This is an optimization exercise on Yosys and OpenROAD, whose aim is small area, not a production implementation.
RTL that was checked went through simulation tests only; none was proved equivalent to the original.
Not every run is shown, and edits may drop behaviour that the tests do not exercise.
The RTL of run 2 was laid out without a check of its function.
The clock port is modelled as an ideal driver; clocking choices that lean on that would not hold on a real chip.

==> design/flow/design.v <==
module controlador (
    input  logic clk,
    input  logic rst_n,
    input  logic rx_pin,
    output logic tx_pin
);
    localparam logic [3:0] CLR = 4'd0, IDLE = 4'd1, RX = 4'd2, PROC = 4'd3,
                           ACC5 = 4'd4, ACC2 = 4'd5, LOAD = 4'd6, TX = 4'd7,
                           ADDSUB = 4'd8, SWAP = 4'd9, MULP = 4'd10, DSS = 4'd11,
                           DCMP = 4'd12, FIN = 4'd13, CCMP = 4'd14, CSUB = 4'd15;
    logic [3:0]  st;
    logic [4:0]  j;
    logic [3:0]  m13;      
    logic [5:0]  cnt;      
    logic [3:0]  seq;      
    logic [1:0]  cs;       
    logic [1:0]  op;       
    logic        shown, txq, rxs;
    logic [7:0]  S;        
    logic [15:0] A;
    logic [31:0] B;
    logic        c, d, h1, h2, ah1;
    wire [3:0] jl = j[3:0];
    wire       w2 = j[4];
    wire       end_pass = (j == 5'd31);
    wire       tick = (jl == 4'd15) && (m13 == 4'd12);
    wire       A_out = A[0];
    wire       B_out = B[0];
    wire sq  = (cs == 2'd2);
    wire mul = (cs == 2'd3) && (op == 2'b00);
    wire div = (cs == 2'd3) && (op == 2'b11);
    wire isdig = (S[7:4] == 4'h3) && (!S[3] || (S[2:1] == 2'b00));
    wire isop  = (S == 8'h2B) || (S == 8'h2D) || (S == 8'h2A) || (S == 8'h2F);
    wire is_s  = (S == 8'h73);
    wire is_q  = (S == 8'h71);
    wire is_r  = (S == 8'h72);
    wire is_eq = (S == 8'h3D) || (S == 8'h0D);
    wire digb = (j[4:2] == 3'b000) && S[j[1:0]];
    logic [15:0] kw;
    always_comb begin
        case (seq[1:0])
            2'd0: kw = 16'd10000;
            2'd1: kw = 16'd1000;
            2'd2: kw = 16'd100;
            default: kw = 16'd10;
        endcase
    end
    wire cbit = kw[jl];
    wire t_ss  = (jl == 4'd0) || ((jl[3:1] != 3'b000) && A[15]);
    wire t_cmp = (jl == 4'd0) || ((jl[3:1] != 3'b000) && A[14]);
    wire y_ss  = sq ? t_ss  : A_out;
    wire y_cmp = sq ? t_cmp : A_out;
    logic [7:0] kb;
    always_comb begin
        case (seq)
            4'd5:  kb = 8'h0D;
            4'd6:  kb = 8'h0A;
            4'd9:  kb = 8'h3D;
            4'd10: kb = 8'h45;
            4'd11, 4'd12: kb = 8'h72;
            default: kb = 8'h30;
        endcase
    end
    wire load_bit = (seq[3:2] == 2'b00 && !j[2]) ? B_out :
                    (seq == 4'd4 && !j[2])      ? A_out : kb[j[2:0]];
    logic x, y, cinit, cfirst;
    logic a_in, b_in, h_in;
    wire cc = cfirst ? cinit : c;
    wire s  = x ^ y ^ cc;
    wire co = (x & y) | (cc & (x ^ y));
    always_comb begin
        x = A_out; y = 1'b0; cinit = 1'b0; cfirst = (jl == 4'd0);
        a_in = A_out; b_in = B_out; h_in = B_out;
        case (st)
            CLR: begin a_in = 1'b0; b_in = 1'b0; end
            ACC5: begin
                cfirst = (j == 5'd0);
                if (cs == 2'd3) begin
                    x = B_out; y = (j[4:1] != 4'd0) && h2; b_in = s;
                end else begin
                    h_in = A_out;
                    x = A_out; y = (j[4:1] != 4'd0) && h2;
                    if (!w2) a_in = s;
                end
            end
            ACC2: begin
                cfirst = (j == 5'd0);
                x = (j != 5'd0) && h1; y = digb;
                if (cs == 2'd3) b_in = s;
                else begin
                    h_in = A_out;
                    if (!w2) a_in = s;
                end
            end
            ADDSUB: begin
                x = A_out; y = B_out ^ op[1]; cinit = op[1];
                if (!w2) a_in = s;
            end
            SWAP: begin
                if (!w2) begin a_in = B_out; b_in = A_out; end
                else b_in = 1'b0;
            end
            MULP: begin
                if (!w2) b_in = (jl == 4'd0) ? 1'b0 : h1;
                else begin
                    x = (jl != 4'd0) && h1; y = d & A_out; b_in = s;
                end
            end
            DSS: begin
                x = B_out; y = ~(d & y_ss); cinit = 1'b1;
                if (!w2) b_in = sq ? h2 : ((jl == 4'd0) ? d : h1);
                else begin
                    h_in = s;
                    b_in = sq ? h2 : h1;
                    if (sq) a_in = (jl == 4'd0) ? d : ah1;
                end
            end
            DCMP: begin
                x = B_out; y = ~y_cmp; cinit = 1'b1;
            end
            FIN: begin
                b_in = 1'b0;
                if ((mul && w2) || (div && !w2)) a_in = B_out;
            end
            CCMP: begin
                x = A_out; y = ~cbit; cinit = 1'b1;
            end
            CSUB: begin
                cinit = 1'b1;
                if (!w2) begin x = A_out; y = ~cbit; a_in = s; end
                else begin x = B_out; y = 1'b0; b_in = s; end
            end
            LOAD: if (seq[3:2] == 2'b00) b_in = 1'b0;
            default: ;
        endcase
    end
    wire bitslot = (cnt != 6'd0) && (cnt[5:4] == 2'b00) && (cnt[3:0] <= 4'd8);
    wire s_shift = ((st == RX || st == TX) && tick && bitslot) ||
                   (st == LOAD && j[4:3] == 2'b10);
    wire s_in = (st == LOAD) ? load_bit : rxs;
    assign tx_pin = txq;
    always_ff @(posedge clk) begin
        rxs <= rx_pin;
        A   <= {a_in, A[15:1]};
        B   <= {b_in, B[31:1]};
        h1  <= h_in;
        h2  <= h1;
        ah1 <= A_out;
        c   <= (st == SWAP) ? (((j == 5'd0) ? 1'b0 : c) | B_out) : co;
        if (s_shift) S <= {s_in, S[7:1]};
        if (st == IDLE && !rxs) m13 <= 4'd6;
        else if (jl == 4'd15) m13 <= (m13 == 4'd12) ? 4'd0 : m13 + 4'd1;
        if (!rst_n) begin
            st <= CLR; j <= 5'd0; txq <= 1'b1; cs <= 2'd0;
        end else begin
            j <= j + 5'd1;
            case (st)
                CLR: begin
                    cs <= 2'd0;
                    if (end_pass) st <= IDLE;
                end
                IDLE: if (!rxs) begin st <= RX; cnt <= 6'd0; end
                RX: if (tick) begin
                    cnt <= cnt + 6'd1;
                    if (cnt == 6'd9) st <= PROC;
                end
                PROC: if (end_pass) begin
                    cnt <= 6'd0; seq <= 4'd8;
                    case (cs)
                        2'd0: begin
                            if (isdig) st <= ACC5;
                            else if (isop) begin
                                op <= {S[2], S[2] ? S[1] : S[0]}; cs <= 2'd3; st <= TX;
                            end else if (is_s) begin cs <= 2'd1; st <= TX; end
                            else st <= IDLE;
                        end
                        2'd1: if (is_q) begin cs <= 2'd2; st <= TX; end else st <= CLR;
                        2'd2: if (is_r) begin seq <= 4'd9; st <= TX; end else st <= CLR;
                        default: begin
                            if (isdig) st <= ACC5;
                            else if (is_eq) begin seq <= 4'd9; st <= LOAD; end
                            else st <= IDLE;
                        end
                    endcase
                end
                ACC5: if (end_pass) st <= ACC2;
                ACC2: if (end_pass) st <= TX;
                LOAD: if (j == 5'd23) begin st <= TX; cnt <= 6'd0; end
                TX: begin
                    if (tick && cnt != 6'd11) begin
                        cnt <= cnt + 6'd1;
                        if (cnt == 6'd0) txq <= 1'b0;
                        else if (cnt <= 6'd8) txq <= S[0];
                        else txq <= 1'b1;
                    end
                    if (cnt == 6'd11 && end_pass) begin
                        case (seq)
                            4'd8: st <= IDLE;
                            4'd9: st <= (cs == 2'd3 && (op[1] ^ op[0])) ? ADDSUB : SWAP;
                            4'd0, 4'd1, 4'd2: begin seq <= seq + 4'd1; st <= CCMP; end
                            4'd6: st <= CLR;
                            4'd12: begin seq <= 4'd5; st <= LOAD; end
                            default: begin seq <= seq + 4'd1; st <= LOAD; end
                        endcase
                    end
                end
                ADDSUB: if (end_pass) st <= FIN;
                SWAP: if (end_pass) begin
                    cnt <= 6'd0; d <= 1'b0;
                    if (div && !(c | B_out)) begin seq <= 4'd10; st <= LOAD; end
                    else st <= mul ? MULP : DSS;
                end
                MULP: begin
                    if (j == 5'd15) d <= B_out;
                    if (end_pass) begin
                        cnt <= cnt + 6'd1;
                        if (cnt == 6'd15) st <= FIN;
                    end
                end
                DSS: if (end_pass) begin
                    d <= s;
                    cnt <= cnt + 6'd1;
                    if (cnt == (sq ? 6'd16 : 6'd32)) st <= FIN;
                    else st <= DCMP;
                end
                DCMP: if (end_pass) begin
                    d <= d | co;
                    cnt <= cnt + 6'd1;
                    st <= DSS;
                end
                FIN: if (end_pass) begin
                    seq <= 4'd0; shown <= 1'b0; st <= CCMP;
                end
                CCMP: begin
                    if (j == 5'd15) d <= co;
                    if (end_pass) begin
                        if (d) st <= CSUB;
                        else if (shown) st <= LOAD;
                        else begin
                            seq <= seq + 4'd1;
                            if (seq == 4'd3) st <= LOAD;
                        end
                    end
                end
                CSUB: begin
                    shown <= 1'b1;
                    if (end_pass) st <= CCMP;
                end
                default: st <= CLR;
            endcase
        end
    end
endmodule
==> design/flow/run.sh <==
#!/bin/bash
# synth_recipe.tcl (not shown) runs the flow's synth.tcl, then flattens the netlist and writes it again
# the make line also repeats each setting of config.mk as NAME=value (left out here)
make -C /OpenROAD-flow-scripts/flow DESIGN_CONFIG=/design/flow/config.mk WORK_HOME=/design/flow/orfs CLKGATE_MAP_FILE= SYNTH_SCRIPT=/design/flow/synth_recipe.tcl finish
==> design/flow/config.mk <==
export PLATFORM = sky130hd
export DESIGN_NAME = controlador
export DESIGN_NICKNAME = controlador
export VERILOG_FILES = /design/flow/design.v
export SDC_FILE = /design/flow/constraint.sdc
export NUM_CORES = 4
export LEC_CHECK = 0
export CAP_MARGIN = 20
export CORE_MARGIN = 2
export CORE_UTILIZATION = 45
export PLACE_DENSITY = 0.6
export SLEW_MARGIN = 20
==> design/flow/constraint.sdc <==
create_clock -name core_clock -period 40.0 [get_ports {clk}]
set_input_delay 8.0000 -clock core_clock [delete_from_list [all_inputs] [get_ports {clk}]]
set_output_delay 8.0000 -clock core_clock [all_outputs]
set_load 0.01 [all_outputs]
run_1/cts_layout.png
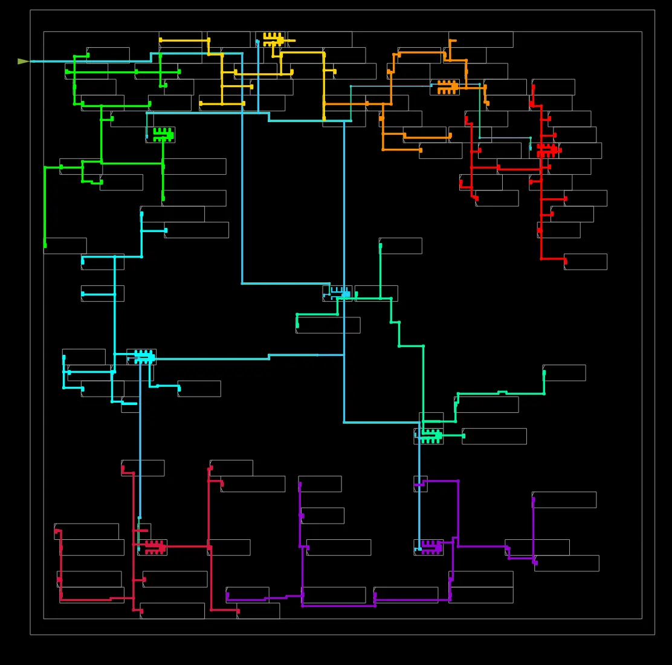
Root Driver: clkbuf_8
FF+latch count: 91
total number of H-tree levels: 3
Num Clock Sinks: 91
CTS buffer count: 9

run_1/gate_families.png
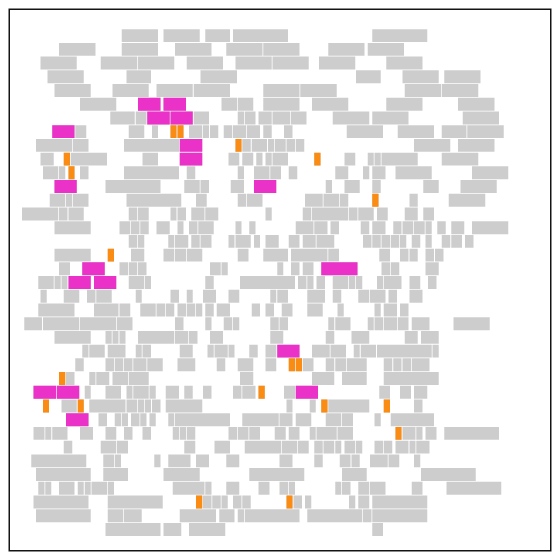
[adder and majority cells] magenta | cells: 18
[inverters] orange | cells: 19

run_1/wire_density.png
The die is cut into 21 by 21 equal tiles; dark purple is low, yellow is high, scaled to the fullest tile. Values are wire area over tile area, all layers added.
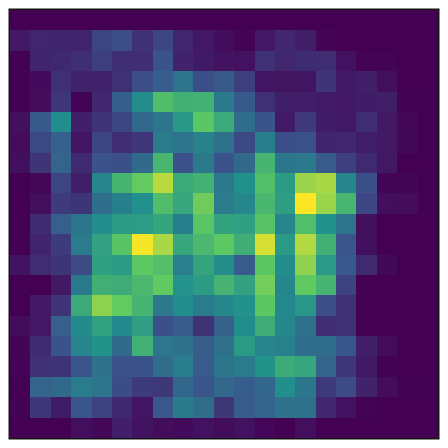
nearly empty tiles: 23%
fullest tile: 0.73
emptiest ninth of the die: upper right
densest ninth of the die: centre
mean over tiles: 0.19
tiles over half the peak: 18%

run_1/met1.png
Supply wires on this layer in grey.
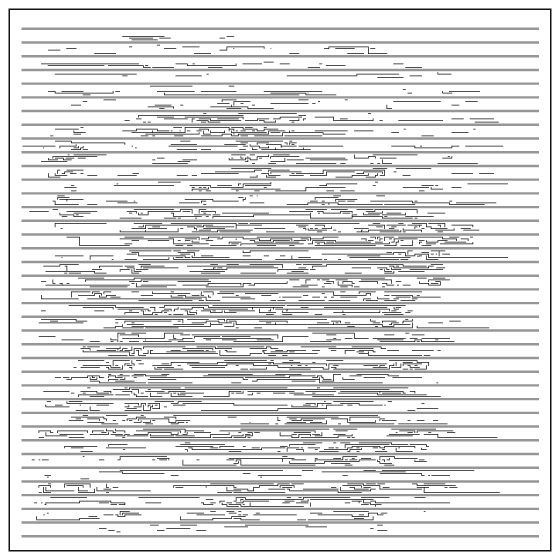
nets with wire on the layer: 503
longest straight run: 49.7 um

==> flow_metrics.env, run 1 <==
export IMPL_worstSetupStartpoint="rst_n"
export IMPL_fin_cells=660
export IMPL_top_register="B"
export IMPL_ys_top_cells_by_count="dfxtp_1, nor2_1, nand2_1"
export IMPL_reg2reg_depth=13
export IMPL_synth_top_family_by_area="simple AND/OR/NAND/NOR gates"
export IMPL_reg_top3="B (32), A (16), S (8)"
export IMPL_synth_seq_area_share_pct=42.70
export IMPL_ios=4
export IMPL_synthSimpleGateAreaFrac_pct=22.45
export IMPL_cp_endpoint="seq[0]$_DFFE_PP_"
export IMPL_synth_mux_area_share_pct=1.936
export IMPL_cts_buffer_depth=2
export IMPL_worst_slack_ns=30.48
export IMPL_min_period_over_period_pct=23.80
export IMPL_row_count=37
export IMPL_min_period_ns=9.518
export IMPL_worstHoldPathCells=0
export IMPL_fin_nets=540
export IMPL_synthFlopType="dfxtp_1"
export IMPL_finalMaxSlewViolations=0
export IMPL_place_area_um2=4855
export IMPL_core_um2=10320
export IMPL_grt_max_degree=39
export IMPL_post_synth_top_count_cell="dfxtp_1"
export IMPL_die_w_um=107.1
export IMPL_synth_area_leaders="dfxtp_1, edfxtp_1, ha_1, a21oi_1, nor2_1"
export IMPL_clock_buffers=10
export IMPL_cp_depth=4
export IMPL_num_vias=4146
export IMPL_utilization_pct=49.25
export IMPL_dp_cells=644
export IMPL_nFillCells=1015
export IMPL_met3_usage_pct=4.863
export IMPL_hold_path_class="reg2reg"
export IMPL_avgRoutedWirePerCell_um=19.47
export IMPL_setup_violations_final=0
export IMPL_initial_core_util_pct=46.32
export IMPL_synth_area_um2=4782
export IMPL_netlist_instances=536
export IMPL_overflow=0
export IMPL_status="finished clean"
export IMPL_dpl_hpwl_um=8823
export IMPL_grt_pass1_wl_um=20700
export IMPL_final_cell_mix="dfxtp_1, nor2_1, nand2_1, a21oi_1, o21ai_0"
export IMPL_end_kind="register"
export IMPL_seqCellArea_um2=2042
export IMPL_skew_ns=0.01487
export IMPL_grtUsageTotal_pct=23.50
export IMPL_fin_area_um2=5085
export IMPL_critical_path_slowest_cell="clkdlybuf4s50_1"
export IMPL_synth_net_count=557
export IMPL_antenna_left=0
export IMPL_multi_input_area_um2=2496
export IMPL_highest_layer="met4"
export IMPL_crit_family="buffers and inverters"
export IMPL_numPortBuffers=3
export IMPL_synthAdderAreaFrac_pct=4.867
export IMPL_insertion_delay_ns=0.39
export IMPL_timing_max_cap_violations=0
export IMPL_rr_endpoint="B[31]$_DFF_P_"
export IMPL_final_common_cell="dfxtp_1"
export IMPL_area_growth_pct=6.332
export IMPL_drive_above_1_share_pct=6.298
export IMPL_path_cells="clkdlybuf4s50_1 > clkinv_1 > a2111oi_0 > buf_4"
export IMPL_cts_tree="done"
export IMPL_tns_ns=0
export IMPL_yosys_area_top_type="dfxtp_1"
export IMPL_buffer_area_share_pct=1.476
export IMPL_synth_seq_cells=91
export IMPL_cts_resized_gates=0
export IMPL_multi_input_cells=389
export IMPL_max_slew_margin_pct=33.31
==> run 2: a larger rewrite; changed files in full <==
removed: design/flow/run.sh
==> design/flow/design.v <==
module controlador (
    input  logic clk,
    input  logic rst_n,
    input  logic rx_pin,
    output logic tx_pin
);
    localparam logic [3:0] CLR = 4'd0, IDLE = 4'd1, RX = 4'd2, PROC = 4'd3,
                           ACC5 = 4'd4, ACC2 = 4'd5, LOAD = 4'd6, TX = 4'd7,
                           INIT = 4'd8, MUL = 4'd9, DIV = 4'd10, FIN = 4'd11,
                           CONV = 4'd12;
    logic [3:0]  st;
    logic [4:0]  j;
    logic [3:0]  m13;      
    logic [4:0]  cnt;      
    logic [3:0]  seq;      
    logic [1:0]  cs;       
    logic [1:0]  op;       
    logic        shown, txq, rxs;
    logic [7:0]  S;        
    logic [15:0] A;
    logic [31:0] B;
    logic        c, c2, d, h1, h2, ah1;
    wire [3:0] jl = j[3:0];
    wire       w2 = j[4];
    wire       end_pass = (j == 5'd31);
    wire       tick = (jl == 4'd15) && (m13 == 4'd12);
    wire       A_out = A[0];
    wire       B_out = B[0];
    wire sq     = (cs == 2'd2);
    wire err    = (cs == 2'd1);
    wire mul    = (cs == 2'd3) && (op == 2'b00);
    wire div    = (cs == 2'd3) && (op == 2'b11);
    wire addsub = (cs == 2'd3) && (op[1] ^ op[0]);
    wire isdig = (S[7:4] == 4'h3) && (!S[3] || (S[2:1] == 2'b00));
    wire isop  = (S == 8'h2B) || (S == 8'h2D) || (S == 8'h2A) || (S == 8'h2F);
    wire is_s  = (S == 8'h73);
    wire is_q  = (S == 8'h71);
    wire is_r  = (S == 8'h72);
    wire is_eq = (S == 8'h3D) || (S == 8'h0D);
    wire digb = (j[4:2] == 3'b000) && S[j[1:0]];
    logic [15:0] kw;
    always_comb begin
        case (seq[1:0])
            2'd0: kw = 16'd10000;
            2'd1: kw = 16'd1000;
            2'd2: kw = 16'd100;
            default: kw = 16'd10;
        endcase
    end
    wire cbit = kw[jl];
    wire t_old = (jl == 4'd0) || ((jl[3:1] != 3'b000) && A[15]);
    wire t_new = (jl == 4'd0) || ((jl[3:1] != 3'b000) && A[14]);
    wire y_sub = sq ? t_old : A_out;
    wire y_cmp = sq ? t_new : A_out;
    wire hsel  = sq ? h2 : h1;
    logic [7:0] kb;
    always_comb begin
        case (seq[2:0])
            3'd2:    kb = err ? 8'h45 : 8'h30;
            3'd3:    kb = err ? 8'h72 : 8'h30;
            3'd4:    kb = err ? 8'h72 : 8'h30;
            3'd5:    kb = 8'h0D;
            3'd6:    kb = 8'h0A;
            3'd7:    kb = 8'h3D;
            default: kb = 8'h30;
        endcase
    end
    wire load_bit = (!err && seq[3:2] == 2'b00 && !j[2]) ? B_out :
                    (!err && seq == 4'd4 && !j[2])      ? A_out : kb[j[2:0]];
    logic x, y, cinit, cfirst, x2, y2;
    logic a_in, b_in, h_in;
    wire cc  = cfirst ? cinit : c;
    wire s   = x ^ y ^ cc;
    wire co  = (x & y) | (cc & (x ^ y));
    wire cc2 = (jl == 4'd0) ? 1'b1 : c2;
    wire co2 = (x2 & y2) | (cc2 & (x2 ^ y2));
    always_comb begin
        x = A_out; y = 1'b0; cinit = 1'b0; cfirst = (jl == 4'd0);
        x2 = s; y2 = ~cbit;
        a_in = A_out; b_in = B_out; h_in = B_out;
        case (st)
            CLR: begin a_in = 1'b0; b_in = 1'b0; end
            ACC5: begin
                cfirst = (j == 5'd0);
                if (cs == 2'd3) begin
                    x = B_out; y = (j[4:1] != 4'd0) && h2; b_in = s;
                end else begin
                    h_in = A_out;
                    x = A_out; y = (j[4:1] != 4'd0) && h2;
                    if (!w2) a_in = s;
                end
            end
            ACC2: begin
                cfirst = (j == 5'd0);
                x = (j != 5'd0) && h1; y = digb;
                if (cs == 2'd3) b_in = s;
                else begin
                    h_in = A_out;
                    if (!w2) a_in = s;
                end
            end
            INIT: begin
                cfirst = (j == 5'd0);
                x = B_out; y = 1'b1;
                if (!w2) begin a_in = B_out; b_in = A_out; end
                else b_in = 1'b0;
            end
            MUL: begin
                if (!w2) b_in = (jl == 4'd0) ? 1'b0 : h1;
                else begin
                    x = (jl != 4'd0) && h1; y = d & A_out; b_in = s;
                end
            end
            DIV: begin
                x = B_out; y = ~(d & y_sub); cinit = 1'b1;
                x2 = hsel; y2 = ~y_cmp;
                if (!w2) b_in = sq ? h2 : ((jl == 4'd0) ? d : h1);
                else begin
                    h_in = s;
                    b_in = hsel;
                    if (sq) a_in = (jl == 4'd0) ? d : ah1;
                end
            end
            FIN: begin
                b_in = 1'b0;
                x = A_out; y = B_out ^ op[1]; cinit = op[1];
                if (addsub && !w2) a_in = s;
                if ((mul && w2) || (div && !w2)) a_in = B_out;
            end
            CONV: begin
                cinit = 1'b1;
                if (!w2) begin x = A_out; y = ~(d & cbit); a_in = s; end
                else begin x = B_out; y = 1'b0; cinit = d; b_in = s; end
            end
            LOAD: if (seq[3:2] == 2'b00) b_in = 1'b0;
            default: ;
        endcase
    end
    wire bitslot = (cnt != 5'd0) && (cnt[4] == 1'b0) && (cnt[3:0] <= 4'd8);
    wire s_shift = ((st == RX || st == TX) && tick && bitslot) ||
                   (st == LOAD && j[4:3] == 2'b10);
    wire s_in = (st == LOAD) ? load_bit : rxs;
    assign tx_pin = txq;
    always_ff @(posedge clk) begin
        rxs <= rx_pin;
        A   <= {a_in, A[15:1]};
        B   <= {b_in, B[31:1]};
        h1  <= h_in;
        h2  <= h1;
        ah1 <= A_out;
        c   <= co;
        c2  <= co2;
        if (s_shift) S <= {s_in, S[7:1]};
        if (st == IDLE && !rxs) m13 <= 4'd6;
        else if (jl == 4'd15) m13 <= (m13 == 4'd12) ? 4'd0 : m13 + 4'd1;
        if (!rst_n) begin
            st <= CLR; j <= 5'd0; txq <= 1'b1; cs <= 2'd0;
        end else begin
            j <= j + 5'd1;
            case (st)
                CLR: begin
                    cs <= 2'd0;
                    if (end_pass) st <= IDLE;
                end
                IDLE: if (!rxs) begin st <= RX; cnt <= 5'd0; end
                RX: if (tick) begin
                    cnt <= cnt + 5'd1;
                    if (cnt == 5'd9) st <= PROC;
                end
                PROC: if (end_pass) begin
                    cnt <= 5'd0; seq <= 4'd8;
                    case (cs)
                        2'd0: begin
                            if (isdig) st <= ACC5;
                            else if (isop) begin
                                op <= {S[2], S[2] ? S[1] : S[0]}; cs <= 2'd3; st <= TX;
                            end else if (is_s) begin cs <= 2'd1; st <= TX; end
                            else st <= IDLE;
                        end
                        2'd1: if (is_q) begin cs <= 2'd2; st <= TX; end else st <= CLR;
                        2'd2: if (is_r) begin seq <= 4'd7; st <= TX; end else st <= CLR;
                        default: begin
                            if (isdig) st <= ACC5;
                            else if (is_eq) begin seq <= 4'd7; st <= LOAD; end
                            else st <= IDLE;
                        end
                    endcase
                end
                ACC5: if (end_pass) st <= ACC2;
                ACC2: if (end_pass) st <= TX;
                LOAD: if (j == 5'd23) begin st <= TX; cnt <= 5'd0; end
                TX: begin
                    if (tick && cnt != 5'd11) begin
                        cnt <= cnt + 5'd1;
                        if (cnt == 5'd0) txq <= 1'b0;
                        else if (cnt <= 5'd8) txq <= S[0];
                        else txq <= 1'b1;
                    end
                    if (cnt == 5'd11 && end_pass) begin
                        if (seq[3]) st <= IDLE;
                        else if (seq == 4'd7) st <= addsub ? FIN : INIT;
                        else if (seq == 4'd6) st <= CLR;
                        else begin
                            seq <= seq + 4'd1;
                            st <= (seq[2:0] < 3'd3 && !err) ? CONV : LOAD;
                        end
                    end
                end
                INIT: if (end_pass) begin
                    cnt <= 5'd0; d <= 1'b0;
                    if (div && !co) begin cs <= 2'd1; seq <= 4'd2; st <= LOAD; end
                    else st <= mul ? MUL : DIV;
                end
                MUL: begin
                    if (j == 5'd15) d <= B_out;
                    if (end_pass) begin
                        cnt <= cnt + 5'd1;
                        if (cnt == 5'd15) st <= FIN;
                    end
                end
                DIV: if (end_pass) begin
                    d <= co2 | s;
                    cnt <= cnt + 5'd1;
                    if (cnt == (sq ? 5'd8 : 5'd16)) st <= FIN;
                end
                FIN: if (end_pass) begin
                    seq <= 4'd0; shown <= 1'b0; d <= 1'b0; st <= CONV;
                end
                CONV: begin
                    if (j == 5'd15) begin
                        d <= co2;
                        if (co2) shown <= 1'b1;
                    end
                    if (end_pass && !d) begin
                        if (shown) st <= LOAD;
                        else begin
                            seq <= seq + 4'd1;
                            if (seq == 4'd3) st <= LOAD;
                        end
                    end
                end
                default: st <= CLR;
            endcase
        end
    end
endmodule
==> design/flow/flow/run.sh <==
#!/bin/bash
set -euo pipefail
here=$(pwd)
rm -rf "$here/scripts"
cp -r "$FLOW_HOME/scripts" "$here/scripts"
cp "$here/flow/abc_area.script" "$here/scripts/abc_area.script"
bash standard.sh SCRIPTS_DIR="$here/scripts" finish > "$here/flow.log" 2>&1
==> design/flow/flow/abc_area.script <==
strash
&get -n
&deepsyn -T 20
&put
dch -f
amap
stime -c
==> design/flow/standard.sh <==
#!/bin/bash
# synth_recipe.tcl (not shown) runs the flow's synth.tcl, then flattens the netlist and writes it again
# the make line also repeats each setting of config.mk as NAME=value (left out here)
make -C /OpenROAD-flow-scripts/flow DESIGN_CONFIG=/design/flow/config.mk WORK_HOME=/design/flow/orfs CLKGATE_MAP_FILE= SYNTH_SCRIPT=/design/flow/synth_recipe.tcl "${@:-finish}"
==> design/flow/config.mk <==
export PLATFORM = sky130hd
export DESIGN_NAME = controlador
export DESIGN_NICKNAME = controlador
export VERILOG_FILES = /design/flow/design.v
export SDC_FILE = /design/flow/constraint.sdc
export NUM_CORES = 4
export LEC_CHECK = 0
export ABC_AREA = 1
export CAP_MARGIN = 20
export CORE_MARGIN = 2
export CORE_UTILIZATION = 45
export PLACE_DENSITY = 0.6
export SLEW_MARGIN = 20
==> run 2 against run 1 <==
  * First-iteration DRC count down 37%
  * Die area down 15%
  * Count of clock-buffer cells in the layout decreased by 1
  * Cell count down 9.7%
  * Critical path depth down 1
  * Via count fell by 14%
  * Synthesized cell count decreased by 13%
  * Routed wire length is 18% lower
  * Critical path type unchanged
  * Largest cell class is now registers
==> flow_metrics.env, run 2 <==
export IMPL_synth_area_um2=4048
export IMPL_min_period_over_period_pct=24.36
export IMPL_synthSimpleGateAreaFrac_pct=18.49
export IMPL_ys_types=39
export IMPL_insertion_delay_ns=0.36
export IMPL_core_um2=8721
export IMPL_synth_top_family_by_area="compound AO/OA/AOI/OAI gates"
export IMPL_worstSetupStartpoint="rst_n"
export IMPL_cp_endpoint="cnt[0]$_SDFFCE_PN0P_"
export IMPL_final_common_cell="nor2_1"
export IMPL_synth_area_leaders="dfxtp_1, edfxtp_1, nor2_1, clkinv_1, ha_1"
export IMPL_synth_seq_cells=91
export IMPL_die_w_um=98.84
export IMPL_grtUsageTotal_pct=22.81
export IMPL_reg2reg_depth=14
export IMPL_seqCellArea_um2=2032
export IMPL_wl_met2_um=4519
export IMPL_overflow=0
export IMPL_fin_area_um2=4419
export IMPL_inv_count=65
export IMPL_cp_depth=3
export IMPL_hold_ws_ns=0.3274
export IMPL_area_growth_pct=9.181
export IMPL_fin_cells=596
export IMPL_drive_above_1_share_pct=3.689
export IMPL_multi_input_area_um2=1772
export IMPL_highest_layer="met4"
export IMPL_htreeDepth=3
export IMPL_tapCellCount=108
export IMPL_place_area_um2=4228
export IMPL_dpl_hpwl_um=7868
export IMPL_initial_core_util_pct=46.41
export IMPL_start_kind="input port"
export IMPL_wl_met3_um=886
export IMPL_cts_resized_gates=0
export IMPL_critical_path_slowest_cell="nor3_1"
export IMPL_buffer_area_share_pct=1.019
export IMPL_antenna_left=0
export IMPL_post_synth_top_count_cell="nor2_1"
export IMPL_clock_sinks=91
export IMPL_ios=4
export IMPL_min_period_ns=9.743
export IMPL_ys_warnings_count=1
export IMPL_largest_reg_flops=32
export IMPL_ys_top_cells_by_count="nor2_1, dfxtp_1, clkinv_1"
export IMPL_row_count=34
export IMPL_num_vias=3546
export IMPL_grt_max_degree=19
export IMPL_final_cell_mix="nor2_1, dfxtp_1, clkinv_1, nand2_1, o21ai_0"
export IMPL_root_buffer="clkbuf_8"
export IMPL_crit_buf_inv=2
export IMPL_cts_hold_buf=0
export IMPL_finalMaxSlewViolations=0
export IMPL_worst_slack_ns=30.26
export IMPL_seq_share_pct=45.98
export IMPL_synthAdderAreaFrac_pct=6.368
export IMPL_drcViolationCount=0
export IMPL_yosys_area_top_type="dfxtp_1"
export IMPL_top_register="B"
export IMPL_synth_xor_xnor_area_share_pct=0
export IMPL_timing_max_cap_violations=0
export IMPL_synth_mux_area_share_pct=0
export IMPL_crit_fanout=14
export IMPL_die_area_um2=9769
export IMPL_synth_compound_area_share_pct=18.92
export IMPL_viasPerCell=5.950
export IMPL_max_slew_margin_pct=47.43
export IMPL_synth_net_count=490
export IMPL_met3_usage_pct=6.738
export IMPL_skew_ns=0.01317
export IMPL_status="finished clean"
export IMPL_worstHoldPathCells=0
export IMPL_met1_usage_pct=31.33
export IMPL_nFillCells=841
export IMPL_cts_tree="done"
export IMPL_numPortBuffers=3
export IMPL_setup_violations_final=0
export IMPL_dp_cells=580
export IMPL_crit_family="buffers and inverters"
export IMPL_end_kind="register"
export IMPL_utilization_pct=50.67
export IMPL_numCtsBuffers=9
export IMPL_clock_buffers=9
export IMPL_synthFlopType="dfxtp_1"
export IMPL_multi_input_area_share_pct=40.09
export IMPL_largest_cell_class="registers"
export IMPL_reg_top3="B (32), A (16), S (8)"
export IMPL_avgRoutedWirePerCell_um=17.62
export IMPL_rr_endpoint="seq[1]$_DFFE_PP_"
export IMPL_cts_buffer_depth=2
export IMPL_worstMarginPinSlew_ns=0.7763
export IMPL_fin_nets=506
export IMPL_multi_input_cells=311
export IMPL_hold_path_class="reg2reg"
export IMPL_m1WireLength_um=4766
export IMPL_grt_pass1_wl_um=17330
export IMPL_dp_slack_ns=29.84
export IMPL_tns_ns=0
export IMPL_grtUsageMet2_pct=33.68
export IMPL_synth_seq_area_share_pct=50.20
export IMPL_nFlopsAndLatches=91
export IMPL_netlist_instances=467
export IMPL_path_cells="clkdlybuf4s50_1 > clkinv_1 > nor3_1"
export IMPL_antenna_cells=0
export IMPL_grt_busiest_layer="met2"
run_2/cts_layout.png
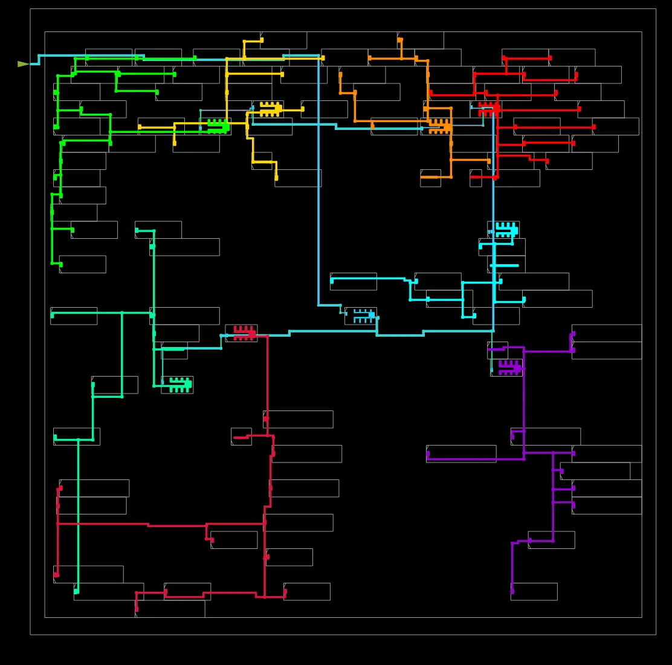

run_2/gate_families.png
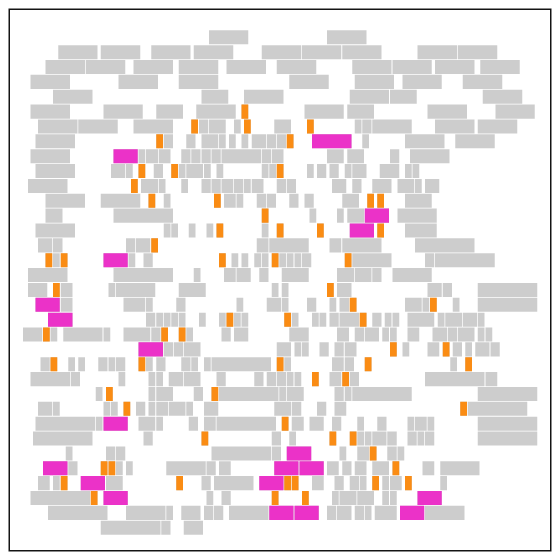
[adder and majority cells] magenta | cells: 20
[inverters] orange | cells: 65

==> run 3: a larger rewrite; changed files in full <==
==> design/flow/design.v <==
module controlador (
    input  logic clk,
    input  logic rst_n,
    input  logic rx_pin,
    output logic tx_pin
);
    localparam logic [3:0] CLR = 4'd0, IDLE = 4'd1, RX = 4'd2, PROC = 4'd3,
                           ACC5 = 4'd4, ACC2 = 4'd5, LOAD = 4'd6, TX = 4'd7,
                           INIT = 4'd8, MUL = 4'd9, DIV = 4'd10, FIN = 4'd11,
                           CONV = 4'd12;
    logic [3:0]  st;
    logic [4:0]  j;
    logic [3:0]  m13;      
    logic [3:0]  cnt;      
    logic [3:0]  seq;      
    logic [2:0]  cs;       
    logic        shown, txq, rxs;
    logic [7:0]  S;        
    logic [15:0] A;
    logic [31:0] B;
    logic        c, c2, d, h1, h2, ah1;
    wire [3:0] jl = j[3:0];
    wire       w2 = j[4];
    wire       end_pass = (j == 5'd31);
    wire       tick = (jl == 4'd15) && (m13 == 4'd12);
    wire       A_out = A[0];
    wire       B_out = B[0];
    wire sq     = (cs == 3'd2);
    wire err    = (cs == 3'd1);
    wire mul    = (cs == 3'd4);
    wire div    = (cs == 3'd7);
    wire addsub = cs[2] && (cs[1] ^ cs[0]);
    wire isdig = (S[7:4] == 4'h3) && (!S[3] || (S[2:1] == 2'b00));
    wire isop  = (S == 8'h2B) || (S == 8'h2D) || (S == 8'h2A) || (S == 8'h2F);
    wire is_s  = (S == 8'h73);
    wire is_q  = (S == 8'h71);
    wire is_r  = (S == 8'h72);
    wire is_eq = (S == 8'h3D) || (S == 8'h0D);
    wire digb = (j[4:2] == 3'b000) && S[j[1:0]];
    logic [15:0] kw;
    always_comb begin
        case (seq[1:0])
            2'd0: kw = 16'd10000;
            2'd1: kw = 16'd1000;
            2'd2: kw = 16'd100;
            default: kw = 16'd10;
        endcase
    end
    wire cbit = kw[jl];
    wire t_old = (jl == 4'd0) || ((jl[3:1] != 3'b000) && A[15]);
    wire t_new = (jl == 4'd0) || ((jl[3:1] != 3'b000) && A[14]);
    wire y_sub = sq ? t_old : A_out;
    wire y_cmp = sq ? t_new : A_out;
    wire hsel  = sq ? h2 : h1;
    logic [7:0] kb;
    always_comb begin
        case (seq[2:0])
            3'd2:    kb = err ? 8'h45 : 8'h30;
            3'd3:    kb = err ? 8'h72 : 8'h30;
            3'd4:    kb = err ? 8'h72 : 8'h30;
            3'd5:    kb = 8'h0D;
            3'd6:    kb = 8'h0A;
            3'd7:    kb = 8'h3D;
            default: kb = 8'h30;
        endcase
    end
    wire load_bit = (!err && seq[3:2] == 2'b00 && !j[2]) ? B_out :
                    (!err && seq == 4'd4 && !j[2])      ? A_out : kb[j[2:0]];
    logic x, y, cinit, cfirst, x2, y2;
    logic a_in, b_in, h_in;
    wire cc  = cfirst ? cinit : c;
    wire s   = x ^ y ^ cc;
    wire co  = (x & y) | (cc & (x ^ y));
    wire cc2 = (jl == 4'd0) ? 1'b1 : c2;
    wire co2 = (x2 & y2) | (cc2 & (x2 ^ y2));
    always_comb begin
        x = A_out; y = 1'b0; cinit = 1'b0; cfirst = (jl == 4'd0);
        x2 = s; y2 = ~cbit;
        a_in = A_out; b_in = B_out; h_in = B_out;
        case (st)
            CLR: begin a_in = 1'b0; b_in = 1'b0; end
            ACC5: begin
                cfirst = (j == 5'd0);
                if (cs[2]) begin
                    x = B_out; y = (j[4:1] != 4'd0) && h2; b_in = s;
                end else begin
                    h_in = A_out;
                    x = A_out; y = (j[4:1] != 4'd0) && h2;
                    if (!w2) a_in = s;
                end
            end
            ACC2: begin
                cfirst = (j == 5'd0);
                x = (j != 5'd0) && h1; y = digb;
                if (cs[2]) b_in = s;
                else begin
                    h_in = A_out;
                    if (!w2) a_in = s;
                end
            end
            INIT: begin
                cfirst = (j == 5'd0);
                x = B_out; y = 1'b1;
                if (!w2) begin a_in = B_out; b_in = A_out; end
                else b_in = 1'b0;
            end
            MUL: begin
                if (!w2) b_in = (jl == 4'd0) ? 1'b0 : h1;
                else begin
                    x = (jl != 4'd0) && h1; y = d & A_out; b_in = s;
                end
            end
            DIV: begin
                x = B_out; y = ~(d & y_sub); cinit = 1'b1;
                x2 = hsel; y2 = ~y_cmp;
                if (!w2) b_in = sq ? h2 : ((jl == 4'd0) ? d : h1);
                else begin
                    h_in = s;
                    b_in = hsel;
                    if (sq) a_in = (jl == 4'd0) ? d : ah1;
                end
            end
            FIN: begin
                b_in = 1'b0;
                x = A_out; y = B_out ^ cs[1]; cinit = cs[1];
                if (!w2) begin
                    if (addsub) a_in = s;
                    if (div || sq) a_in = (jl == 4'd0) ? d : (sq ? ah1 : h1);
                end else if (mul) a_in = B_out;
            end
            CONV: begin
                cinit = 1'b1;
                if (!w2) begin x = A_out; y = ~(d & cbit); a_in = s; end
                else begin x = B_out; y = 1'b0; cinit = d; b_in = s; end
            end
            LOAD: if (seq[3:2] == 2'b00) b_in = 1'b0;
            default: ;
        endcase
    end
    wire bitslot = (cnt != 4'd0) && (cnt <= 4'd8);
    wire s_shift = ((st == RX || st == TX) && tick && bitslot) ||
                   (st == LOAD && j[4:3] == 2'b10);
    wire s_in = (st == LOAD) ? load_bit : rxs;
    assign tx_pin = txq;
    always_ff @(posedge clk) begin
        rxs <= rx_pin;
        A   <= {a_in, A[15:1]};
        B   <= {b_in, B[31:1]};
        h1  <= h_in;
        h2  <= h1;
        ah1 <= A_out;
        c   <= co;
        c2  <= co2;
        if (s_shift) S <= {s_in, S[7:1]};
        if (st == IDLE && !rxs) m13 <= 4'd6;
        else if (jl == 4'd15) m13 <= (m13 == 4'd12) ? 4'd0 : m13 + 4'd1;
        if (!rst_n) begin
            st <= CLR; j <= 5'd0; txq <= 1'b1; cs <= 3'd0;
        end else begin
            j <= j + 5'd1;
            case (st)
                CLR: begin
                    cs <= 3'd0;
                    if (end_pass) st <= IDLE;
                end
                IDLE: if (!rxs) begin st <= RX; cnt <= 4'd0; end
                RX: if (tick) begin
                    cnt <= cnt + 4'd1;
                    if (cnt == 4'd9) st <= PROC;
                end
                PROC: if (end_pass) begin
                    cnt <= 4'd0; seq <= 4'd8;
                    case (cs)
                        3'd0: begin
                            if (isdig) st <= ACC5;
                            else if (isop) begin
                                cs <= {1'b1, S[2], S[2] ? S[1] : S[0]}; st <= TX;
                            end else if (is_s) begin cs <= 3'd1; st <= TX; end
                            else st <= IDLE;
                        end
                        3'd1: if (is_q) begin cs <= 3'd2; st <= TX; end else st <= CLR;
                        3'd2: if (is_r) begin seq <= 4'd7; st <= TX; end else st <= CLR;
                        default: begin
                            if (isdig) st <= ACC5;
                            else if (is_eq) begin seq <= 4'd7; st <= LOAD; end
                            else st <= IDLE;
                        end
                    endcase
                end
                ACC5: if (end_pass) st <= ACC2;
                ACC2: if (end_pass) st <= TX;
                LOAD: if (j == 5'd23) begin st <= TX; cnt <= 4'd0; end
                TX: begin
                    if (tick && cnt != 4'd11) begin
                        cnt <= cnt + 4'd1;
                        if (cnt == 4'd0) txq <= 1'b0;
                        else if (cnt <= 4'd8) txq <= S[0];
                        else txq <= 1'b1;
                    end
                    if (cnt == 4'd11 && end_pass) begin
                        if (seq[3]) st <= IDLE;
                        else if (seq == 4'd7) st <= addsub ? FIN : INIT;
                        else if (seq == 4'd6) st <= CLR;
                        else begin
                            seq <= seq + 4'd1;
                            st <= (seq[2:0] < 3'd3 && !err) ? CONV : LOAD;
                        end
                    end
                end
                INIT: if (end_pass) begin
                    cnt <= 4'd0; d <= 1'b0;
                    if (div && !co) begin cs <= 3'd1; seq <= 4'd2; st <= LOAD; end
                    else st <= mul ? MUL : DIV;
                end
                MUL: begin
                    if (j == 5'd15) d <= B_out;
                    if (end_pass) begin
                        cnt <= cnt + 4'd1;
                        if (cnt == 4'd15) st <= FIN;
                    end
                end
                DIV: if (end_pass) begin
                    d <= co2 | s;
                    cnt <= cnt + 4'd1;
                    if (cnt[2:0] == 3'd7 && (sq || cnt[3])) st <= FIN;
                end
                FIN: if (end_pass) begin
                    seq <= 4'd0; shown <= 1'b0; d <= 1'b0; st <= CONV;
                end
                CONV: begin
                    if (j == 5'd15) begin
                        d <= co2;
                        if (co2) shown <= 1'b1;
                    end
                    if (end_pass && !d) begin
                        if (shown) st <= LOAD;
                        else begin
                            seq <= seq + 4'd1;
                            if (seq == 4'd3) st <= LOAD;
                        end
                    end
                end
                default: st <= CLR;
            endcase
        end
    end
endmodule
==> design/flow/config.mk <==
export PLATFORM = sky130hd
export DESIGN_NAME = controlador
export DESIGN_NICKNAME = controlador
export VERILOG_FILES = /design/flow/design.v
export SDC_FILE = /design/flow/constraint.sdc
export NUM_CORES = 4
export LEC_CHECK = 0
export ABC_AREA = 1
export CAP_MARGIN = 0
export CORE_MARGIN = 2
export CORE_UTILIZATION = 70
export HOLD_SLACK_MARGIN = 0
export PLACE_DENSITY = 0.85
export SLEW_MARGIN = 0
==> run 3 against run 2 <==
  * Synthesized cell count shrank 2.6%
  * Area after synthesis shrank 1.1%
  * Non-clock buffer count shrank 2
  * Setup slack gained 0.20 ns
  * Global-route usage grew 16 points
  * Via count grew 9.8%
  * Hold slack gained 0.0050 ns
  * Count of clock-buffer cells in the layout is the same
  * Core utilization grew 28 points
  * Highest routed layer unchanged
==> flow_metrics.env, run 3 <==
export IMPL_multi_input_cells=304
export IMPL_row_count=27
export IMPL_largest_reg_flops=32
export IMPL_netlist_instances=455
export IMPL_setup_violations_final=0
export IMPL_met1_usage_pct=50.11
export IMPL_ys_top_cells_by_count="dfxtp_1, nor2_1, clkinv_1"
export IMPL_status="finished clean"
export IMPL_cts_buffer_depth=2
export IMPL_synthSimpleGateAreaFrac_pct=17.66
export IMPL_viasPerCell=7.128
export IMPL_synthAdderAreaFrac_pct=7.065
export IMPL_synth_compound_area_share_pct=20.44
export IMPL_synth_mux_area_share_pct=0
export IMPL_reg_top3="B (32), A (16), S (8)"
export IMPL_fin_area_um2=4308
export IMPL_synth_area_leaders="dfxtp_1, edfxtp_1, ha_1, nor2_1, clkinv_1"
export IMPL_grt_max_degree=18
export IMPL_initial_core_util_pct=72.69
export IMPL_antenna_cells=0
export IMPL_place_area_um2=4123
export IMPL_path_cells="clkdlybuf4s50_1 > nand2_1 > a2111oi_0 > o21a_1"
export IMPL_area_growth_pct=7.627
export IMPL_drive_above_1_share_pct=3.165
export IMPL_multi_input_area_share_pct=41.97
export IMPL_htreeDepth=3
export IMPL_overflow=0
export IMPL_ys_types=42
export IMPL_synth_top_family_by_area="compound AO/OA/AOI/OAI gates"
export IMPL_multi_input_area_um2=1808
export IMPL_inv_count=62
export IMPL_grtUsageMet2_pct=60.92
export IMPL_start_kind="input port"
export IMPL_synthFlopType="dfxtp_1"
export IMPL_core_um2=5507
export IMPL_tns_ns=0
export IMPL_clock_buffers=9
export IMPL_nFillCells=388
export IMPL_final_cell_mix="dfxtp_1, nor2_1, clkinv_1, nand2_1"
export IMPL_crit_fanout=5
export IMPL_timing_max_cap_violations=0
export IMPL_rr_endpoint="d$_DFFE_PP_"
export IMPL_tapCellCount=72
export IMPL_hold_path_class="reg2reg"
export IMPL_dpl_hpwl_um=8350
export IMPL_synth_net_count=480
export IMPL_worst_slack_ns=30.46
export IMPL_seq_share_pct=45.54
export IMPL_cp_depth=4
export IMPL_synth_area_um2=4003
export IMPL_end_kind="register"
export IMPL_seqCellArea_um2=1962
export IMPL_hold_ws_ns=0.3325
export IMPL_die_area_um2=6339
export IMPL_ys_warnings_count=1
export IMPL_met3_usage_pct=9.276
export IMPL_nFlopsAndLatches=89
export IMPL_grt_pass1_wl_um=18140
export IMPL_wl_met2_um=5136
export IMPL_cts_hold_buf=0
export IMPL_min_period_ns=9.540
export IMPL_finalMaxSlewViolations=0
export IMPL_drcViolationCount=0
export IMPL_final_common_cell="dfxtp_1"
export IMPL_top_register="B"
export IMPL_cts_tree="done"
run_3/met1.png
Supply wires on this layer in grey.
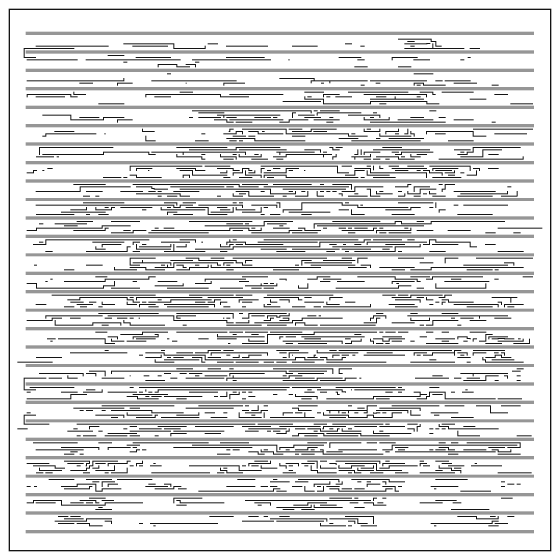
longest straight run: 26.2 um
wire length on this layer: 4,240 um
nets with wire on the layer: 470
share of all routed wire: 37%
main direction: horizontal

run_3/metal_stack.png
Bar = 20 um. Only two layers are drawn.
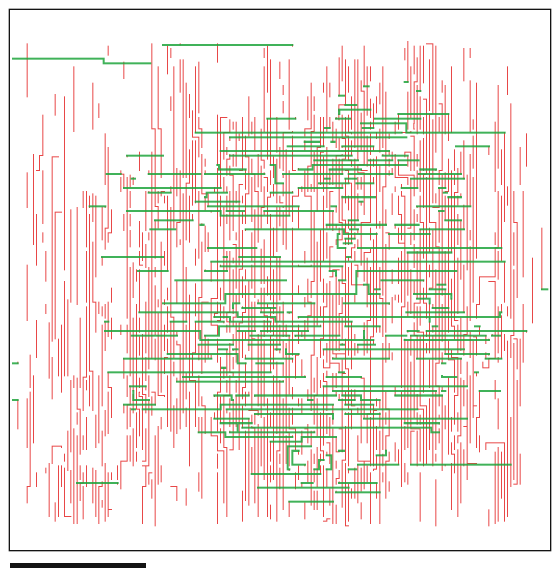
[met3] green | wire length: 1,480 um
[met2] red | wire length: 5,140 um

## Run 4: what changed since run 3
==> design/flow/config.mk (replaced) <==
export PLATFORM = sky130hd
export DESIGN_NAME = controlador
export DESIGN_NICKNAME = controlador
export VERILOG_FILES = /design/flow/design.v
export SDC_FILE = /design/flow/constraint.sdc
export NUM_CORES = 4
export LEC_CHECK = 0
export ABC_AREA = 1
export CAP_MARGIN = 20
export CORE_MARGIN = 2
export CORE_UTILIZATION = 45
export PLACE_DENSITY = 0.6
export SLEW_MARGIN = 20
==> run 4 against run 3 <==
  * Still clean on timing, DRC and antenna
  * Core utilization fell by 28 points
  * Non-clock buffer count rose by 1
  * Register-to-register slack improved by 0.21 ns
  * Cell count rose by 6.8%
  * Largest cell class unchanged
==> flow_metrics.env, run 4 <==
export IMPL_status="finished clean"
export IMPL_place_area_um2=4175
export IMPL_path_cells="clkdlybuf4s50_1 > nand2_1 > a2111oi_0 > o21a_1"
export IMPL_synth_net_count=480
export IMPL_num_vias=3441
export IMPL_setup_violations_final=0
export IMPL_antenna_cells=0
export IMPL_finalMaxSlewViolations=0
export IMPL_synth_xor_xnor_area_share_pct=0
export IMPL_row_count=34
export IMPL_grtUsageTotal_pct=22.92
export IMPL_met1_usage_pct=33.91
export IMPL_fin_cells=583
export IMPL_m1WireLength_um=5176
export IMPL_max_slew_margin_pct=41.85
export IMPL_synth_mux_area_share_pct=0
export IMPL_utilization_pct=50.14
export IMPL_ys_warnings_count=1
export IMPL_clock_sinks=89
export IMPL_largest_reg_flops=32
export IMPL_insertion_delay_ns=0.36
export IMPL_synthFlopType="dfxtp_1"
export IMPL_start_kind="input port"
export IMPL_fin_nets=495
export IMPL_cts_hold_buf=0
export IMPL_ys_types=42
export IMPL_dpl_hpwl_um=7996
export IMPL_ys_top_cells_by_count="dfxtp_1, nor2_1, clkinv_1"
export IMPL_area_growth_pct=8.721
export IMPL_hold_ws_ns=0.3283
export IMPL_hold_path_class="reg2reg"
export IMPL_post_synth_top_count_cell="dfxtp_1"
export IMPL_numPortBuffers=3
export IMPL_synth_compound_area_share_pct=20.44
export IMPL_critical_path_slowest_cell="a2111oi_0"
export IMPL_worst_slack_ns=30.36
export IMPL_fin_area_um2=4352
export IMPL_overflow=0
export IMPL_ios=4
export IMPL_crit_fanout=5
export IMPL_cp_depth=4
export IMPL_timing_max_cap_violations=0
export IMPL_yosys_area_top_type="dfxtp_1"
export IMPL_viasPerCell=5.902
export IMPL_top_register="B"
export IMPL_highest_layer="met4"
export IMPL_nFlopsAndLatches=89
export IMPL_nFillCells=868
export IMPL_root_buffer="clkbuf_8"
export IMPL_clock_buffers=10
export IMPL_worstMarginPinSlew_ns=0.8503
export IMPL_synth_seq_area_share_pct=49.02
export IMPL_cts_tree="done"
export IMPL_cts_resized_gates=0
export IMPL_crit_buf_inv=1
export IMPL_wl_met3_um=652
export IMPL_grt_pass1_wl_um=17400
export IMPL_synth_top_family_by_area="compound AO/OA/AOI/OAI gates"
export IMPL_multi_input_area_um2=1808
export IMPL_seq_share_pct=45.08
export IMPL_synth_area_leaders="dfxtp_1, edfxtp_1, ha_1, nor2_1, clkinv_1"
export IMPL_tapCellCount=108
export IMPL_inv_count=62
export IMPL_drive_above_1_share_pct=3.368
export IMPL_tns_ns=0
export IMPL_min_period_over_period_pct=24.09
export IMPL_grtUsageMet2_pct=32.97
export IMPL_drcViolationCount=0
export IMPL_die_area_um2=9665
export IMPL_buffer_area_share_pct=0.8626
export IMPL_largest_cell_class="registers"
export IMPL_synth_seq_cells=89
export IMPL_avgRoutedWirePerCell_um=18.19
run_4/wire_density.png
The die is cut into 20 by 20 equal tiles; dark purple is low, yellow is high, scaled to the fullest tile. Values are wire area over tile area, all layers added.
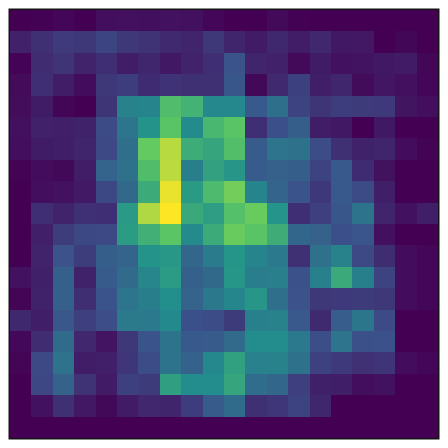
emptiest ninth of the die: upper right
tiles over half the peak: 11%
fullest tile: 0.82
mean over tiles: 0.18
nearly empty tiles: 19%
densest ninth of the die: centre

run_4/gate_families.png
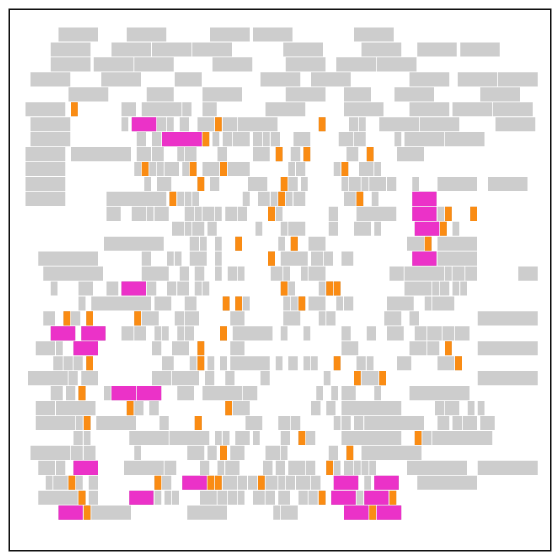
[inverters] orange | cells: 62 | where: spread over the die
[adder and majority cells] magenta | cells: 22

## Run 5: what changed since run 4
--- a/design/flow/config.mk
+++ b/design/flow/config.mk
@@ -9,5 +9,8 @@
 export CAP_MARGIN = 20
 export CORE_MARGIN = 2
 export CORE_UTILIZATION = 45
+export CTS_BUF_LIST = sky130_fd_sc_hd__clkbuf_8
+export CTS_CLUSTER_DIAMETER = 150
+export CTS_CLUSTER_SIZE = 40
 export PLACE_DENSITY = 0.6
 export SLEW_MARGIN = 20
==> run 5 against run 4 <==
  * Still clean on timing, DRC and antenna
  * Design area unchanged
  * Area after synthesis unchanged
  * Via count increased by 1.2%
  * Global-route usage unchanged
  * Cell count unchanged
  * Critical endpoint unchanged
==> flow_metrics.env, run 5 <==
export IMPL_drcViolationCount=0
export IMPL_finalMaxSlewViolations=0
export IMPL_synth_top_family_by_area="compound AO/OA/AOI/OAI gates"
export IMPL_reg_top3="B (32), A (16), S (8)"
export IMPL_critical_path_slowest_cell="a2111oi_0"
export IMPL_num_vias=3484
export IMPL_wl_met3_um=718
export IMPL_timing_max_cap_violations=0
export IMPL_grt_max_degree=17
export IMPL_ys_warnings_count=1
export IMPL_final_common_cell="dfxtp_1"
export IMPL_tapCellCount=108
export IMPL_status="finished clean"
export IMPL_inv_count=62
export IMPL_rr_endpoint="d$_DFFE_PP_"
export IMPL_netlist_instances=455
export IMPL_synth_area_leaders="dfxtp_1, edfxtp_1, ha_1, nor2_1, clkinv_1"
export IMPL_seq_share_pct=45.08
export IMPL_seqCellArea_um2=1962
export IMPL_htreeDepth=3
export IMPL_tns_ns=0
export IMPL_avgRoutedWirePerCell_um=18.15
export IMPL_synth_seq_area_share_pct=49.02
export IMPL_grtUsageTotal_pct=22.92
export IMPL_cp_endpoint="seq[2]$_DFFE_PP_"
export IMPL_root_buffer="clkbuf_8"
export IMPL_ys_top_cells_by_count="dfxtp_1, nor2_1, clkinv_1"
export IMPL_largest_reg_flops=32
export IMPL_worstHoldPathCells=0
export IMPL_crit_buf_inv=1
export IMPL_path_cells="clkdlybuf4s50_1 > nand2_1 > a2111oi_0 > o21a_1"
export IMPL_dp_cells=567
export IMPL_synth_area_um2=4003
export IMPL_viasPerCell=5.976
export IMPL_core_um2=8678
export IMPL_cts_tree="done"
export IMPL_synth_compound_area_share_pct=20.44
export IMPL_grt_busiest_layer="met1"
export IMPL_synthFlopType="dfxtp_1"
export IMPL_synthSimpleGateAreaFrac_pct=17.66
export IMPL_drive_above_1_share_pct=3.368
export IMPL_cp_depth=4
export IMPL_skew_ns=0.006446
export IMPL_clock_buffers=9
export IMPL_end_kind="register"
export IMPL_met3_usage_pct=4.939
export IMPL_fin_area_um2=4352
export IMPL_ys_types=42
export IMPL_cts_buffer_depth=2
export IMPL_multi_input_cells=304
export IMPL_yosys_area_top_type="dfxtp_1"
export IMPL_multi_input_area_share_pct=41.55
export IMPL_cts_hold_buf=0
export IMPL_numPortBuffers=3
export IMPL_fin_nets=495
export IMPL_setup_violations_final=0
export IMPL_numCtsBuffers=9
export IMPL_worstMarginPinSlew_ns=0.8512
export IMPL_grt_pass1_wl_um=17400
export IMPL_die_area_um2=9665
export IMPL_max_slew_margin_pct=41.78
export IMPL_initial_core_util_pct=46.12
export IMPL_met1_usage_pct=33.91
export IMPL_fin_cells=583
export IMPL_multi_input_area_um2=1808
export IMPL_m1WireLength_um=5091
export IMPL_nFillCells=868
export IMPL_worst_slack_ns=30.36
export IMPL_utilization_pct=50.14
export IMPL_worstSetupStartpoint="rst_n"
export IMPL_post_synth_top_count_cell="dfxtp_1"
export IMPL_grtUsageMet2_pct=32.97
export IMPL_hold_ws_ns=0.3279
export IMPL_nFlopsAndLatches=89
export IMPL_dp_slack_ns=29.97
export IMPL_ios=4
export IMPL_insertion_delay_ns=0.36
export IMPL_area_growth_pct=8.721
export IMPL_wl_met2_um=4424
run_5/metal_stack.png
Bar = 20 um. Only two layers are drawn.
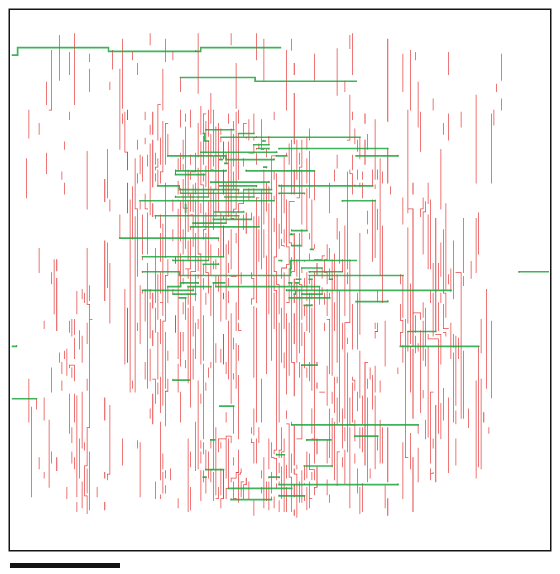
[met2] red | wire length: 4,420 um
[met3] green | wire length: 718 um

run_5/wire_density.png
The die is cut into 20 by 20 equal tiles; dark purple is low, yellow is high, scaled to the fullest tile. Values are wire area over tile area, all layers added.
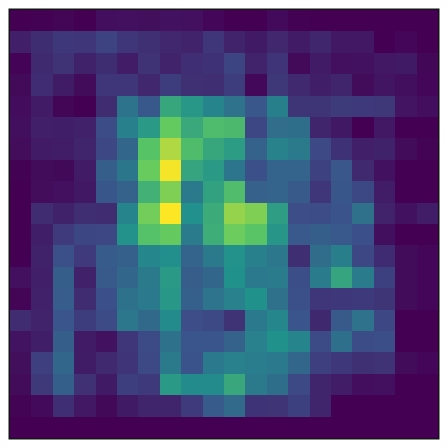
densest ninth of the die: centre
tiles over half the peak: 10%
nearly empty tiles: 19%
fullest tile: 0.85

## Run 6: what changed since run 5
--- a/design/flow/config.mk
+++ b/design/flow/config.mk
@@ -9,8 +9,8 @@
 export CAP_MARGIN = 20
 export CORE_MARGIN = 2
 export CORE_UTILIZATION = 45
-export CTS_BUF_LIST = sky130_fd_sc_hd__clkbuf_8
-export CTS_CLUSTER_DIAMETER = 150
-export CTS_CLUSTER_SIZE = 40
+export CTS_BUF_LIST = sky130_fd_sc_hd__clkbuf_16
+export CTS_CLUSTER_DIAMETER = 200
+export CTS_CLUSTER_SIZE = 50
 export PLACE_DENSITY = 0.6
 export SLEW_MARGIN = 20
==> run 6 against run 5 <==
  * Design area grew 2.3%
  * First-iteration DRC count down 0.29%
  * Hold slack worse by 0.0037 ns
  * Core utilization grew 1.2 points
  * Critical path depth unchanged
  * Global-route usage is 0.15 points lower
  * Fmax fell by 0.35%
  * Non-clock buffer count is the same
  * Area after synthesis stayed put
  * Critical path type unchanged
  * Critical endpoint unchanged
  * Largest cell class unchanged
  * Highest routed layer unchanged
==> flow_metrics.env, run 6 <==
export IMPL_reg2reg_depth=19
export IMPL_hold_path_class="reg2reg"
export IMPL_ys_warnings_count=1
export IMPL_min_period_over_period_pct=24.19
export IMPL_yosys_area_top_type="dfxtp_1"
export IMPL_netlist_instances=455
export IMPL_synthSimpleGateAreaFrac_pct=17.66
export IMPL_grt_pass1_wl_um=17310
export IMPL_seq_share_pct=44.06
export IMPL_dpl_hpwl_um=7996
export IMPL_synthAdderAreaFrac_pct=7.065
export IMPL_critical_path_slowest_cell="a2111oi_0"
export IMPL_insertion_delay_ns=0.34
export IMPL_met3_usage_pct=4.868
export IMPL_crit_buf_inv=1
export IMPL_synth_xor_xnor_area_share_pct=0
export IMPL_top_register="B"
export IMPL_synth_seq_cells=89
export IMPL_inv_count=62
export IMPL_synth_net_count=480
export IMPL_path_cells="clkdlybuf4s50_1 > nand2_1 > a2111oi_0 > o21a_1"
export IMPL_synth_top_family_by_area="compound AO/OA/AOI/OAI gates"
export IMPL_avgRoutedWirePerCell_um=18.15
export IMPL_cts_hold_buf=0
export IMPL_dp_slack_ns=29.97
export IMPL_fin_nets=495
export IMPL_row_count=34
export IMPL_synth_seq_area_share_pct=49.02
export IMPL_m1WireLength_um=4996
export IMPL_antenna_cells=0
export IMPL_met1_usage_pct=33.59
export IMPL_setup_violations_final=0
export IMPL_cts_tree="done"
export IMPL_cts_buffer_depth=2
export IMPL_grtUsageTotal_pct=22.77
export IMPL_min_period_ns=9.676
export IMPL_final_common_cell="dfxtp_1"
export IMPL_end_kind="register"
export IMPL_highest_layer="met4"
export IMPL_status="finished clean"
export IMPL_place_area_um2=4175
export IMPL_core_um2=8678
export IMPL_nFillCells=852
export IMPL_synth_compound_area_share_pct=20.44
export IMPL_crit_family="compound AO/OA/AOI/OAI gates"
export IMPL_worstMarginPinSlew_ns=0.8322
export IMPL_htreeDepth=3
export IMPL_dp_cells=567
export IMPL_finalMaxSlewViolations=0
export IMPL_synth_area_um2=4003
export IMPL_clock_buffers=9
export IMPL_overflow=0
export IMPL_wl_met2_um=4485
export IMPL_fin_cells=583
export IMPL_viasPerCell=5.967
export IMPL_multi_input_area_share_pct=40.60
export IMPL_tns_ns=0
export IMPL_die_w_um=98.31
export IMPL_numPortBuffers=3
export IMPL_max_slew_margin_pct=43.08
export IMPL_synth_mux_area_share_pct=0
export IMPL_tapCellCount=108
export IMPL_grt_busiest_layer="met1"
export IMPL_numCtsBuffers=9
export IMPL_fin_area_um2=4453
export IMPL_ys_top_cells_by_count="dfxtp_1, nor2_1, clkinv_1"
export IMPL_area_growth_pct=11.25
export IMPL_start_kind="input port"
export IMPL_antenna_left=0
export IMPL_multi_input_cells=304
export IMPL_cp_endpoint="seq[2]$_DFFE_PP_"
run_6/met1.png
Supply wires on this layer in grey.
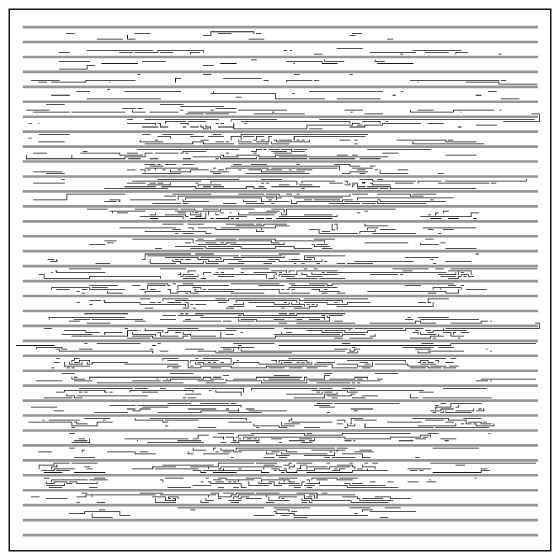
share of all routed wire: 47%
longest straight run: 39.1 um

run_6/metal_stack.png
Bar = 20 um. Only two layers are drawn.
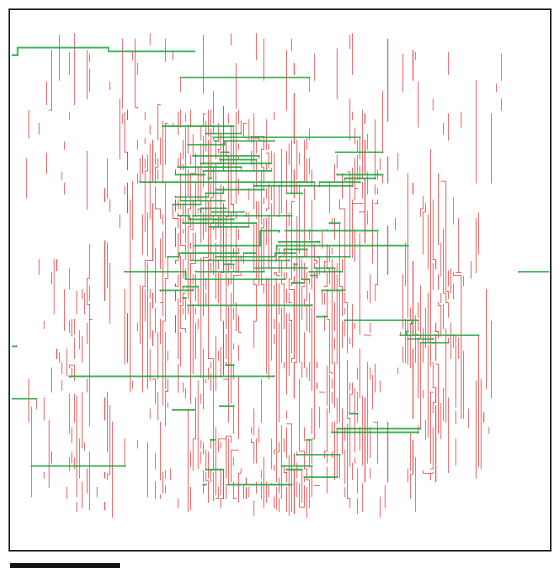
[met2] red | wire length: 4,490 um
[met3] green | wire length: 780 um

## Run 7: what changed since run 6
==> design/flow/flow/run.sh (replaced) <==
#!/bin/bash
# The standard layout (standard.sh, ORFS's own scripts), with three
# changes to how the layout is made:
#  - ABC's area script (combinational logic only; flip-flops are mapped
#    before ABC runs, so the registers are those of the standard synthesis)
#    is replaced by a stronger area-oriented one (flow/abc_area.script);
#  - CTS does not add dummy loads for skew balancing;
#  - the port buffers use the smallest buffer cell.
set -euo pipefail
here=$(pwd)
rm -rf "$here/scripts"
cp -r "$FLOW_HOME/scripts" "$here/scripts"
cp "$here/flow/abc_area.script" "$here/scripts/abc_area.script"
sed -i 's/^log_cmd clock_tree_synthesis {\*}\$cts_args/lappend cts_args -dont_use_dummy_load\nlog_cmd clock_tree_synthesis {*}$cts_args/' "$here/scripts/cts.tcl"
sed -i 's/buffer_ports {\*}\[env_var_or_empty BUFFER_PORTS_ARGS\]/buffer_ports -buffer_cell sky130_fd_sc_hd__buf_1/' "$here/scripts/global_place.tcl"
grep -q dont_use_dummy_load "$here/scripts/cts.tcl"
grep -q "buffer_cell sky130_fd_sc_hd__buf_1" "$here/scripts/global_place.tcl"
bash standard.sh SCRIPTS_DIR="$here/scripts" finish > "$here/flow.log" 2>&1
--- a/design/flow/config.mk
+++ b/design/flow/config.mk
@@ -9,8 +9,5 @@
 export CAP_MARGIN = 20
 export CORE_MARGIN = 2
 export CORE_UTILIZATION = 45
-export CTS_BUF_LIST = sky130_fd_sc_hd__clkbuf_16
-export CTS_CLUSTER_DIAMETER = 200
-export CTS_CLUSTER_SIZE = 50
 export PLACE_DENSITY = 0.6
 export SLEW_MARGIN = 20
==> run 7 against run 6 <==
  * Critical path depth is the same
  * Sequential cell count is the same
  * Clock skew grew 0.014 ns
  * Core utilization shrank 2.0 points
  * Die area is the same
  * Cell count shrank 1.2%
  * Sequential share of layout area grew 1.8 points
  * Routed wire length grew 0.34%
==> flow_metrics.env, run 7 <==
export IMPL_grtUsageTotal_pct=23.50
export IMPL_fin_nets=495
export IMPL_numPortBuffers=3
export IMPL_cp_depth=4
export IMPL_ys_warnings_count=1
export IMPL_synth_seq_area_share_pct=49.02
export IMPL_m1WireLength_um=4884
export IMPL_grt_max_degree=17
export IMPL_critical_path_slowest_cell="a2111oi_0"
export IMPL_crit_family="compound AO/OA/AOI/OAI gates"
export IMPL_numCtsBuffers=9
export IMPL_cts_hold_buf=0
export IMPL_antenna_left=0
export IMPL_r2r_start="st[1]$_SDFFE_PN0P_"
export IMPL_die_h_um=98.31
export IMPL_tns_ns=0
export IMPL_area_growth_pct=6.940
export IMPL_dp_slack_ns=30.42
export IMPL_nFillCells=858
export IMPL_hold_ws_ns=0.3137
export IMPL_wl_met2_um=4415
export IMPL_largest_reg_flops=32
export IMPL_finalMaxSlewViolations=0
export IMPL_min_period_ns=9.259
export IMPL_wl_met3_um=930
export IMPL_clock_sinks=89
export IMPL_clkSlewWorstSetupHoldPaths_ns=0.08
export IMPL_worstHoldStart="B[18]$_DFF_P_"
export IMPL_utilization_pct=49.32
export IMPL_holdPathEnd="B[17]$_DFF_P_"
export IMPL_seq_share_pct=45.83
export IMPL_buffer_area_share_pct=0.4385
export IMPL_synth_xor_xnor_area_share_pct=0
export IMPL_final_cell_mix="dfxtp_1, nor2_1, clkinv_1, nand2_1"
export IMPL_synth_compound_area_share_pct=20.44
export IMPL_rsz0062_at_grt="false"
export IMPL_cts_resized_gates=0
export IMPL_dp_cells=567
export IMPL_seqCellArea_um2=1962
export IMPL_grt_pass1_vias=3343
export IMPL_netlist_area_leader_share_pct=35.51
export IMPL_path_cells="buf_1 > nand2_1 > a2111oi_0 > o21a_1"
export IMPL_num_vias=3478
export IMPL_timing_max_cap_violations=0
export IMPL_synth_area_um2=4003
export IMPL_yosys_area_top_type="dfxtp_1"
export IMPL_viasPerCell=6.038
export IMPL_worstSetupPathType="in2reg"
export IMPL_reg2reg_depth=19
export IMPL_required_ns=40.05
export IMPL_synth_seq_cells=89
export IMPL_setup_violations_final=0
export IMPL_ys_types=42
export IMPL_dpl_hpwl_um=7937
export IMPL_row_count=34
export IMPL_multi_input_area_um2=1808
export IMPL_synth_top_family_by_area="compound AO/OA/AOI/OAI gates"
export IMPL_core_um2=8678
export IMPL_clock_buffers=9
export IMPL_syn_avg_cell_area_um2=8.797
export IMPL_multi_input_cells=304
export IMPL_crit_arrival_ns=9.31
export IMPL_place_area_um2=4156
export IMPL_netlist_instances=455
export IMPL_rrSetupSlack_ns=35.28
export IMPL_cts_tree="done"
export IMPL_dr_pass1_iters=6
export IMPL_clock_fmax_ghz=0.1080
export IMPL_synthSimpleGateAreaFrac_pct=17.66
export IMPL_min_period_over_period_pct=23.15
export IMPL_worstHoldPathCells=0
export IMPL_skew_ns=0.01781
export IMPL_met1_usage_pct=33.45
export IMPL_ys_top_cells_by_count="dfxtp_1, nor2_1, clkinv_1"
export IMPL_final_common_cell="dfxtp_1"
export IMPL_top_register="B"
export IMPL_synthAdderAreaFrac_pct=7.065
export IMPL_start_kind="input port"
export IMPL_antenna_cells=0
export IMPL_die_w_um=98.31
export IMPL_reg_top3="B (32), A (16), S (8)"
export IMPL_end_kind="register"
export IMPL_drive_above_1_share_pct=2.137
export IMPL_fin_cells=576
export IMPL_synth_net_count=480
export IMPL_grt_pass1_wl_um=17810
export IMPL_highest_layer="met4"
export IMPL_initial_core_util_pct=46.12
export IMPL_overflow=0
export IMPL_rr_endpoint="d$_DFFE_PP_"
export IMPL_post_synth_top_count_cell="dfxtp_1"
export IMPL_drtIter0Drc=467
export IMPL_fin_area_um2=4280
export IMPL_cts_setup_buffers=0
export IMPL_worst_slack_ns=30.74
export IMPL_antenna_found_initial=0
export IMPL_max_slew_margin_pct=48.31
export IMPL_place_congestion=0.9650
export IMPL_hold_path_class="reg2reg"
export IMPL_multi_input_area_share_pct=42.24
export IMPL_synthFlopType="dfxtp_1"
export IMPL_final_hold_violation_count=0
export IMPL_clkCellAreaFrac_pct=2.894
export IMPL_routed_wl_um=10620
export IMPL_ios=4
export IMPL_met3_usage_pct=5.798
export IMPL_status="finished clean"
export IMPL_signal_buffers=4
export IMPL_insertion_delay_ns=0.36
export IMPL_nFlopsAndLatches=89
export IMPL_die_area_um2=9665
export IMPL_synth_edff_count=18
export IMPL_async_reset_ff_share_pct=0
export IMPL_avgRoutedWirePerCell_um=18.43
export IMPL_synth_area_leaders="dfxtp_1, edfxtp_1, ha_1, nor2_1, clkinv_1"
export IMPL_worstSetupStartpoint="rst_n"
export IMPL_tapCellCount=108
export IMPL_crit_buf_inv=1
export IMPL_grt_busiest_layer="met2"
export IMPL_synth_mux_area_share_pct=0
export IMPL_cp_endpoint="seq[0]$_DFFE_PP_"
export IMPL_max_stage_delay_ns=0.70
export IMPL_grtUsageMet2_pct=34.28
export IMPL_inv_count=62
export IMPL_largest_cell_class="registers"
export IMPL_worstMarginPinSlew_ns=0.7558
export IMPL_crit_fanout=5
export IMPL_drcViolationCount=0
run_7/met1.png
Supply wires on this layer in grey.
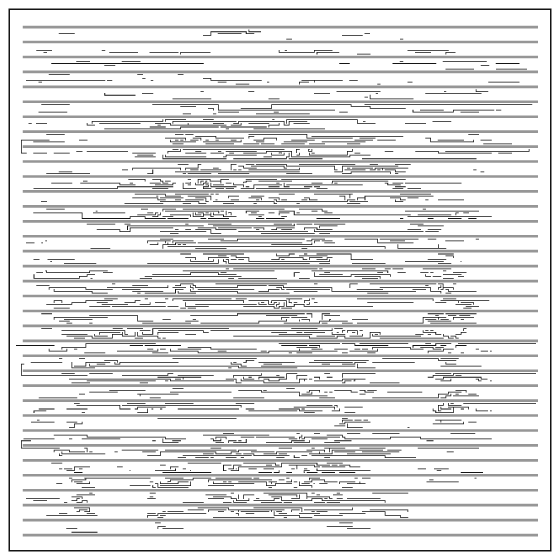
main direction: horizontal
share of all routed wire: 46%
wire length on this layer: 4,880 um

run_7/gate_families.png
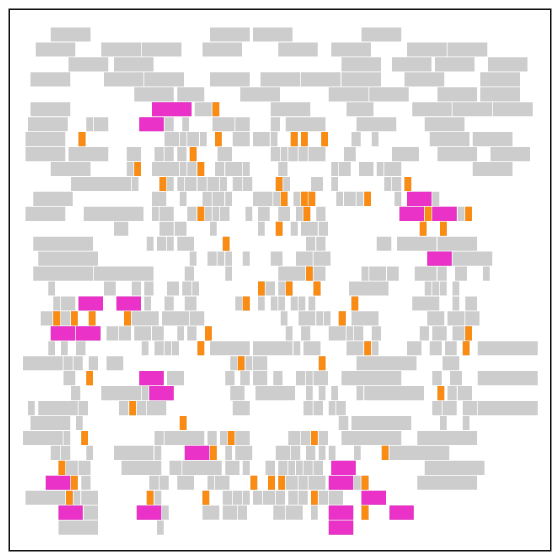
[inverters] orange | cells: 62 | where: spread over the die
[adder and majority cells] magenta | cells: 22

## Run 8: what changed since run 7
==> design/flow/flow/run.sh (replaced) <==
#!/bin/bash
# The standard layout (standard.sh, ORFS's own scripts), with these
# changes to how the layout is made:
#  - ABC's area script (combinational logic only; flip-flops are mapped
#    before ABC runs, so the registers are those of the standard synthesis)
#    is replaced by a stronger area-oriented one (flow/abc_area.script);
#  - CTS does not add dummy loads for skew balancing, and after CTS each
#    clock buffer is downsized as far as the clock-pin slew allows
#    (flow/ck_down.tcl);
#  - the port buffers use the smallest buffer cell.
# All tool output goes to flow.log and ORFS's per-step logs under orfs/logs.
set -euo pipefail
here=$(pwd)
rm -rf "$here/scripts"
cp -r "$FLOW_HOME/scripts" "$here/scripts"
cp "$here/flow/abc_area.script" "$here/scripts/abc_area.script"
cp "$here/flow/ck_down.tcl" "$here/scripts/ck_down.tcl"
sed -i 's/^log_cmd clock_tree_synthesis {\*}\$cts_args/lappend cts_args -dont_use_dummy_load\nlog_cmd clock_tree_synthesis {*}$cts_args\nsource $::env(SCRIPTS_DIR)\/ck_down.tcl/' "$here/scripts/cts.tcl"
sed -i 's/buffer_ports {\*}\[env_var_or_empty BUFFER_PORTS_ARGS\]/buffer_ports -buffer_cell sky130_fd_sc_hd__buf_1/' "$here/scripts/global_place.tcl"
grep -q dont_use_dummy_load "$here/scripts/cts.tcl"
grep -q ck_down.tcl "$here/scripts/cts.tcl"
grep -q "buffer_cell sky130_fd_sc_hd__buf_1" "$here/scripts/global_place.tcl"
bash standard.sh SCRIPTS_DIR="$here/scripts" finish > "$here/flow.log" 2>&1
==> design/flow/flow/ck_down.tcl (new file) <==
proc ck_max_slew {} {
  set mx 0
  foreach p [get_pins -of_objects [all_registers] -filter "is_clock==1"] {
    set s [get_property $p slew_max]
    if {$s > $mx} {set mx $s}
  }
  return $mx
}
set_propagated_clock [all_clocks]
estimate_parasitics -placement
puts "ck_down: max clock pin slew before [ck_max_slew]"
foreach inst [get_cells -filter "ref_name == sky130_fd_sc_hd__clkbuf_8"] {
  foreach smaller {sky130_fd_sc_hd__clkbuf_2 sky130_fd_sc_hd__clkbuf_4} {
    replace_cell $inst $smaller
    estimate_parasitics -placement
    if {[ck_max_slew] <= 0.110} {
      puts "ck_down: [get_full_name $inst] -> $smaller"
      break
    }
    replace_cell $inst sky130_fd_sc_hd__clkbuf_8
    estimate_parasitics -placement
  }
}
puts "ck_down: max clock pin slew after [ck_max_slew]"
unset_propagated_clock [all_clocks]
==> run 8 against run 7 <==
  * Highest routed layer unchanged
  * Sequential share of layout area rose by 0.23 points
  * Still clean
  * Hold slack improved by 0.00092 ns
  * First-iteration DRC count fell by 21%
==> flow_metrics.env, run 8 <==
export IMPL_cts_resized_gates=0
export IMPL_ys_types=42
export IMPL_numCtsBuffers=9
export IMPL_synth_top_family_by_area="compound AO/OA/AOI/OAI gates"
export IMPL_synth_net_count=480
export IMPL_fin_cells=576
export IMPL_worstMarginPinSlew_ns=0.7990
export IMPL_netlist_area_leader_share_pct=35.51
export IMPL_routed_wl_um=10650
export IMPL_grt_max_degree=17
export IMPL_final_hold_violation_count=0
export IMPL_m1WireLength_um=4910
export IMPL_buffer_area_share_pct=0.4407
export IMPL_die_h_um=98.31
export IMPL_crit_buf_inv=2
export IMPL_met3_usage_pct=5.798
export IMPL_antenna_found_initial=0
export IMPL_worstHoldStart="B[18]$_DFF_P_"
export IMPL_crit_arrival_ns=9.36
export IMPL_antenna_cells=0
export IMPL_num_vias=3501
export IMPL_crit_family="buffers and inverters"
export IMPL_drcViolationCount=0
export IMPL_min_period_over_period_pct=22.79
export IMPL_synthAdderAreaFrac_pct=7.065
export IMPL_ios=4
export IMPL_reg2reg_depth=19
export IMPL_rrSetupSlack_ns=35.35
export IMPL_rsz0062_at_grt="false"
export IMPL_rr_endpoint="d$_DFFE_PP_"
export IMPL_seq_share_pct=46.06
export IMPL_place_area_um2=4156
export IMPL_reg_top3="B (32), A (16), S (8)"
export IMPL_clkSlewWorstSetupHoldPaths_ns=0.09
export IMPL_synth_mux_area_share_pct=0
export IMPL_initial_core_util_pct=46.12
export IMPL_cts_tree="done"
export IMPL_synth_seq_area_share_pct=49.02
export IMPL_hold_ws_ns=0.3146
export IMPL_clkCellAreaFrac_pct=2.409
export IMPL_max_slew_margin_pct=45.35
export IMPL_final_cell_mix="dfxtp_1, nor2_1, clkinv_1, nand2_1"
export IMPL_viasPerCell=6.078
export IMPL_wl_met2_um=4387
export IMPL_status="finished clean"
export IMPL_largest_reg_flops=32
export IMPL_synth_seq_cells=89
export IMPL_timing_max_cap_violations=0
export IMPL_multi_input_area_um2=1808
export IMPL_worstSetupPathType="in2reg"
export IMPL_overflow=0
export IMPL_grt_pass1_wl_um=17800
export IMPL_top_register="B"
export IMPL_multi_input_area_share_pct=42.45
export IMPL_netlist_instances=455
export IMPL_row_count=34
export IMPL_synthFlopType="dfxtp_1"
export IMPL_core_um2=8678
export IMPL_drive_above_1_share_pct=2.137
export IMPL_inv_count=62
run_8/wire_density.png
The die is cut into 20 by 20 equal tiles; dark purple is low, yellow is high, scaled to the fullest tile. Values are wire area over tile area, all layers added.
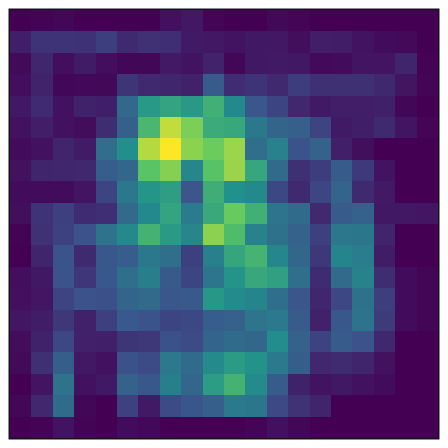
mean over tiles: 0.19
densest ninth of the die: centre
tiles over half the peak: 10%
fullest tile: 0.89

run_8/metal_stack.png
Bar = 20 um. Only two layers are drawn.
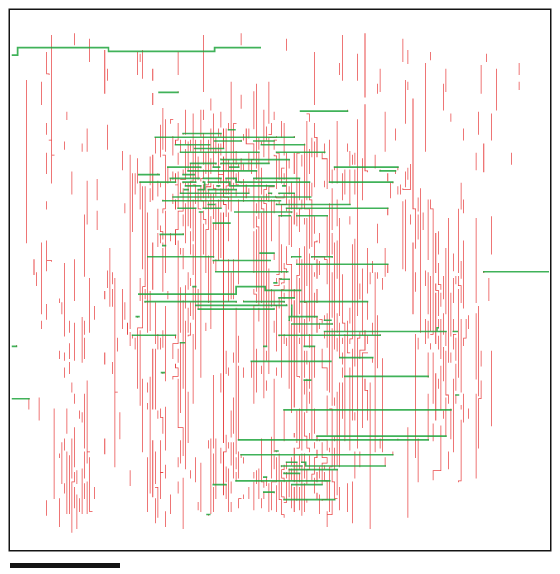
[met3] green | wire length: 884 um
[met2] red | wire length: 4,390 um

## Run 9: what changed since run 8
--- a/design/flow/design.v
+++ b/design/flow/design.v
@@ -12,8 +12,7 @@
     logic [4:0]  j;
     logic [3:0]  m13;      
     logic [3:0]  cnt;      
-    logic [3:0]  seq;      
-    logic [2:0]  cs;       
+    logic [3:0]  cs;
     logic        shown, txq, rxs;
     logic [7:0]  S;        
     logic [15:0] A;
@@ -25,21 +24,22 @@
     wire       tick = (jl == 4'd15) && (m13 == 4'd12);
     wire       A_out = A[0];
     wire       B_out = B[0];
-    wire sq     = (cs == 3'd2);
-    wire err    = (cs == 3'd1);
-    wire mul    = (cs == 3'd4);
-    wire div    = (cs == 3'd7);
-    wire addsub = cs[2] && (cs[1] ^ cs[0]);
+    wire sq     = (cs == 4'd2);
+    wire mul    = (cs == 4'd4);
+    wire div    = (cs == 4'd7);
+    wire addsub = (cs[3:2] == 2'b01) && (cs[1] ^ cs[0]);
+    wire err    = d;           
     wire isdig = (S[7:4] == 4'h3) && (!S[3] || (S[2:1] == 2'b00));
     wire isop  = (S == 8'h2B) || (S == 8'h2D) || (S == 8'h2A) || (S == 8'h2F);
     wire is_s  = (S == 8'h73);
     wire is_q  = (S == 8'h71);
     wire is_r  = (S == 8'h72);
     wire is_eq = (S == 8'h3D) || (S == 8'h0D);
+    wire calc  = S[6] ? !S[0] : (S[4] && S[3] && S[2]);
     wire digb = (j[4:2] == 3'b000) && S[j[1:0]];
     logic [15:0] kw;
     always_comb begin
-        case (seq[1:0])
+        case (cs[1:0])
             2'd0: kw = 16'd10000;
             2'd1: kw = 16'd1000;
             2'd2: kw = 16'd100;
@@ -54,18 +54,18 @@
     wire hsel  = sq ? h2 : h1;
     logic [7:0] kb;
     always_comb begin
-        case (seq[2:0])
-            3'd2:    kb = err ? 8'h45 : 8'h30;
-            3'd3:    kb = err ? 8'h72 : 8'h30;
-            3'd4:    kb = err ? 8'h72 : 8'h30;
-            3'd5:    kb = 8'h0D;
-            3'd6:    kb = 8'h0A;
-            3'd7:    kb = 8'h3D;
-            default: kb = 8'h30;
+        case (cs)
+            4'd10:   kb = err ? 8'h45 : 8'h30;
+            4'd11:   kb = err ? 8'h72 : 8'h30;
+            4'd12:   kb = err ? 8'h72 : 8'h30;
+            4'd13:   kb = 8'h0D;
+            4'd14:   kb = 8'h0A;
+            4'd8, 4'd9: kb = 8'h30;
+            default: kb = 8'h3D;        
         endcase
     end
-    wire load_bit = (!err && seq[3:2] == 2'b00 && !j[2]) ? B_out :
-                    (!err && seq == 4'd4 && !j[2])      ? A_out : kb[j[2:0]];
+    wire load_bit = (!err && cs[3:2] == 2'b10 && !j[2]) ? B_out :
+                    (!err && cs == 4'd12 && !j[2])      ? A_out : kb[j[2:0]];
     logic x, y, cinit, cfirst, x2, y2;
     logic a_in, b_in, h_in;
     wire cc  = cfirst ? cinit : c;
@@ -133,14 +133,14 @@
                 if (!w2) begin x = A_out; y = ~(d & cbit); a_in = s; end
                 else begin x = B_out; y = 1'b0; cinit = d; b_in = s; end
             end
-            LOAD: if (seq[3:2] == 2'b00) b_in = 1'b0;
+            LOAD: if (cs[3:2] == 2'b10) b_in = 1'b0;
             default: ;
         endcase
     end
     wire bitslot = (cnt != 4'd0) && (cnt <= 4'd8);
     wire s_shift = ((st == RX || st == TX) && tick && bitslot) ||
                    (st == LOAD && j[4:3] == 2'b10);
-    wire s_in = (st == LOAD) ? load_bit : rxs;
+    wire s_in = (st == LOAD) ? load_bit : (st == TX) ? S[0] : rxs;
     assign tx_pin = txq;
     always_ff @(posedge clk) begin
         rxs <= rx_pin;
@@ -155,12 +155,12 @@
         if (st == IDLE && !rxs) m13 <= 4'd6;
         else if (jl == 4'd15) m13 <= (m13 == 4'd12) ? 4'd0 : m13 + 4'd1;
         if (!rst_n) begin
-            st <= CLR; j <= 5'd0; txq <= 1'b1; cs <= 3'd0;
+            st <= CLR; j <= 5'd0; txq <= 1'b1; cs <= 4'd0;
         end else begin
             j <= j + 5'd1;
             case (st)
                 CLR: begin
-                    cs <= 3'd0;
+                    cs <= 4'd0;
                     if (end_pass) st <= IDLE;
                 end
                 IDLE: if (!rxs) begin st <= RX; cnt <= 4'd0; end
@@ -169,20 +169,20 @@
                     if (cnt == 4'd9) st <= PROC;
                 end
                 PROC: if (end_pass) begin
-                    cnt <= 4'd0; seq <= 4'd8;
-                    case (cs)
+                    cnt <= 4'd0;
+                    case (cs[2:0])
                         3'd0: begin
                             if (isdig) st <= ACC5;
                             else if (isop) begin
-                                cs <= {1'b1, S[2], S[2] ? S[1] : S[0]}; st <= TX;
-                            end else if (is_s) begin cs <= 3'd1; st <= TX; end
+                                cs <= {2'b01, S[2], S[2] ? S[1] : S[0]}; st <= TX;
+                            end else if (is_s) begin cs <= 4'd1; st <= TX; end
                             else st <= IDLE;
                         end
-                        3'd1: if (is_q) begin cs <= 3'd2; st <= TX; end else st <= CLR;
-                        3'd2: if (is_r) begin seq <= 4'd7; st <= TX; end else st <= CLR;
+                        3'd1: if (is_q) begin cs <= 4'd2; st <= TX; end else st <= CLR;
+                        3'd2: if (is_r) st <= TX; else st <= CLR;
                         default: begin
                             if (isdig) st <= ACC5;
-                            else if (is_eq) begin seq <= 4'd7; st <= LOAD; end
+                            else if (is_eq) st <= LOAD;
                             else st <= IDLE;
                         end
                     endcase
@@ -198,18 +198,17 @@
                         else txq <= 1'b1;
                     end
                     if (cnt == 4'd11 && end_pass) begin
-                        if (seq[3]) st <= IDLE;
-                        else if (seq == 4'd7) st <= addsub ? FIN : INIT;
-                        else if (seq == 4'd6) st <= CLR;
+                        if (!cs[3]) st <= !calc ? IDLE : addsub ? FIN : INIT;
+                        else if (cs == 4'd14) st <= CLR;
                         else begin
-                            seq <= seq + 4'd1;
-                            st <= (seq[2:0] < 3'd3 && !err) ? CONV : LOAD;
+                            cs <= cs + 4'd1;
+                            st <= (cs < 4'd11 && !err) ? CONV : LOAD;
                         end
                     end
                 end
                 INIT: if (end_pass) begin
                     cnt <= 4'd0; d <= 1'b0;
-                    if (div && !co) begin cs <= 3'd1; seq <= 4'd2; st <= LOAD; end
+                    if (div && !co) begin cs <= 4'd10; d <= 1'b1; st <= LOAD; end
                     else st <= mul ? MUL : DIV;
                 end
                 MUL: begin
@@ -225,7 +224,7 @@
                     if (cnt[2:0] == 3'd7 && (sq || cnt[3])) st <= FIN;
                 end
                 FIN: if (end_pass) begin
-                    seq <= 4'd0; shown <= 1'b0; d <= 1'b0; st <= CONV;
+                    cs <= 4'd8; shown <= 1'b0; d <= 1'b0; st <= CONV;
                 end
                 CONV: begin
                     if (j == 5'd15) begin
@@ -235,8 +234,8 @@
                     if (end_pass && !d) begin
                         if (shown) st <= LOAD;
                         else begin
-                            seq <= seq + 4'd1;
-                            if (seq == 4'd3) st <= LOAD;
+                            cs <= cs + 4'd1;
+                            if (cs == 4'd11) st <= LOAD;
                         end
                     end
                 end
--- a/design/flow/config.mk
+++ b/design/flow/config.mk
@@ -8,6 +8,6 @@
 export ABC_AREA = 1
 export CAP_MARGIN = 20
 export CORE_MARGIN = 2
-export CORE_UTILIZATION = 45
-export PLACE_DENSITY = 0.6
+export CORE_UTILIZATION = 80
+export PLACE_DENSITY = 0.9
 export SLEW_MARGIN = 20
==> run 9 against run 8 <==
  * Still clean
  * First-iteration DRC count is 89% higher
  * Sequential share of layout area hardly changed
  * Highest routed layer unchanged
==> flow_metrics.env, run 9 <==
export IMPL_status="finished clean"
export IMPL_crit_fanout=12
export IMPL_hold_ws_ns=0.3241
export IMPL_met1_usage_pct=54.51
export IMPL_max_slew_margin_pct=33.37
export IMPL_required_ns=40.27
export IMPL_highest_layer="met4"
export IMPL_clock_fmax_ghz=0.1101
export IMPL_synth_area_leaders="dfxtp_1, edfxtp_1, nor2_1, clkinv_1, ha_1"
export IMPL_final_hold_violation_count=0
export IMPL_worstHoldStart="B[21]$_DFF_P_"
export IMPL_area_growth_pct=4.737
export IMPL_clkCellAreaFrac_pct=2.385
export IMPL_grt_busiest_layer="met2"
export IMPL_end_kind="register"
export IMPL_start_kind="input port"
export IMPL_fin_cells=519
export IMPL_syn_avg_cell_area_um2=8.513
export IMPL_worst_slack_ns=30.92
export IMPL_netlist_instances=453
export IMPL_place_area_um2=3935
export IMPL_min_period_over_period_pct=22.71
export IMPL_grt_pass1_wl_um=17090
export IMPL_post_synth_top_count_cell="nor2_1"
export IMPL_reg_top3="B (32), A (16), S (8)"
export IMPL_numCtsBuffers=9
export IMPL_multi_input_area_share_pct=43.80
export IMPL_multi_input_area_um2=1769
export IMPL_dr_pass1_iters=10
export IMPL_numPortBuffers=3
export IMPL_worstSetupPathType="in2reg"
export IMPL_drtIter0Drc=701
export IMPL_fin_nets=487
export IMPL_cts_hold_buf=0
export IMPL_rrSetupSlack_ns=34.59
export IMPL_crit_family="compound AO/OA/AOI/OAI gates"
export IMPL_antenna_left=0
export IMPL_synth_compound_area_share_pct=20.93
export IMPL_rsz0062_at_grt="false"
export IMPL_antenna_found_initial=0
export IMPL_wl_met3_um=1535
export IMPL_viasPerCell=7.254
export IMPL_crit_arrival_ns=9.36
export IMPL_place_congestion=1.135
export IMPL_synth_xor_xnor_area_share_pct=0
export IMPL_netlist_area_leader_share_pct=37.38
export IMPL_fin_area_um2=4039
export IMPL_die_h_um=73.43
export IMPL_synth_edff_count=14
export IMPL_clock_sinks=86
export IMPL_signal_buffers=3
export IMPL_synth_mux_area_share_pct=0
export IMPL_utilization_pct=86.08
export IMPL_routed_wl_um=10840
export IMPL_largest_cell_class="registers"
export IMPL_synth_seq_area_share_pct=48.28
export IMPL_synth_area_um2=3856
export IMPL_grt_pass1_vias=3458
export IMPL_row_count=25
export IMPL_core_um2=4692
export IMPL_synth_top_family_by_area="compound AO/OA/AOI/OAI gates"
export IMPL_crit_buf_inv=2
export IMPL_grt_max_degree=16
export IMPL_dp_cells=510
export IMPL_finalMaxSlewViolations=0
export IMPL_insertion_delay_ns=0.56
export IMPL_tapCellCount=54
export IMPL_inv_count=62
export IMPL_grtUsageMet2_pct=64.56
export IMPL_synth_seq_cells=86
export IMPL_clock_buffers=9
export IMPL_dpl_hpwl_um=7880
export IMPL_rr_endpoint="d$_DFFE_PP_"
export IMPL_r2r_start="cs[1]$_SDFFE_PN0P_"
export IMPL_hold_path_class="reg2reg"
export IMPL_initial_core_util_pct=82.19
export IMPL_critical_path_slowest_cell="a2111oi_0"
export IMPL_synth_net_count=473
export IMPL_largest_reg_flops=32
export IMPL_synthFlopType="dfxtp_1"
export IMPL_timing_max_cap_violations=0
export IMPL_ys_types=40
export IMPL_final_cell_mix="nor2_1, dfxtp_1, clkinv_1, nand2_1, o21ai_0"
export IMPL_worstHoldPathCells=0
export IMPL_die_area_um2=5392
export IMPL_num_vias=3765
export IMPL_worstMarginPinSlew_ns=0.9919
export IMPL_clkSlewWorstSetupHoldPaths_ns=0.08
export IMPL_buffer_area_share_pct=0.2788
export IMPL_ys_warnings_count=1
run_9/metal_stack.png
Bar = 20 um. Only two layers are drawn.
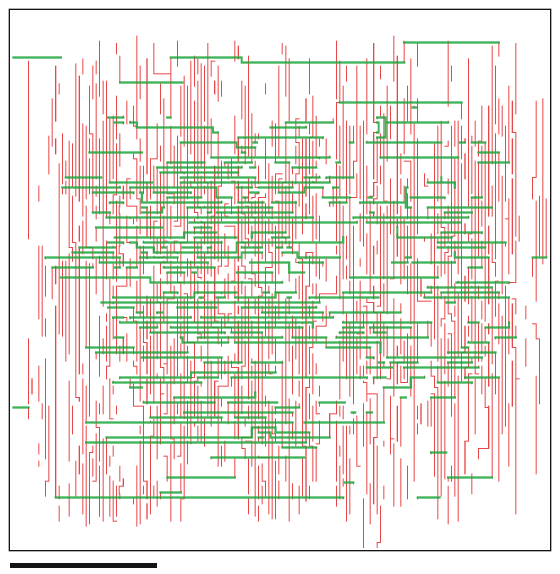
[met2] red | wire length: 4,740 um
[met3] green | wire length: 1,540 um

run_9/wire_density.png
The die is cut into 15 by 15 equal tiles; dark purple is low, yellow is high, scaled to the fullest tile. Values are wire area over tile area, all layers added.
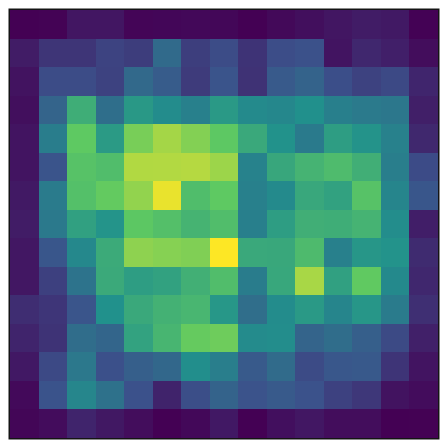
fullest tile: 1.0
mean over tiles: 0.37
nearly empty tiles: 5.3%
tiles over half the peak: 32%
densest ninth of the die: centre

## Run 10: what changed since run 9
--- a/design/flow/config.mk
+++ b/design/flow/config.mk
@@ -8,6 +8,6 @@
 export ABC_AREA = 1
 export CAP_MARGIN = 20
 export CORE_MARGIN = 2
-export CORE_UTILIZATION = 80
-export PLACE_DENSITY = 0.9
+export CORE_UTILIZATION = 45
+export PLACE_DENSITY = 0.6
 export SLEW_MARGIN = 20
==> run 10 against run 9 <==
  * Still clean
  * Cell count grew 10%
  * Non-clock buffer count grew 2
  * Via count shrank 6.2%
  * Global-route usage shrank 18 points
  * Critical path depth is the same
  * Synthesized cell count is the same
  * Register-to-register slack gained 0.37 ns
  * Core utilization shrank 36 points
  * Critical path type unchanged
  * Critical endpoint unchanged
  * Highest routed layer unchanged
==> flow_metrics.env, run 10 <==
export IMPL_status="finished clean"
export IMPL_grt_busiest_layer="met2"
export IMPL_hold_path_class="reg2reg"
export IMPL_required_ns=40.25
export IMPL_nFillCells=832
export IMPL_fin_cells=572
export IMPL_synth_area_um2=3856
export IMPL_antenna_cells=0
export IMPL_routed_wl_um=10890
export IMPL_clock_fmax_ghz=0.1102
export IMPL_m1WireLength_um=4877
export IMPL_seqCellArea_um2=1862
export IMPL_drtIter0Drc=364
export IMPL_largest_cell_class="registers"
export IMPL_overflow=0
export IMPL_r2r_start="st[3]$_SDFFE_PN0P_"
export IMPL_die_area_um2=9326
export IMPL_grtUsageMet2_pct=36.69
export IMPL_initial_core_util_pct=46.70
export IMPL_min_period_over_period_pct=22.69
export IMPL_crit_family="compound AO/OA/AOI/OAI gates"
export IMPL_nFlopsAndLatches=86
export IMPL_tapCellCount=105
export IMPL_drive_above_1_share_pct=2.355
export IMPL_dpl_hpwl_um=7975
export IMPL_ios=4
export IMPL_avgRoutedWirePerCell_um=19.03
export IMPL_worstMarginPinSlew_ns=0.6758
export IMPL_reg2reg_depth=19
export IMPL_antenna_left=0
export IMPL_synth_area_leaders="dfxtp_1, edfxtp_1, nor2_1, clkinv_1, ha_1"
export IMPL_max_slew_margin_pct=54.47
export IMPL_num_vias=3530
export IMPL_met1_usage_pct=35.81
export IMPL_grt_max_degree=18
export IMPL_setup_violations_final=0
export IMPL_rr_endpoint="d$_DFFE_PP_"
export IMPL_synth_top_family_by_area="compound AO/OA/AOI/OAI gates"
export IMPL_min_period_ns=9.077
export IMPL_grt_pass1_wl_um=17280
export IMPL_ys_types=40
export IMPL_signal_buffers=5
export IMPL_wl_met3_um=942
export IMPL_cts_resized_gates=0
export IMPL_netlist_instances=453
export IMPL_clock_buffers=9
export IMPL_holdPathEnd="A[2]$_DFF_P_"
export IMPL_multi_input_area_share_pct=42.93
export IMPL_area_growth_pct=6.425
export IMPL_clkCellAreaFrac_pct=2.195
export IMPL_synth_edff_count=14
export IMPL_max_stage_delay_ns=0.64
export IMPL_wl_met2_um=4792
export IMPL_synth_mux_area_share_pct=0
export IMPL_cts_hold_buf=0
export IMPL_syn_avg_cell_area_um2=8.513
export IMPL_synth_net_count=473
export IMPL_final_common_cell="nor2_1"
export IMPL_cts_setup_buffers=0
export IMPL_cts_tree="done"
export IMPL_start_kind="input port"
export IMPL_tns_ns=0
export IMPL_final_cell_mix="nor2_1, dfxtp_1, clkinv_1, nand2_1, o21ai_0"
export IMPL_dp_slack_ns=30.35
export IMPL_place_area_um2=4014
export IMPL_clock_sinks=86
export IMPL_synth_xor_xnor_area_share_pct=0
export IMPL_crit_fanout=12
export IMPL_ys_warnings_count=1
export IMPL_timing_max_cap_violations=0
export IMPL_worstHoldPathCells=0
export IMPL_row_count=33
export IMPL_worst_slack_ns=30.92
export IMPL_rsz0062_at_grt="false"
export IMPL_antenna_found_initial=0
export IMPL_path_cells="buf_1 > clkinv_1 > a2111oi_0 > o21a_1"
export IMPL_worstSetupStartpoint="rst_n"
export IMPL_met3_usage_pct=5.974
export IMPL_multi_input_area_um2=1762
export IMPL_synthAdderAreaFrac_pct=5.711
export IMPL_hold_ws_ns=0.3076
export IMPL_worstSetupPathType="in2reg"
export IMPL_grtUsageTotal_pct=25.15
export IMPL_skew_ns=0.02684
export IMPL_insertion_delay_ns=0.53
export IMPL_crit_arrival_ns=9.32
export IMPL_multi_input_cells=305
export IMPL_fin_area_um2=4104
export IMPL_highest_layer="met4"
export IMPL_drcViolationCount=0
export IMPL_post_synth_top_count_cell="nor2_1"
export IMPL_place_congestion=0.9887
export IMPL_worstHoldStart="A[3]$_DFF_P_"
export IMPL_async_reset_ff_share_pct=0
export IMPL_ys_top_cells_by_count="nor2_1, dfxtp_1, clkinv_1"
export IMPL_final_hold_violation_count=0
export IMPL_utilization_pct=49.70
export IMPL_clkSlewWorstSetupHoldPaths_ns=0.10
export IMPL_finalMaxSlewViolations=0
export IMPL_end_kind="register"
export IMPL_crit_buf_inv=2
export IMPL_fin_nets=489
export IMPL_die_h_um=96.57
export IMPL_dr_pass1_iters=5
export IMPL_buffer_area_share_pct=0.6402
export IMPL_cp_endpoint="shown$_DFFE_PP_"
export IMPL_synth_seq_area_share_pct=48.28
export IMPL_seq_share_pct=45.37
export IMPL_die_w_um=96.57
export IMPL_grt_pass1_vias=3275
export IMPL_viasPerCell=6.171
export IMPL_numPortBuffers=3
export IMPL_critical_path_slowest_cell="a2111oi_0"
export IMPL_top_register="B"
export IMPL_core_um2=8258
export IMPL_netlist_area_leader_share_pct=37.38
export IMPL_synth_seq_cells=86
export IMPL_inv_count=62
export IMPL_largest_reg_flops=32
export IMPL_yosys_area_top_type="dfxtp_1"
export IMPL_numCtsBuffers=9
export IMPL_rrSetupSlack_ns=34.96
export IMPL_dp_cells=563
export IMPL_synthFlopType="dfxtp_1"
export IMPL_synth_compound_area_share_pct=20.93
export IMPL_synthSimpleGateAreaFrac_pct=19.05
export IMPL_reg_top3="B (32), A (16), S (8)"
export IMPL_cp_depth=4
run_10/met1.png
Supply wires on this layer in grey.
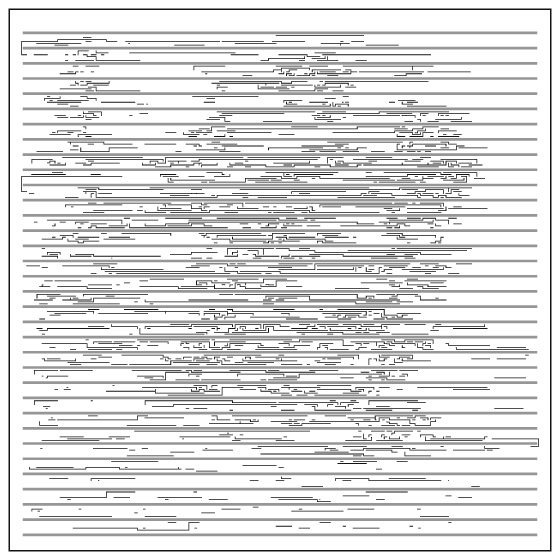
nets with wire on the layer: 460
share of all routed wire: 45%
main direction: horizontal

run_10/metal_stack.png
Bar = 20 um. Only two layers are drawn.
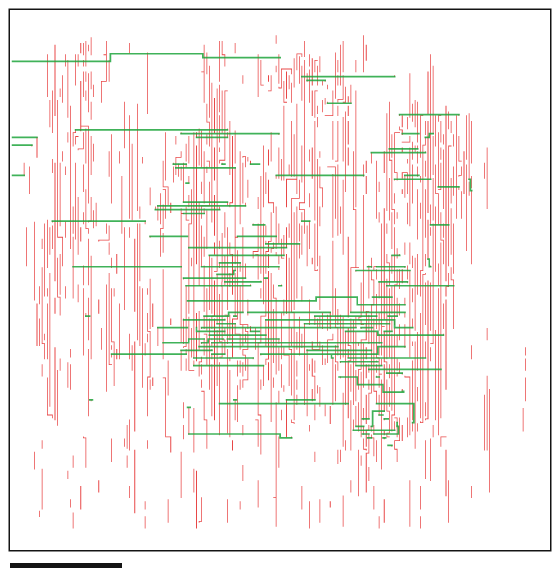
[met3] green | wire length: 943 um
[met2] red | wire length: 4,790 um

## Run 11: what changed since run 10
--- a/design/flow/config.mk
+++ b/design/flow/config.mk
@@ -8,6 +8,6 @@
 export ABC_AREA = 1
 export CAP_MARGIN = 20
 export CORE_MARGIN = 2
-export CORE_UTILIZATION = 45
-export PLACE_DENSITY = 0.6
+export CORE_UTILIZATION = 65
+export PLACE_DENSITY = 0.8
 export SLEW_MARGIN = 20
==> run 11 against run 10 <==
  * Cell count decreased by 6.6%
  * Routed wire length decreased by 5.6%
  * Global-route usage increased by 8.5 points
  * Critical path depth decreased by 3
  * First-iteration DRC count increased by 59%
  * Setup slack improved by 0.10 ns
==> flow_metrics.env, run 11 <==
export IMPL_status="finished clean"
export IMPL_synth_seq_cells=86
export IMPL_max_slew_margin_pct=48.16
export IMPL_rrSetupSlack_ns=35.16
export IMPL_reg2reg_depth=19
export IMPL_drtIter0Drc=579
export IMPL_worstMarginPinSlew_ns=0.7580
export IMPL_worst_slack_ns=31.03
export IMPL_cts_setup_buffers=0
export IMPL_synthFlopType="dfxtp_1"
export IMPL_fin_area_um2=4051
export IMPL_viasPerCell=6.513
export IMPL_cp_depth=1
export IMPL_nFillCells=479
export IMPL_antenna_found_initial=0
export IMPL_drcViolationCount=0
export IMPL_setup_violations_final=0
export IMPL_cp_endpoint="tx_pin"
export IMPL_clkSlewWorstSetupHoldPaths_ns=0.11
export IMPL_synth_mux_area_share_pct=0
export IMPL_synth_top_family_by_area="compound AO/OA/AOI/OAI gates"
export IMPL_ios=4
export IMPL_final_common_cell="nor2_1"
export IMPL_synth_area_um2=3861
export IMPL_crit_family="flip-flops"
export IMPL_ys_types=43
export IMPL_min_period_over_period_pct=22.44
export IMPL_avgRoutedWirePerCell_um=19.25
export IMPL_async_reset_ff_share_pct=0
export IMPL_numCtsBuffers=9
export IMPL_grtUsageMet2_pct=53.80
export IMPL_grt_busiest_layer="met2"
export IMPL_wl_met2_um=4732
export IMPL_m1WireLength_um=4210
export IMPL_netlist_instances=446
export IMPL_grtUsageTotal_pct=33.69
export IMPL_antenna_left=0
export IMPL_final_hold_violation_count=0
export IMPL_initial_core_util_pct=66.39
export IMPL_timing_max_cap_violations=0
export IMPL_cts_tree="done"
export IMPL_clock_fmax_ghz=0.1114
export IMPL_grt_pass1_vias=3291
export IMPL_post_synth_top_count_cell="nor2_1"
export IMPL_fin_nets=481
export IMPL_final_cell_mix="nor2_1, dfxtp_1, clkinv_1, nand2_1, a21oi_1"
export IMPL_dr_pass1_iters=6
export IMPL_clock_sinks=86
export IMPL_synthAdderAreaFrac_pct=5.703
export IMPL_insertion_delay_ns=0.52
export IMPL_place_area_um2=3974
export IMPL_largest_reg_flops=32
export IMPL_min_period_ns=8.974
export IMPL_start_kind="register"
export IMPL_die_w_um=81.08
export IMPL_worstSetupStartpoint="txq$_SDFFE_PN1P_"
export IMPL_largest_cell_class="registers"
export IMPL_ys_top_cells_by_count="nor2_1, dfxtp_1, clkinv_1"
export IMPL_buffer_area_share_pct=0.4632
export IMPL_antenna_cells=0
export IMPL_num_vias=3478
export IMPL_drive_above_1_share_pct=2.179
export IMPL_highest_layer="met4"
export IMPL_multi_input_area_share_pct=43.24
export IMPL_skew_ns=0.03320
export IMPL_utilization_pct=69.66
export IMPL_row_count=28
export IMPL_overflow=0
export IMPL_seq_share_pct=45.95
export IMPL_cts_resized_gates=0
export IMPL_die_area_um2=6573
export IMPL_dp_slack_ns=30.55
export IMPL_routed_wl_um=10280
export IMPL_dpl_hpwl_um=7674
export IMPL_met1_usage_pct=44.37
export IMPL_max_stage_delay_ns=0.33
export IMPL_hold_path_class="reg2reg"
export IMPL_synth_seq_area_share_pct=48.22
export IMPL_nFlopsAndLatches=86
export IMPL_end_kind="output pin"
export IMPL_tapCellCount=75
export IMPL_numPortBuffers=3
export IMPL_worstHoldPathCells=0
export IMPL_synth_area_leaders="dfxtp_1, edfxtp_1, nor2_1, clkinv_1, ha_1"
export IMPL_r2r_start="cs[1]$_SDFFE_PN0P_"
run_11/metal_stack.png
Bar = 20 um. Only two layers are drawn.
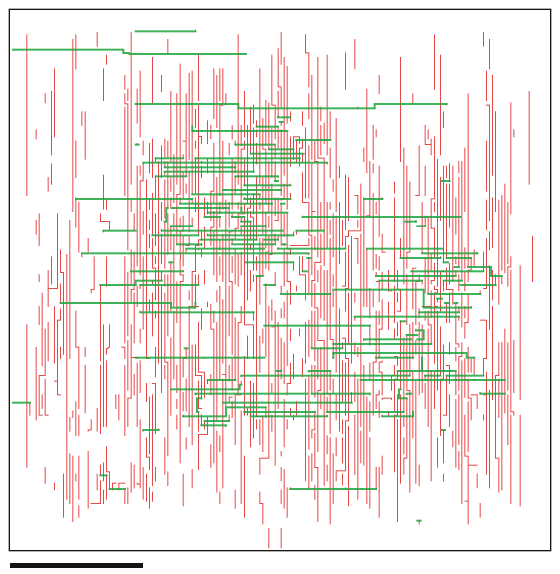
[met3] green | wire length: 1,000 um
[met2] red | wire length: 4,730 um

run_11/gate_families.png
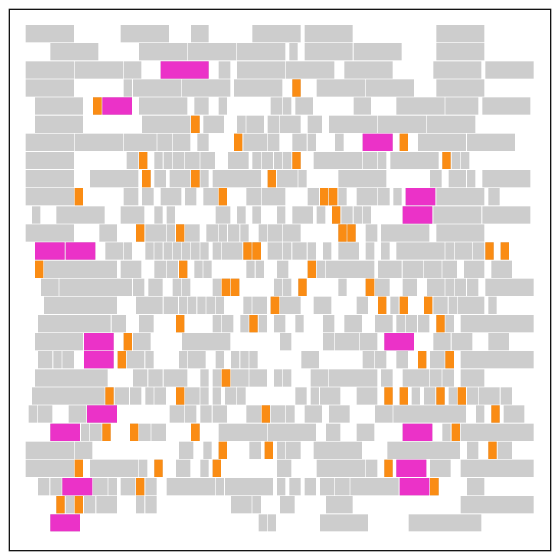
[inverters] orange | cells: 66
[adder and majority cells] magenta | cells: 17 | where: spread over the die

## Run 12: what changed since run 11
==> design/flow/flow/abc_area.script (replaced) <==
strash
&get -n
&deepsyn -J 1000
&put
dch -f
amap
stime -c
==> run 12 against run 11 <==
  * Area after synthesis shrank 1.4%
  * Design area decreased by 1.5%
  * Via count up 2.0%
  * Sequential cell count did not move
  * Largest cell class unchanged
  * Cell count is the same
  * Count of clock-buffer cells in the layout did not move
  * Die area shrank 1.3%
  * Synthesized cell count rose by 0.90%
  * Core utilization is 2.0 points higher
==> flow_metrics.env, run 12 <==
export IMPL_worstSetupStartpoint="rst_n"
export IMPL_worst_slack_ns=30.83
export IMPL_min_period_ns=9.173
export IMPL_cts_tree="done"
export IMPL_synth_xor_xnor_area_share_pct=0
export IMPL_buffer_area_share_pct=0.2820
export IMPL_grt_pass1_vias=3255
export IMPL_place_congestion=1.056
export IMPL_synth_seq_area_share_pct=48.90
export IMPL_ys_top_cells_by_count="nor2_1, dfxtp_1, clkinv_1"
export IMPL_critical_path_slowest_cell="nor3_1"
export IMPL_crit_fanout=10
export IMPL_crit_arrival_ns=9.57
export IMPL_antenna_found_initial=0
export IMPL_synthFlopType="dfxtp_1"
export IMPL_synth_seq_cells=86
export IMPL_die_w_um=80.54
export IMPL_die_area_um2=6486
export IMPL_cts_resized_gates=0
export IMPL_utilization_pct=71.63
export IMPL_hold_ws_ns=0.3142
export IMPL_seq_share_pct=46.63
export IMPL_min_period_over_period_pct=22.93
export IMPL_tns_ns=0
export IMPL_antenna_left=0
export IMPL_signal_buffers=3
export IMPL_setup_violations_final=0
export IMPL_largest_reg_flops=32
export IMPL_wl_met3_um=1259
export IMPL_initial_core_util_pct=68.31
export IMPL_crit_buf_inv=2
export IMPL_fin_nets=484
export IMPL_grtUsageTotal_pct=33.77
export IMPL_inv_count=63
export IMPL_required_ns=40.39
export IMPL_start_kind="input port"
export IMPL_insertion_delay_ns=0.53
export IMPL_fin_cells=534
export IMPL_multi_input_area_um2=1709
export IMPL_rsz0062_at_grt="false"
export IMPL_yosys_area_top_type="dfxtp_1"
export IMPL_reg_top3="B (32), A (16), S (8)"
export IMPL_ys_types=38
export IMPL_synth_compound_area_share_pct=21.16
export IMPL_worstHoldStart="B[15]$_DFF_P_"
export IMPL_reg2reg_depth=18
export IMPL_multi_input_area_share_pct=42.81
export IMPL_synth_top_family_by_area="compound AO/OA/AOI/OAI gates"
export IMPL_met1_usage_pct=42.28
export IMPL_cts_setup_buffers=0
export IMPL_tapCellCount=72
export IMPL_path_cells="buf_1 > clkinv_1 > nor3_1 > o2111ai_1 > o21ai_0 > o221ai_1"
export IMPL_seqCellArea_um2=1862
export IMPL_end_kind="register"
export IMPL_numCtsBuffers=9
export IMPL_synth_net_count=470
export IMPL_largest_cell_class="registers"
export IMPL_clkSlewWorstSetupHoldPaths_ns=0.10
export IMPL_post_synth_top_count_cell="nor2_1"
export IMPL_cp_endpoint="cs[2]$_SDFFE_PN0P_"
export IMPL_drtIter0Drc=419
export IMPL_die_h_um=80.54
export IMPL_synthAdderAreaFrac_pct=5.784
export IMPL_final_cell_mix="nor2_1, dfxtp_1, clkinv_1, o21ai_0, nand2_1"
export IMPL_final_hold_violation_count=0
export IMPL_fin_area_um2=3993
export IMPL_met3_usage_pct=13.82
export IMPL_dp_slack_ns=30.35
export IMPL_area_growth_pct=4.864
export IMPL_core_um2=5574
export IMPL_netlist_instances=450
export IMPL_netlist_area_leader_share_pct=37.86
export IMPL_synth_area_um2=3807
export IMPL_drive_above_1_share_pct=1.948
export IMPL_avgRoutedWirePerCell_um=19.19
export IMPL_drcViolationCount=0
export IMPL_worstMarginPinSlew_ns=0.7816
export IMPL_highest_layer="met4"
export IMPL_dp_cells=525
export IMPL_num_vias=3547
export IMPL_cp_depth=6
export IMPL_numPortBuffers=3
export IMPL_max_stage_delay_ns=0.36
export IMPL_r2r_start="st[3]$_SDFFE_PN0P_"
export IMPL_viasPerCell=6.642
export IMPL_synth_edff_count=14
export IMPL_top_register="B"
export IMPL_final_common_cell="nor2_1"
export IMPL_ys_warnings_count=1
export IMPL_dr_pass1_iters=8
export IMPL_worstHoldPathCells=0
export IMPL_overflow=0
export IMPL_grt_pass1_wl_um=16110
export IMPL_async_reset_ff_share_pct=0
export IMPL_timing_max_cap_violations=0
export IMPL_row_count=27
export IMPL_synthSimpleGateAreaFrac_pct=17.94
export IMPL_nFillCells=449
export IMPL_clock_buffers=9
export IMPL_synth_area_leaders="dfxtp_1, edfxtp_1, nor2_1, clkinv_1, o21ai_0"
export IMPL_antenna_cells=0
export IMPL_dpl_hpwl_um=7492
export IMPL_status="finished clean"
export IMPL_holdPathEnd="B[14]$_DFF_P_"
export IMPL_m1WireLength_um=4128
run_12/cts_layout.png
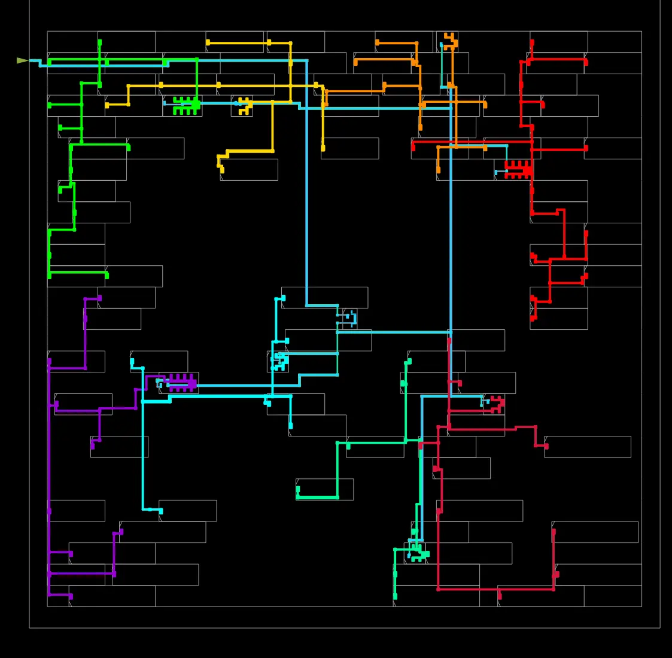
Num Clock Sinks: 86
FF+latch count: 86

run_12/met1.png
Supply wires on this layer in grey.
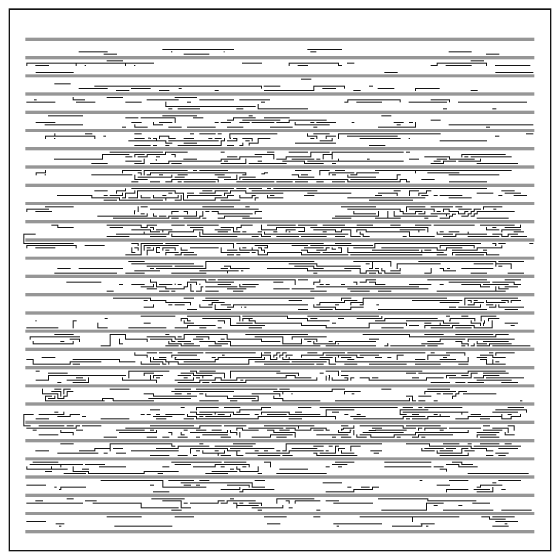
share of all routed wire: 40%
main direction: horizontal
wire length on this layer: 4,130 um
nets with wire on the layer: 455
longest straight run: 31.7 um


==> layout pictures side by side <==
Wire density map.
(a)
The die is cut into 20 by 20 equal tiles; dark purple is low, yellow is high, scaled to the fullest tile. Values are wire area over tile area, all layers added.
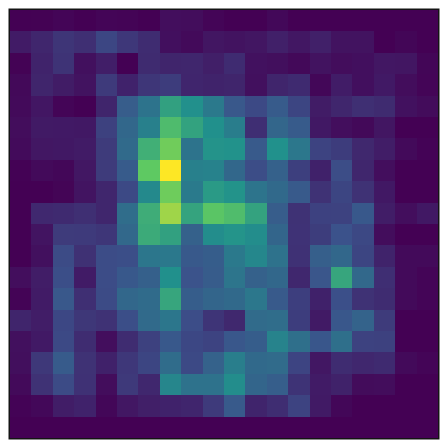
(b)
The die is cut into 16 by 16 equal tiles; dark purple is low, yellow is high, scaled to the fullest tile. Values are wire area over tile area, all layers added.
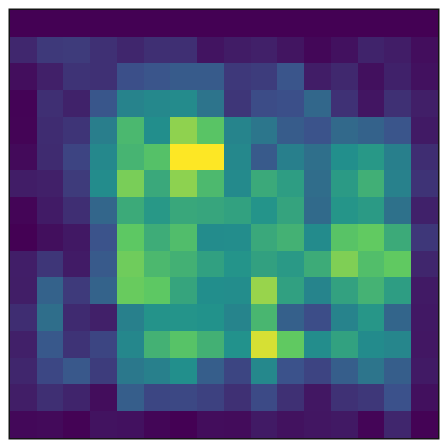
(c)
The die is cut into 16 by 16 equal tiles; dark purple is low, yellow is high, scaled to the fullest tile. Values are wire area over tile area, all layers added.
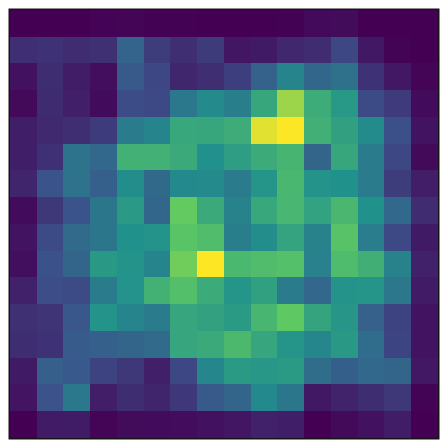
(d)
The die is cut into 19 by 19 equal tiles; dark purple is low, yellow is high, scaled to the fullest tile. Values are wire area over tile area, all layers added.
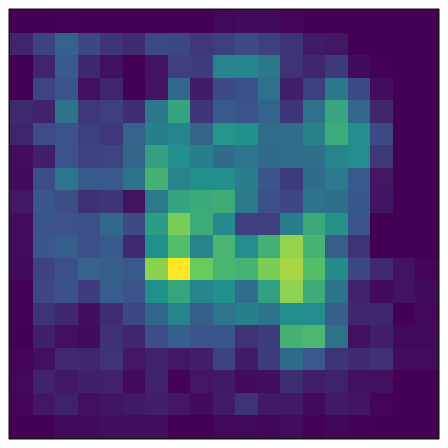
(e)
The die is cut into 20 by 20 equal tiles; dark purple is low, yellow is high, scaled to the fullest tile. Values are wire area over tile area, all layers added.
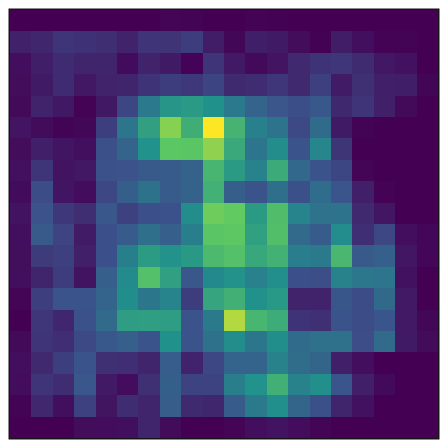
(c): run 3
(e): run 2
(a): run 6
(b): run 12
(d): run 10

Key to (b):
mean over tiles: 0.28
nearly empty tiles: 10%
emptiest ninth of the die: upper right
fullest tile: 0.90
tiles over half the peak: 25%
densest ninth of the die: centre


## Gallery

Clock tree branches.
image #1
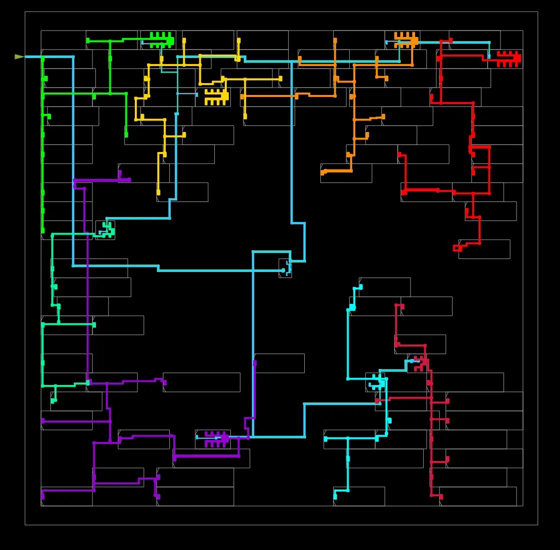
image #2
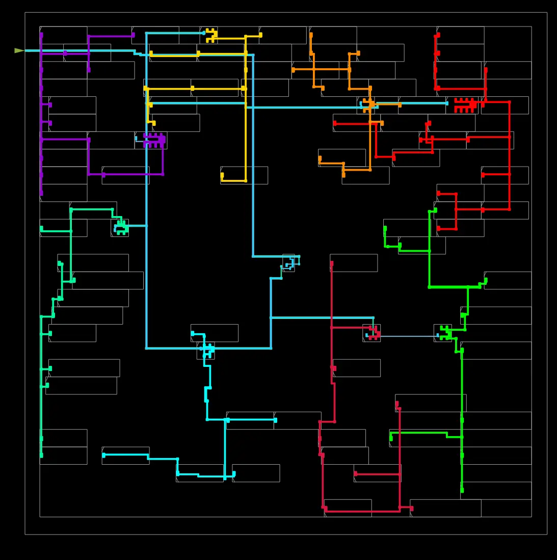
image #3
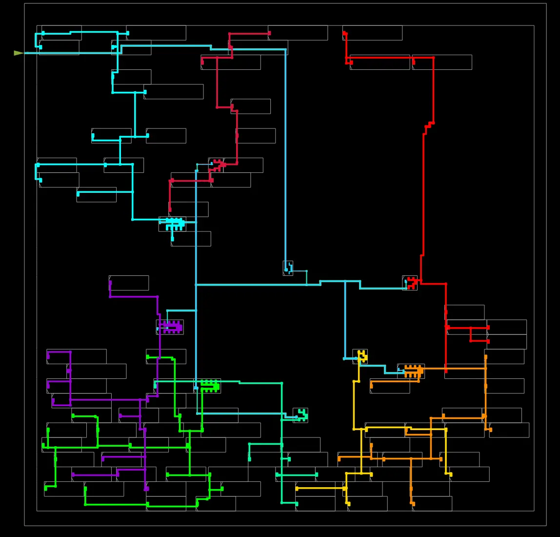
run 10: image #3
run 9: image #1
run 11: image #2

afterwards: timing with drivers on the ports:
The results above use ideal ports. As a check the final layouts listed here were re-extracted and re-timed, cells and wires unchanged.
Step 1 assumes that a clkbuf_16 drives the clock port and a buf_2 every other input.
Step 2 also shifts input and output timing later by t, the mid clock arrival at the registers, as if the neighbouring blocks saw the same clock.
Three values: ideal ports, drivers, drivers and shift; two values: the first two.
run | t (ns) | setup WS [ns] | worst data-port slew with drivers (ns)
run 1 | 0.414 | 30.482 / 30.494 / 30.080 | 0.03
run 2 | 0.386 | 30.257 / 30.267 / 29.881 | 0.03
run 3 | 0.396 | 30.460 / 30.461 / 30.065 | 0.03
run 4 | 0.393 | 30.364 / 30.374 / 29.981 | 0.03
run 5 | 0.388 | 30.359 / 30.368 / 29.980 | 0.03
run 6 | 0.374 | 30.324 / 30.340 / 29.966 | 0.03
run 7 | 0.379 | 30.741 / 30.748 / 30.369 | 0.03
run 8 | 0.555 | 30.886 / 30.890 / 30.334 | 0.03
run 9 | 0.570 | 30.916 / 30.920 / 30.350 | 0.03
run 10 | 0.546 | 30.923 / 30.933 / 30.387 | 0.03
run 11 | 0.530 | 31.026 / 30.997 / 30.571 | 0.03
run 12 | 0.541 | 30.827 / 30.834 / 30.293 | 0.03
After both steps every run listed still meets setup and hold. For run 9, which loses most, drivers alone change the setup slack by +0.004 ns; drivers and shift together by -0.566 ns.
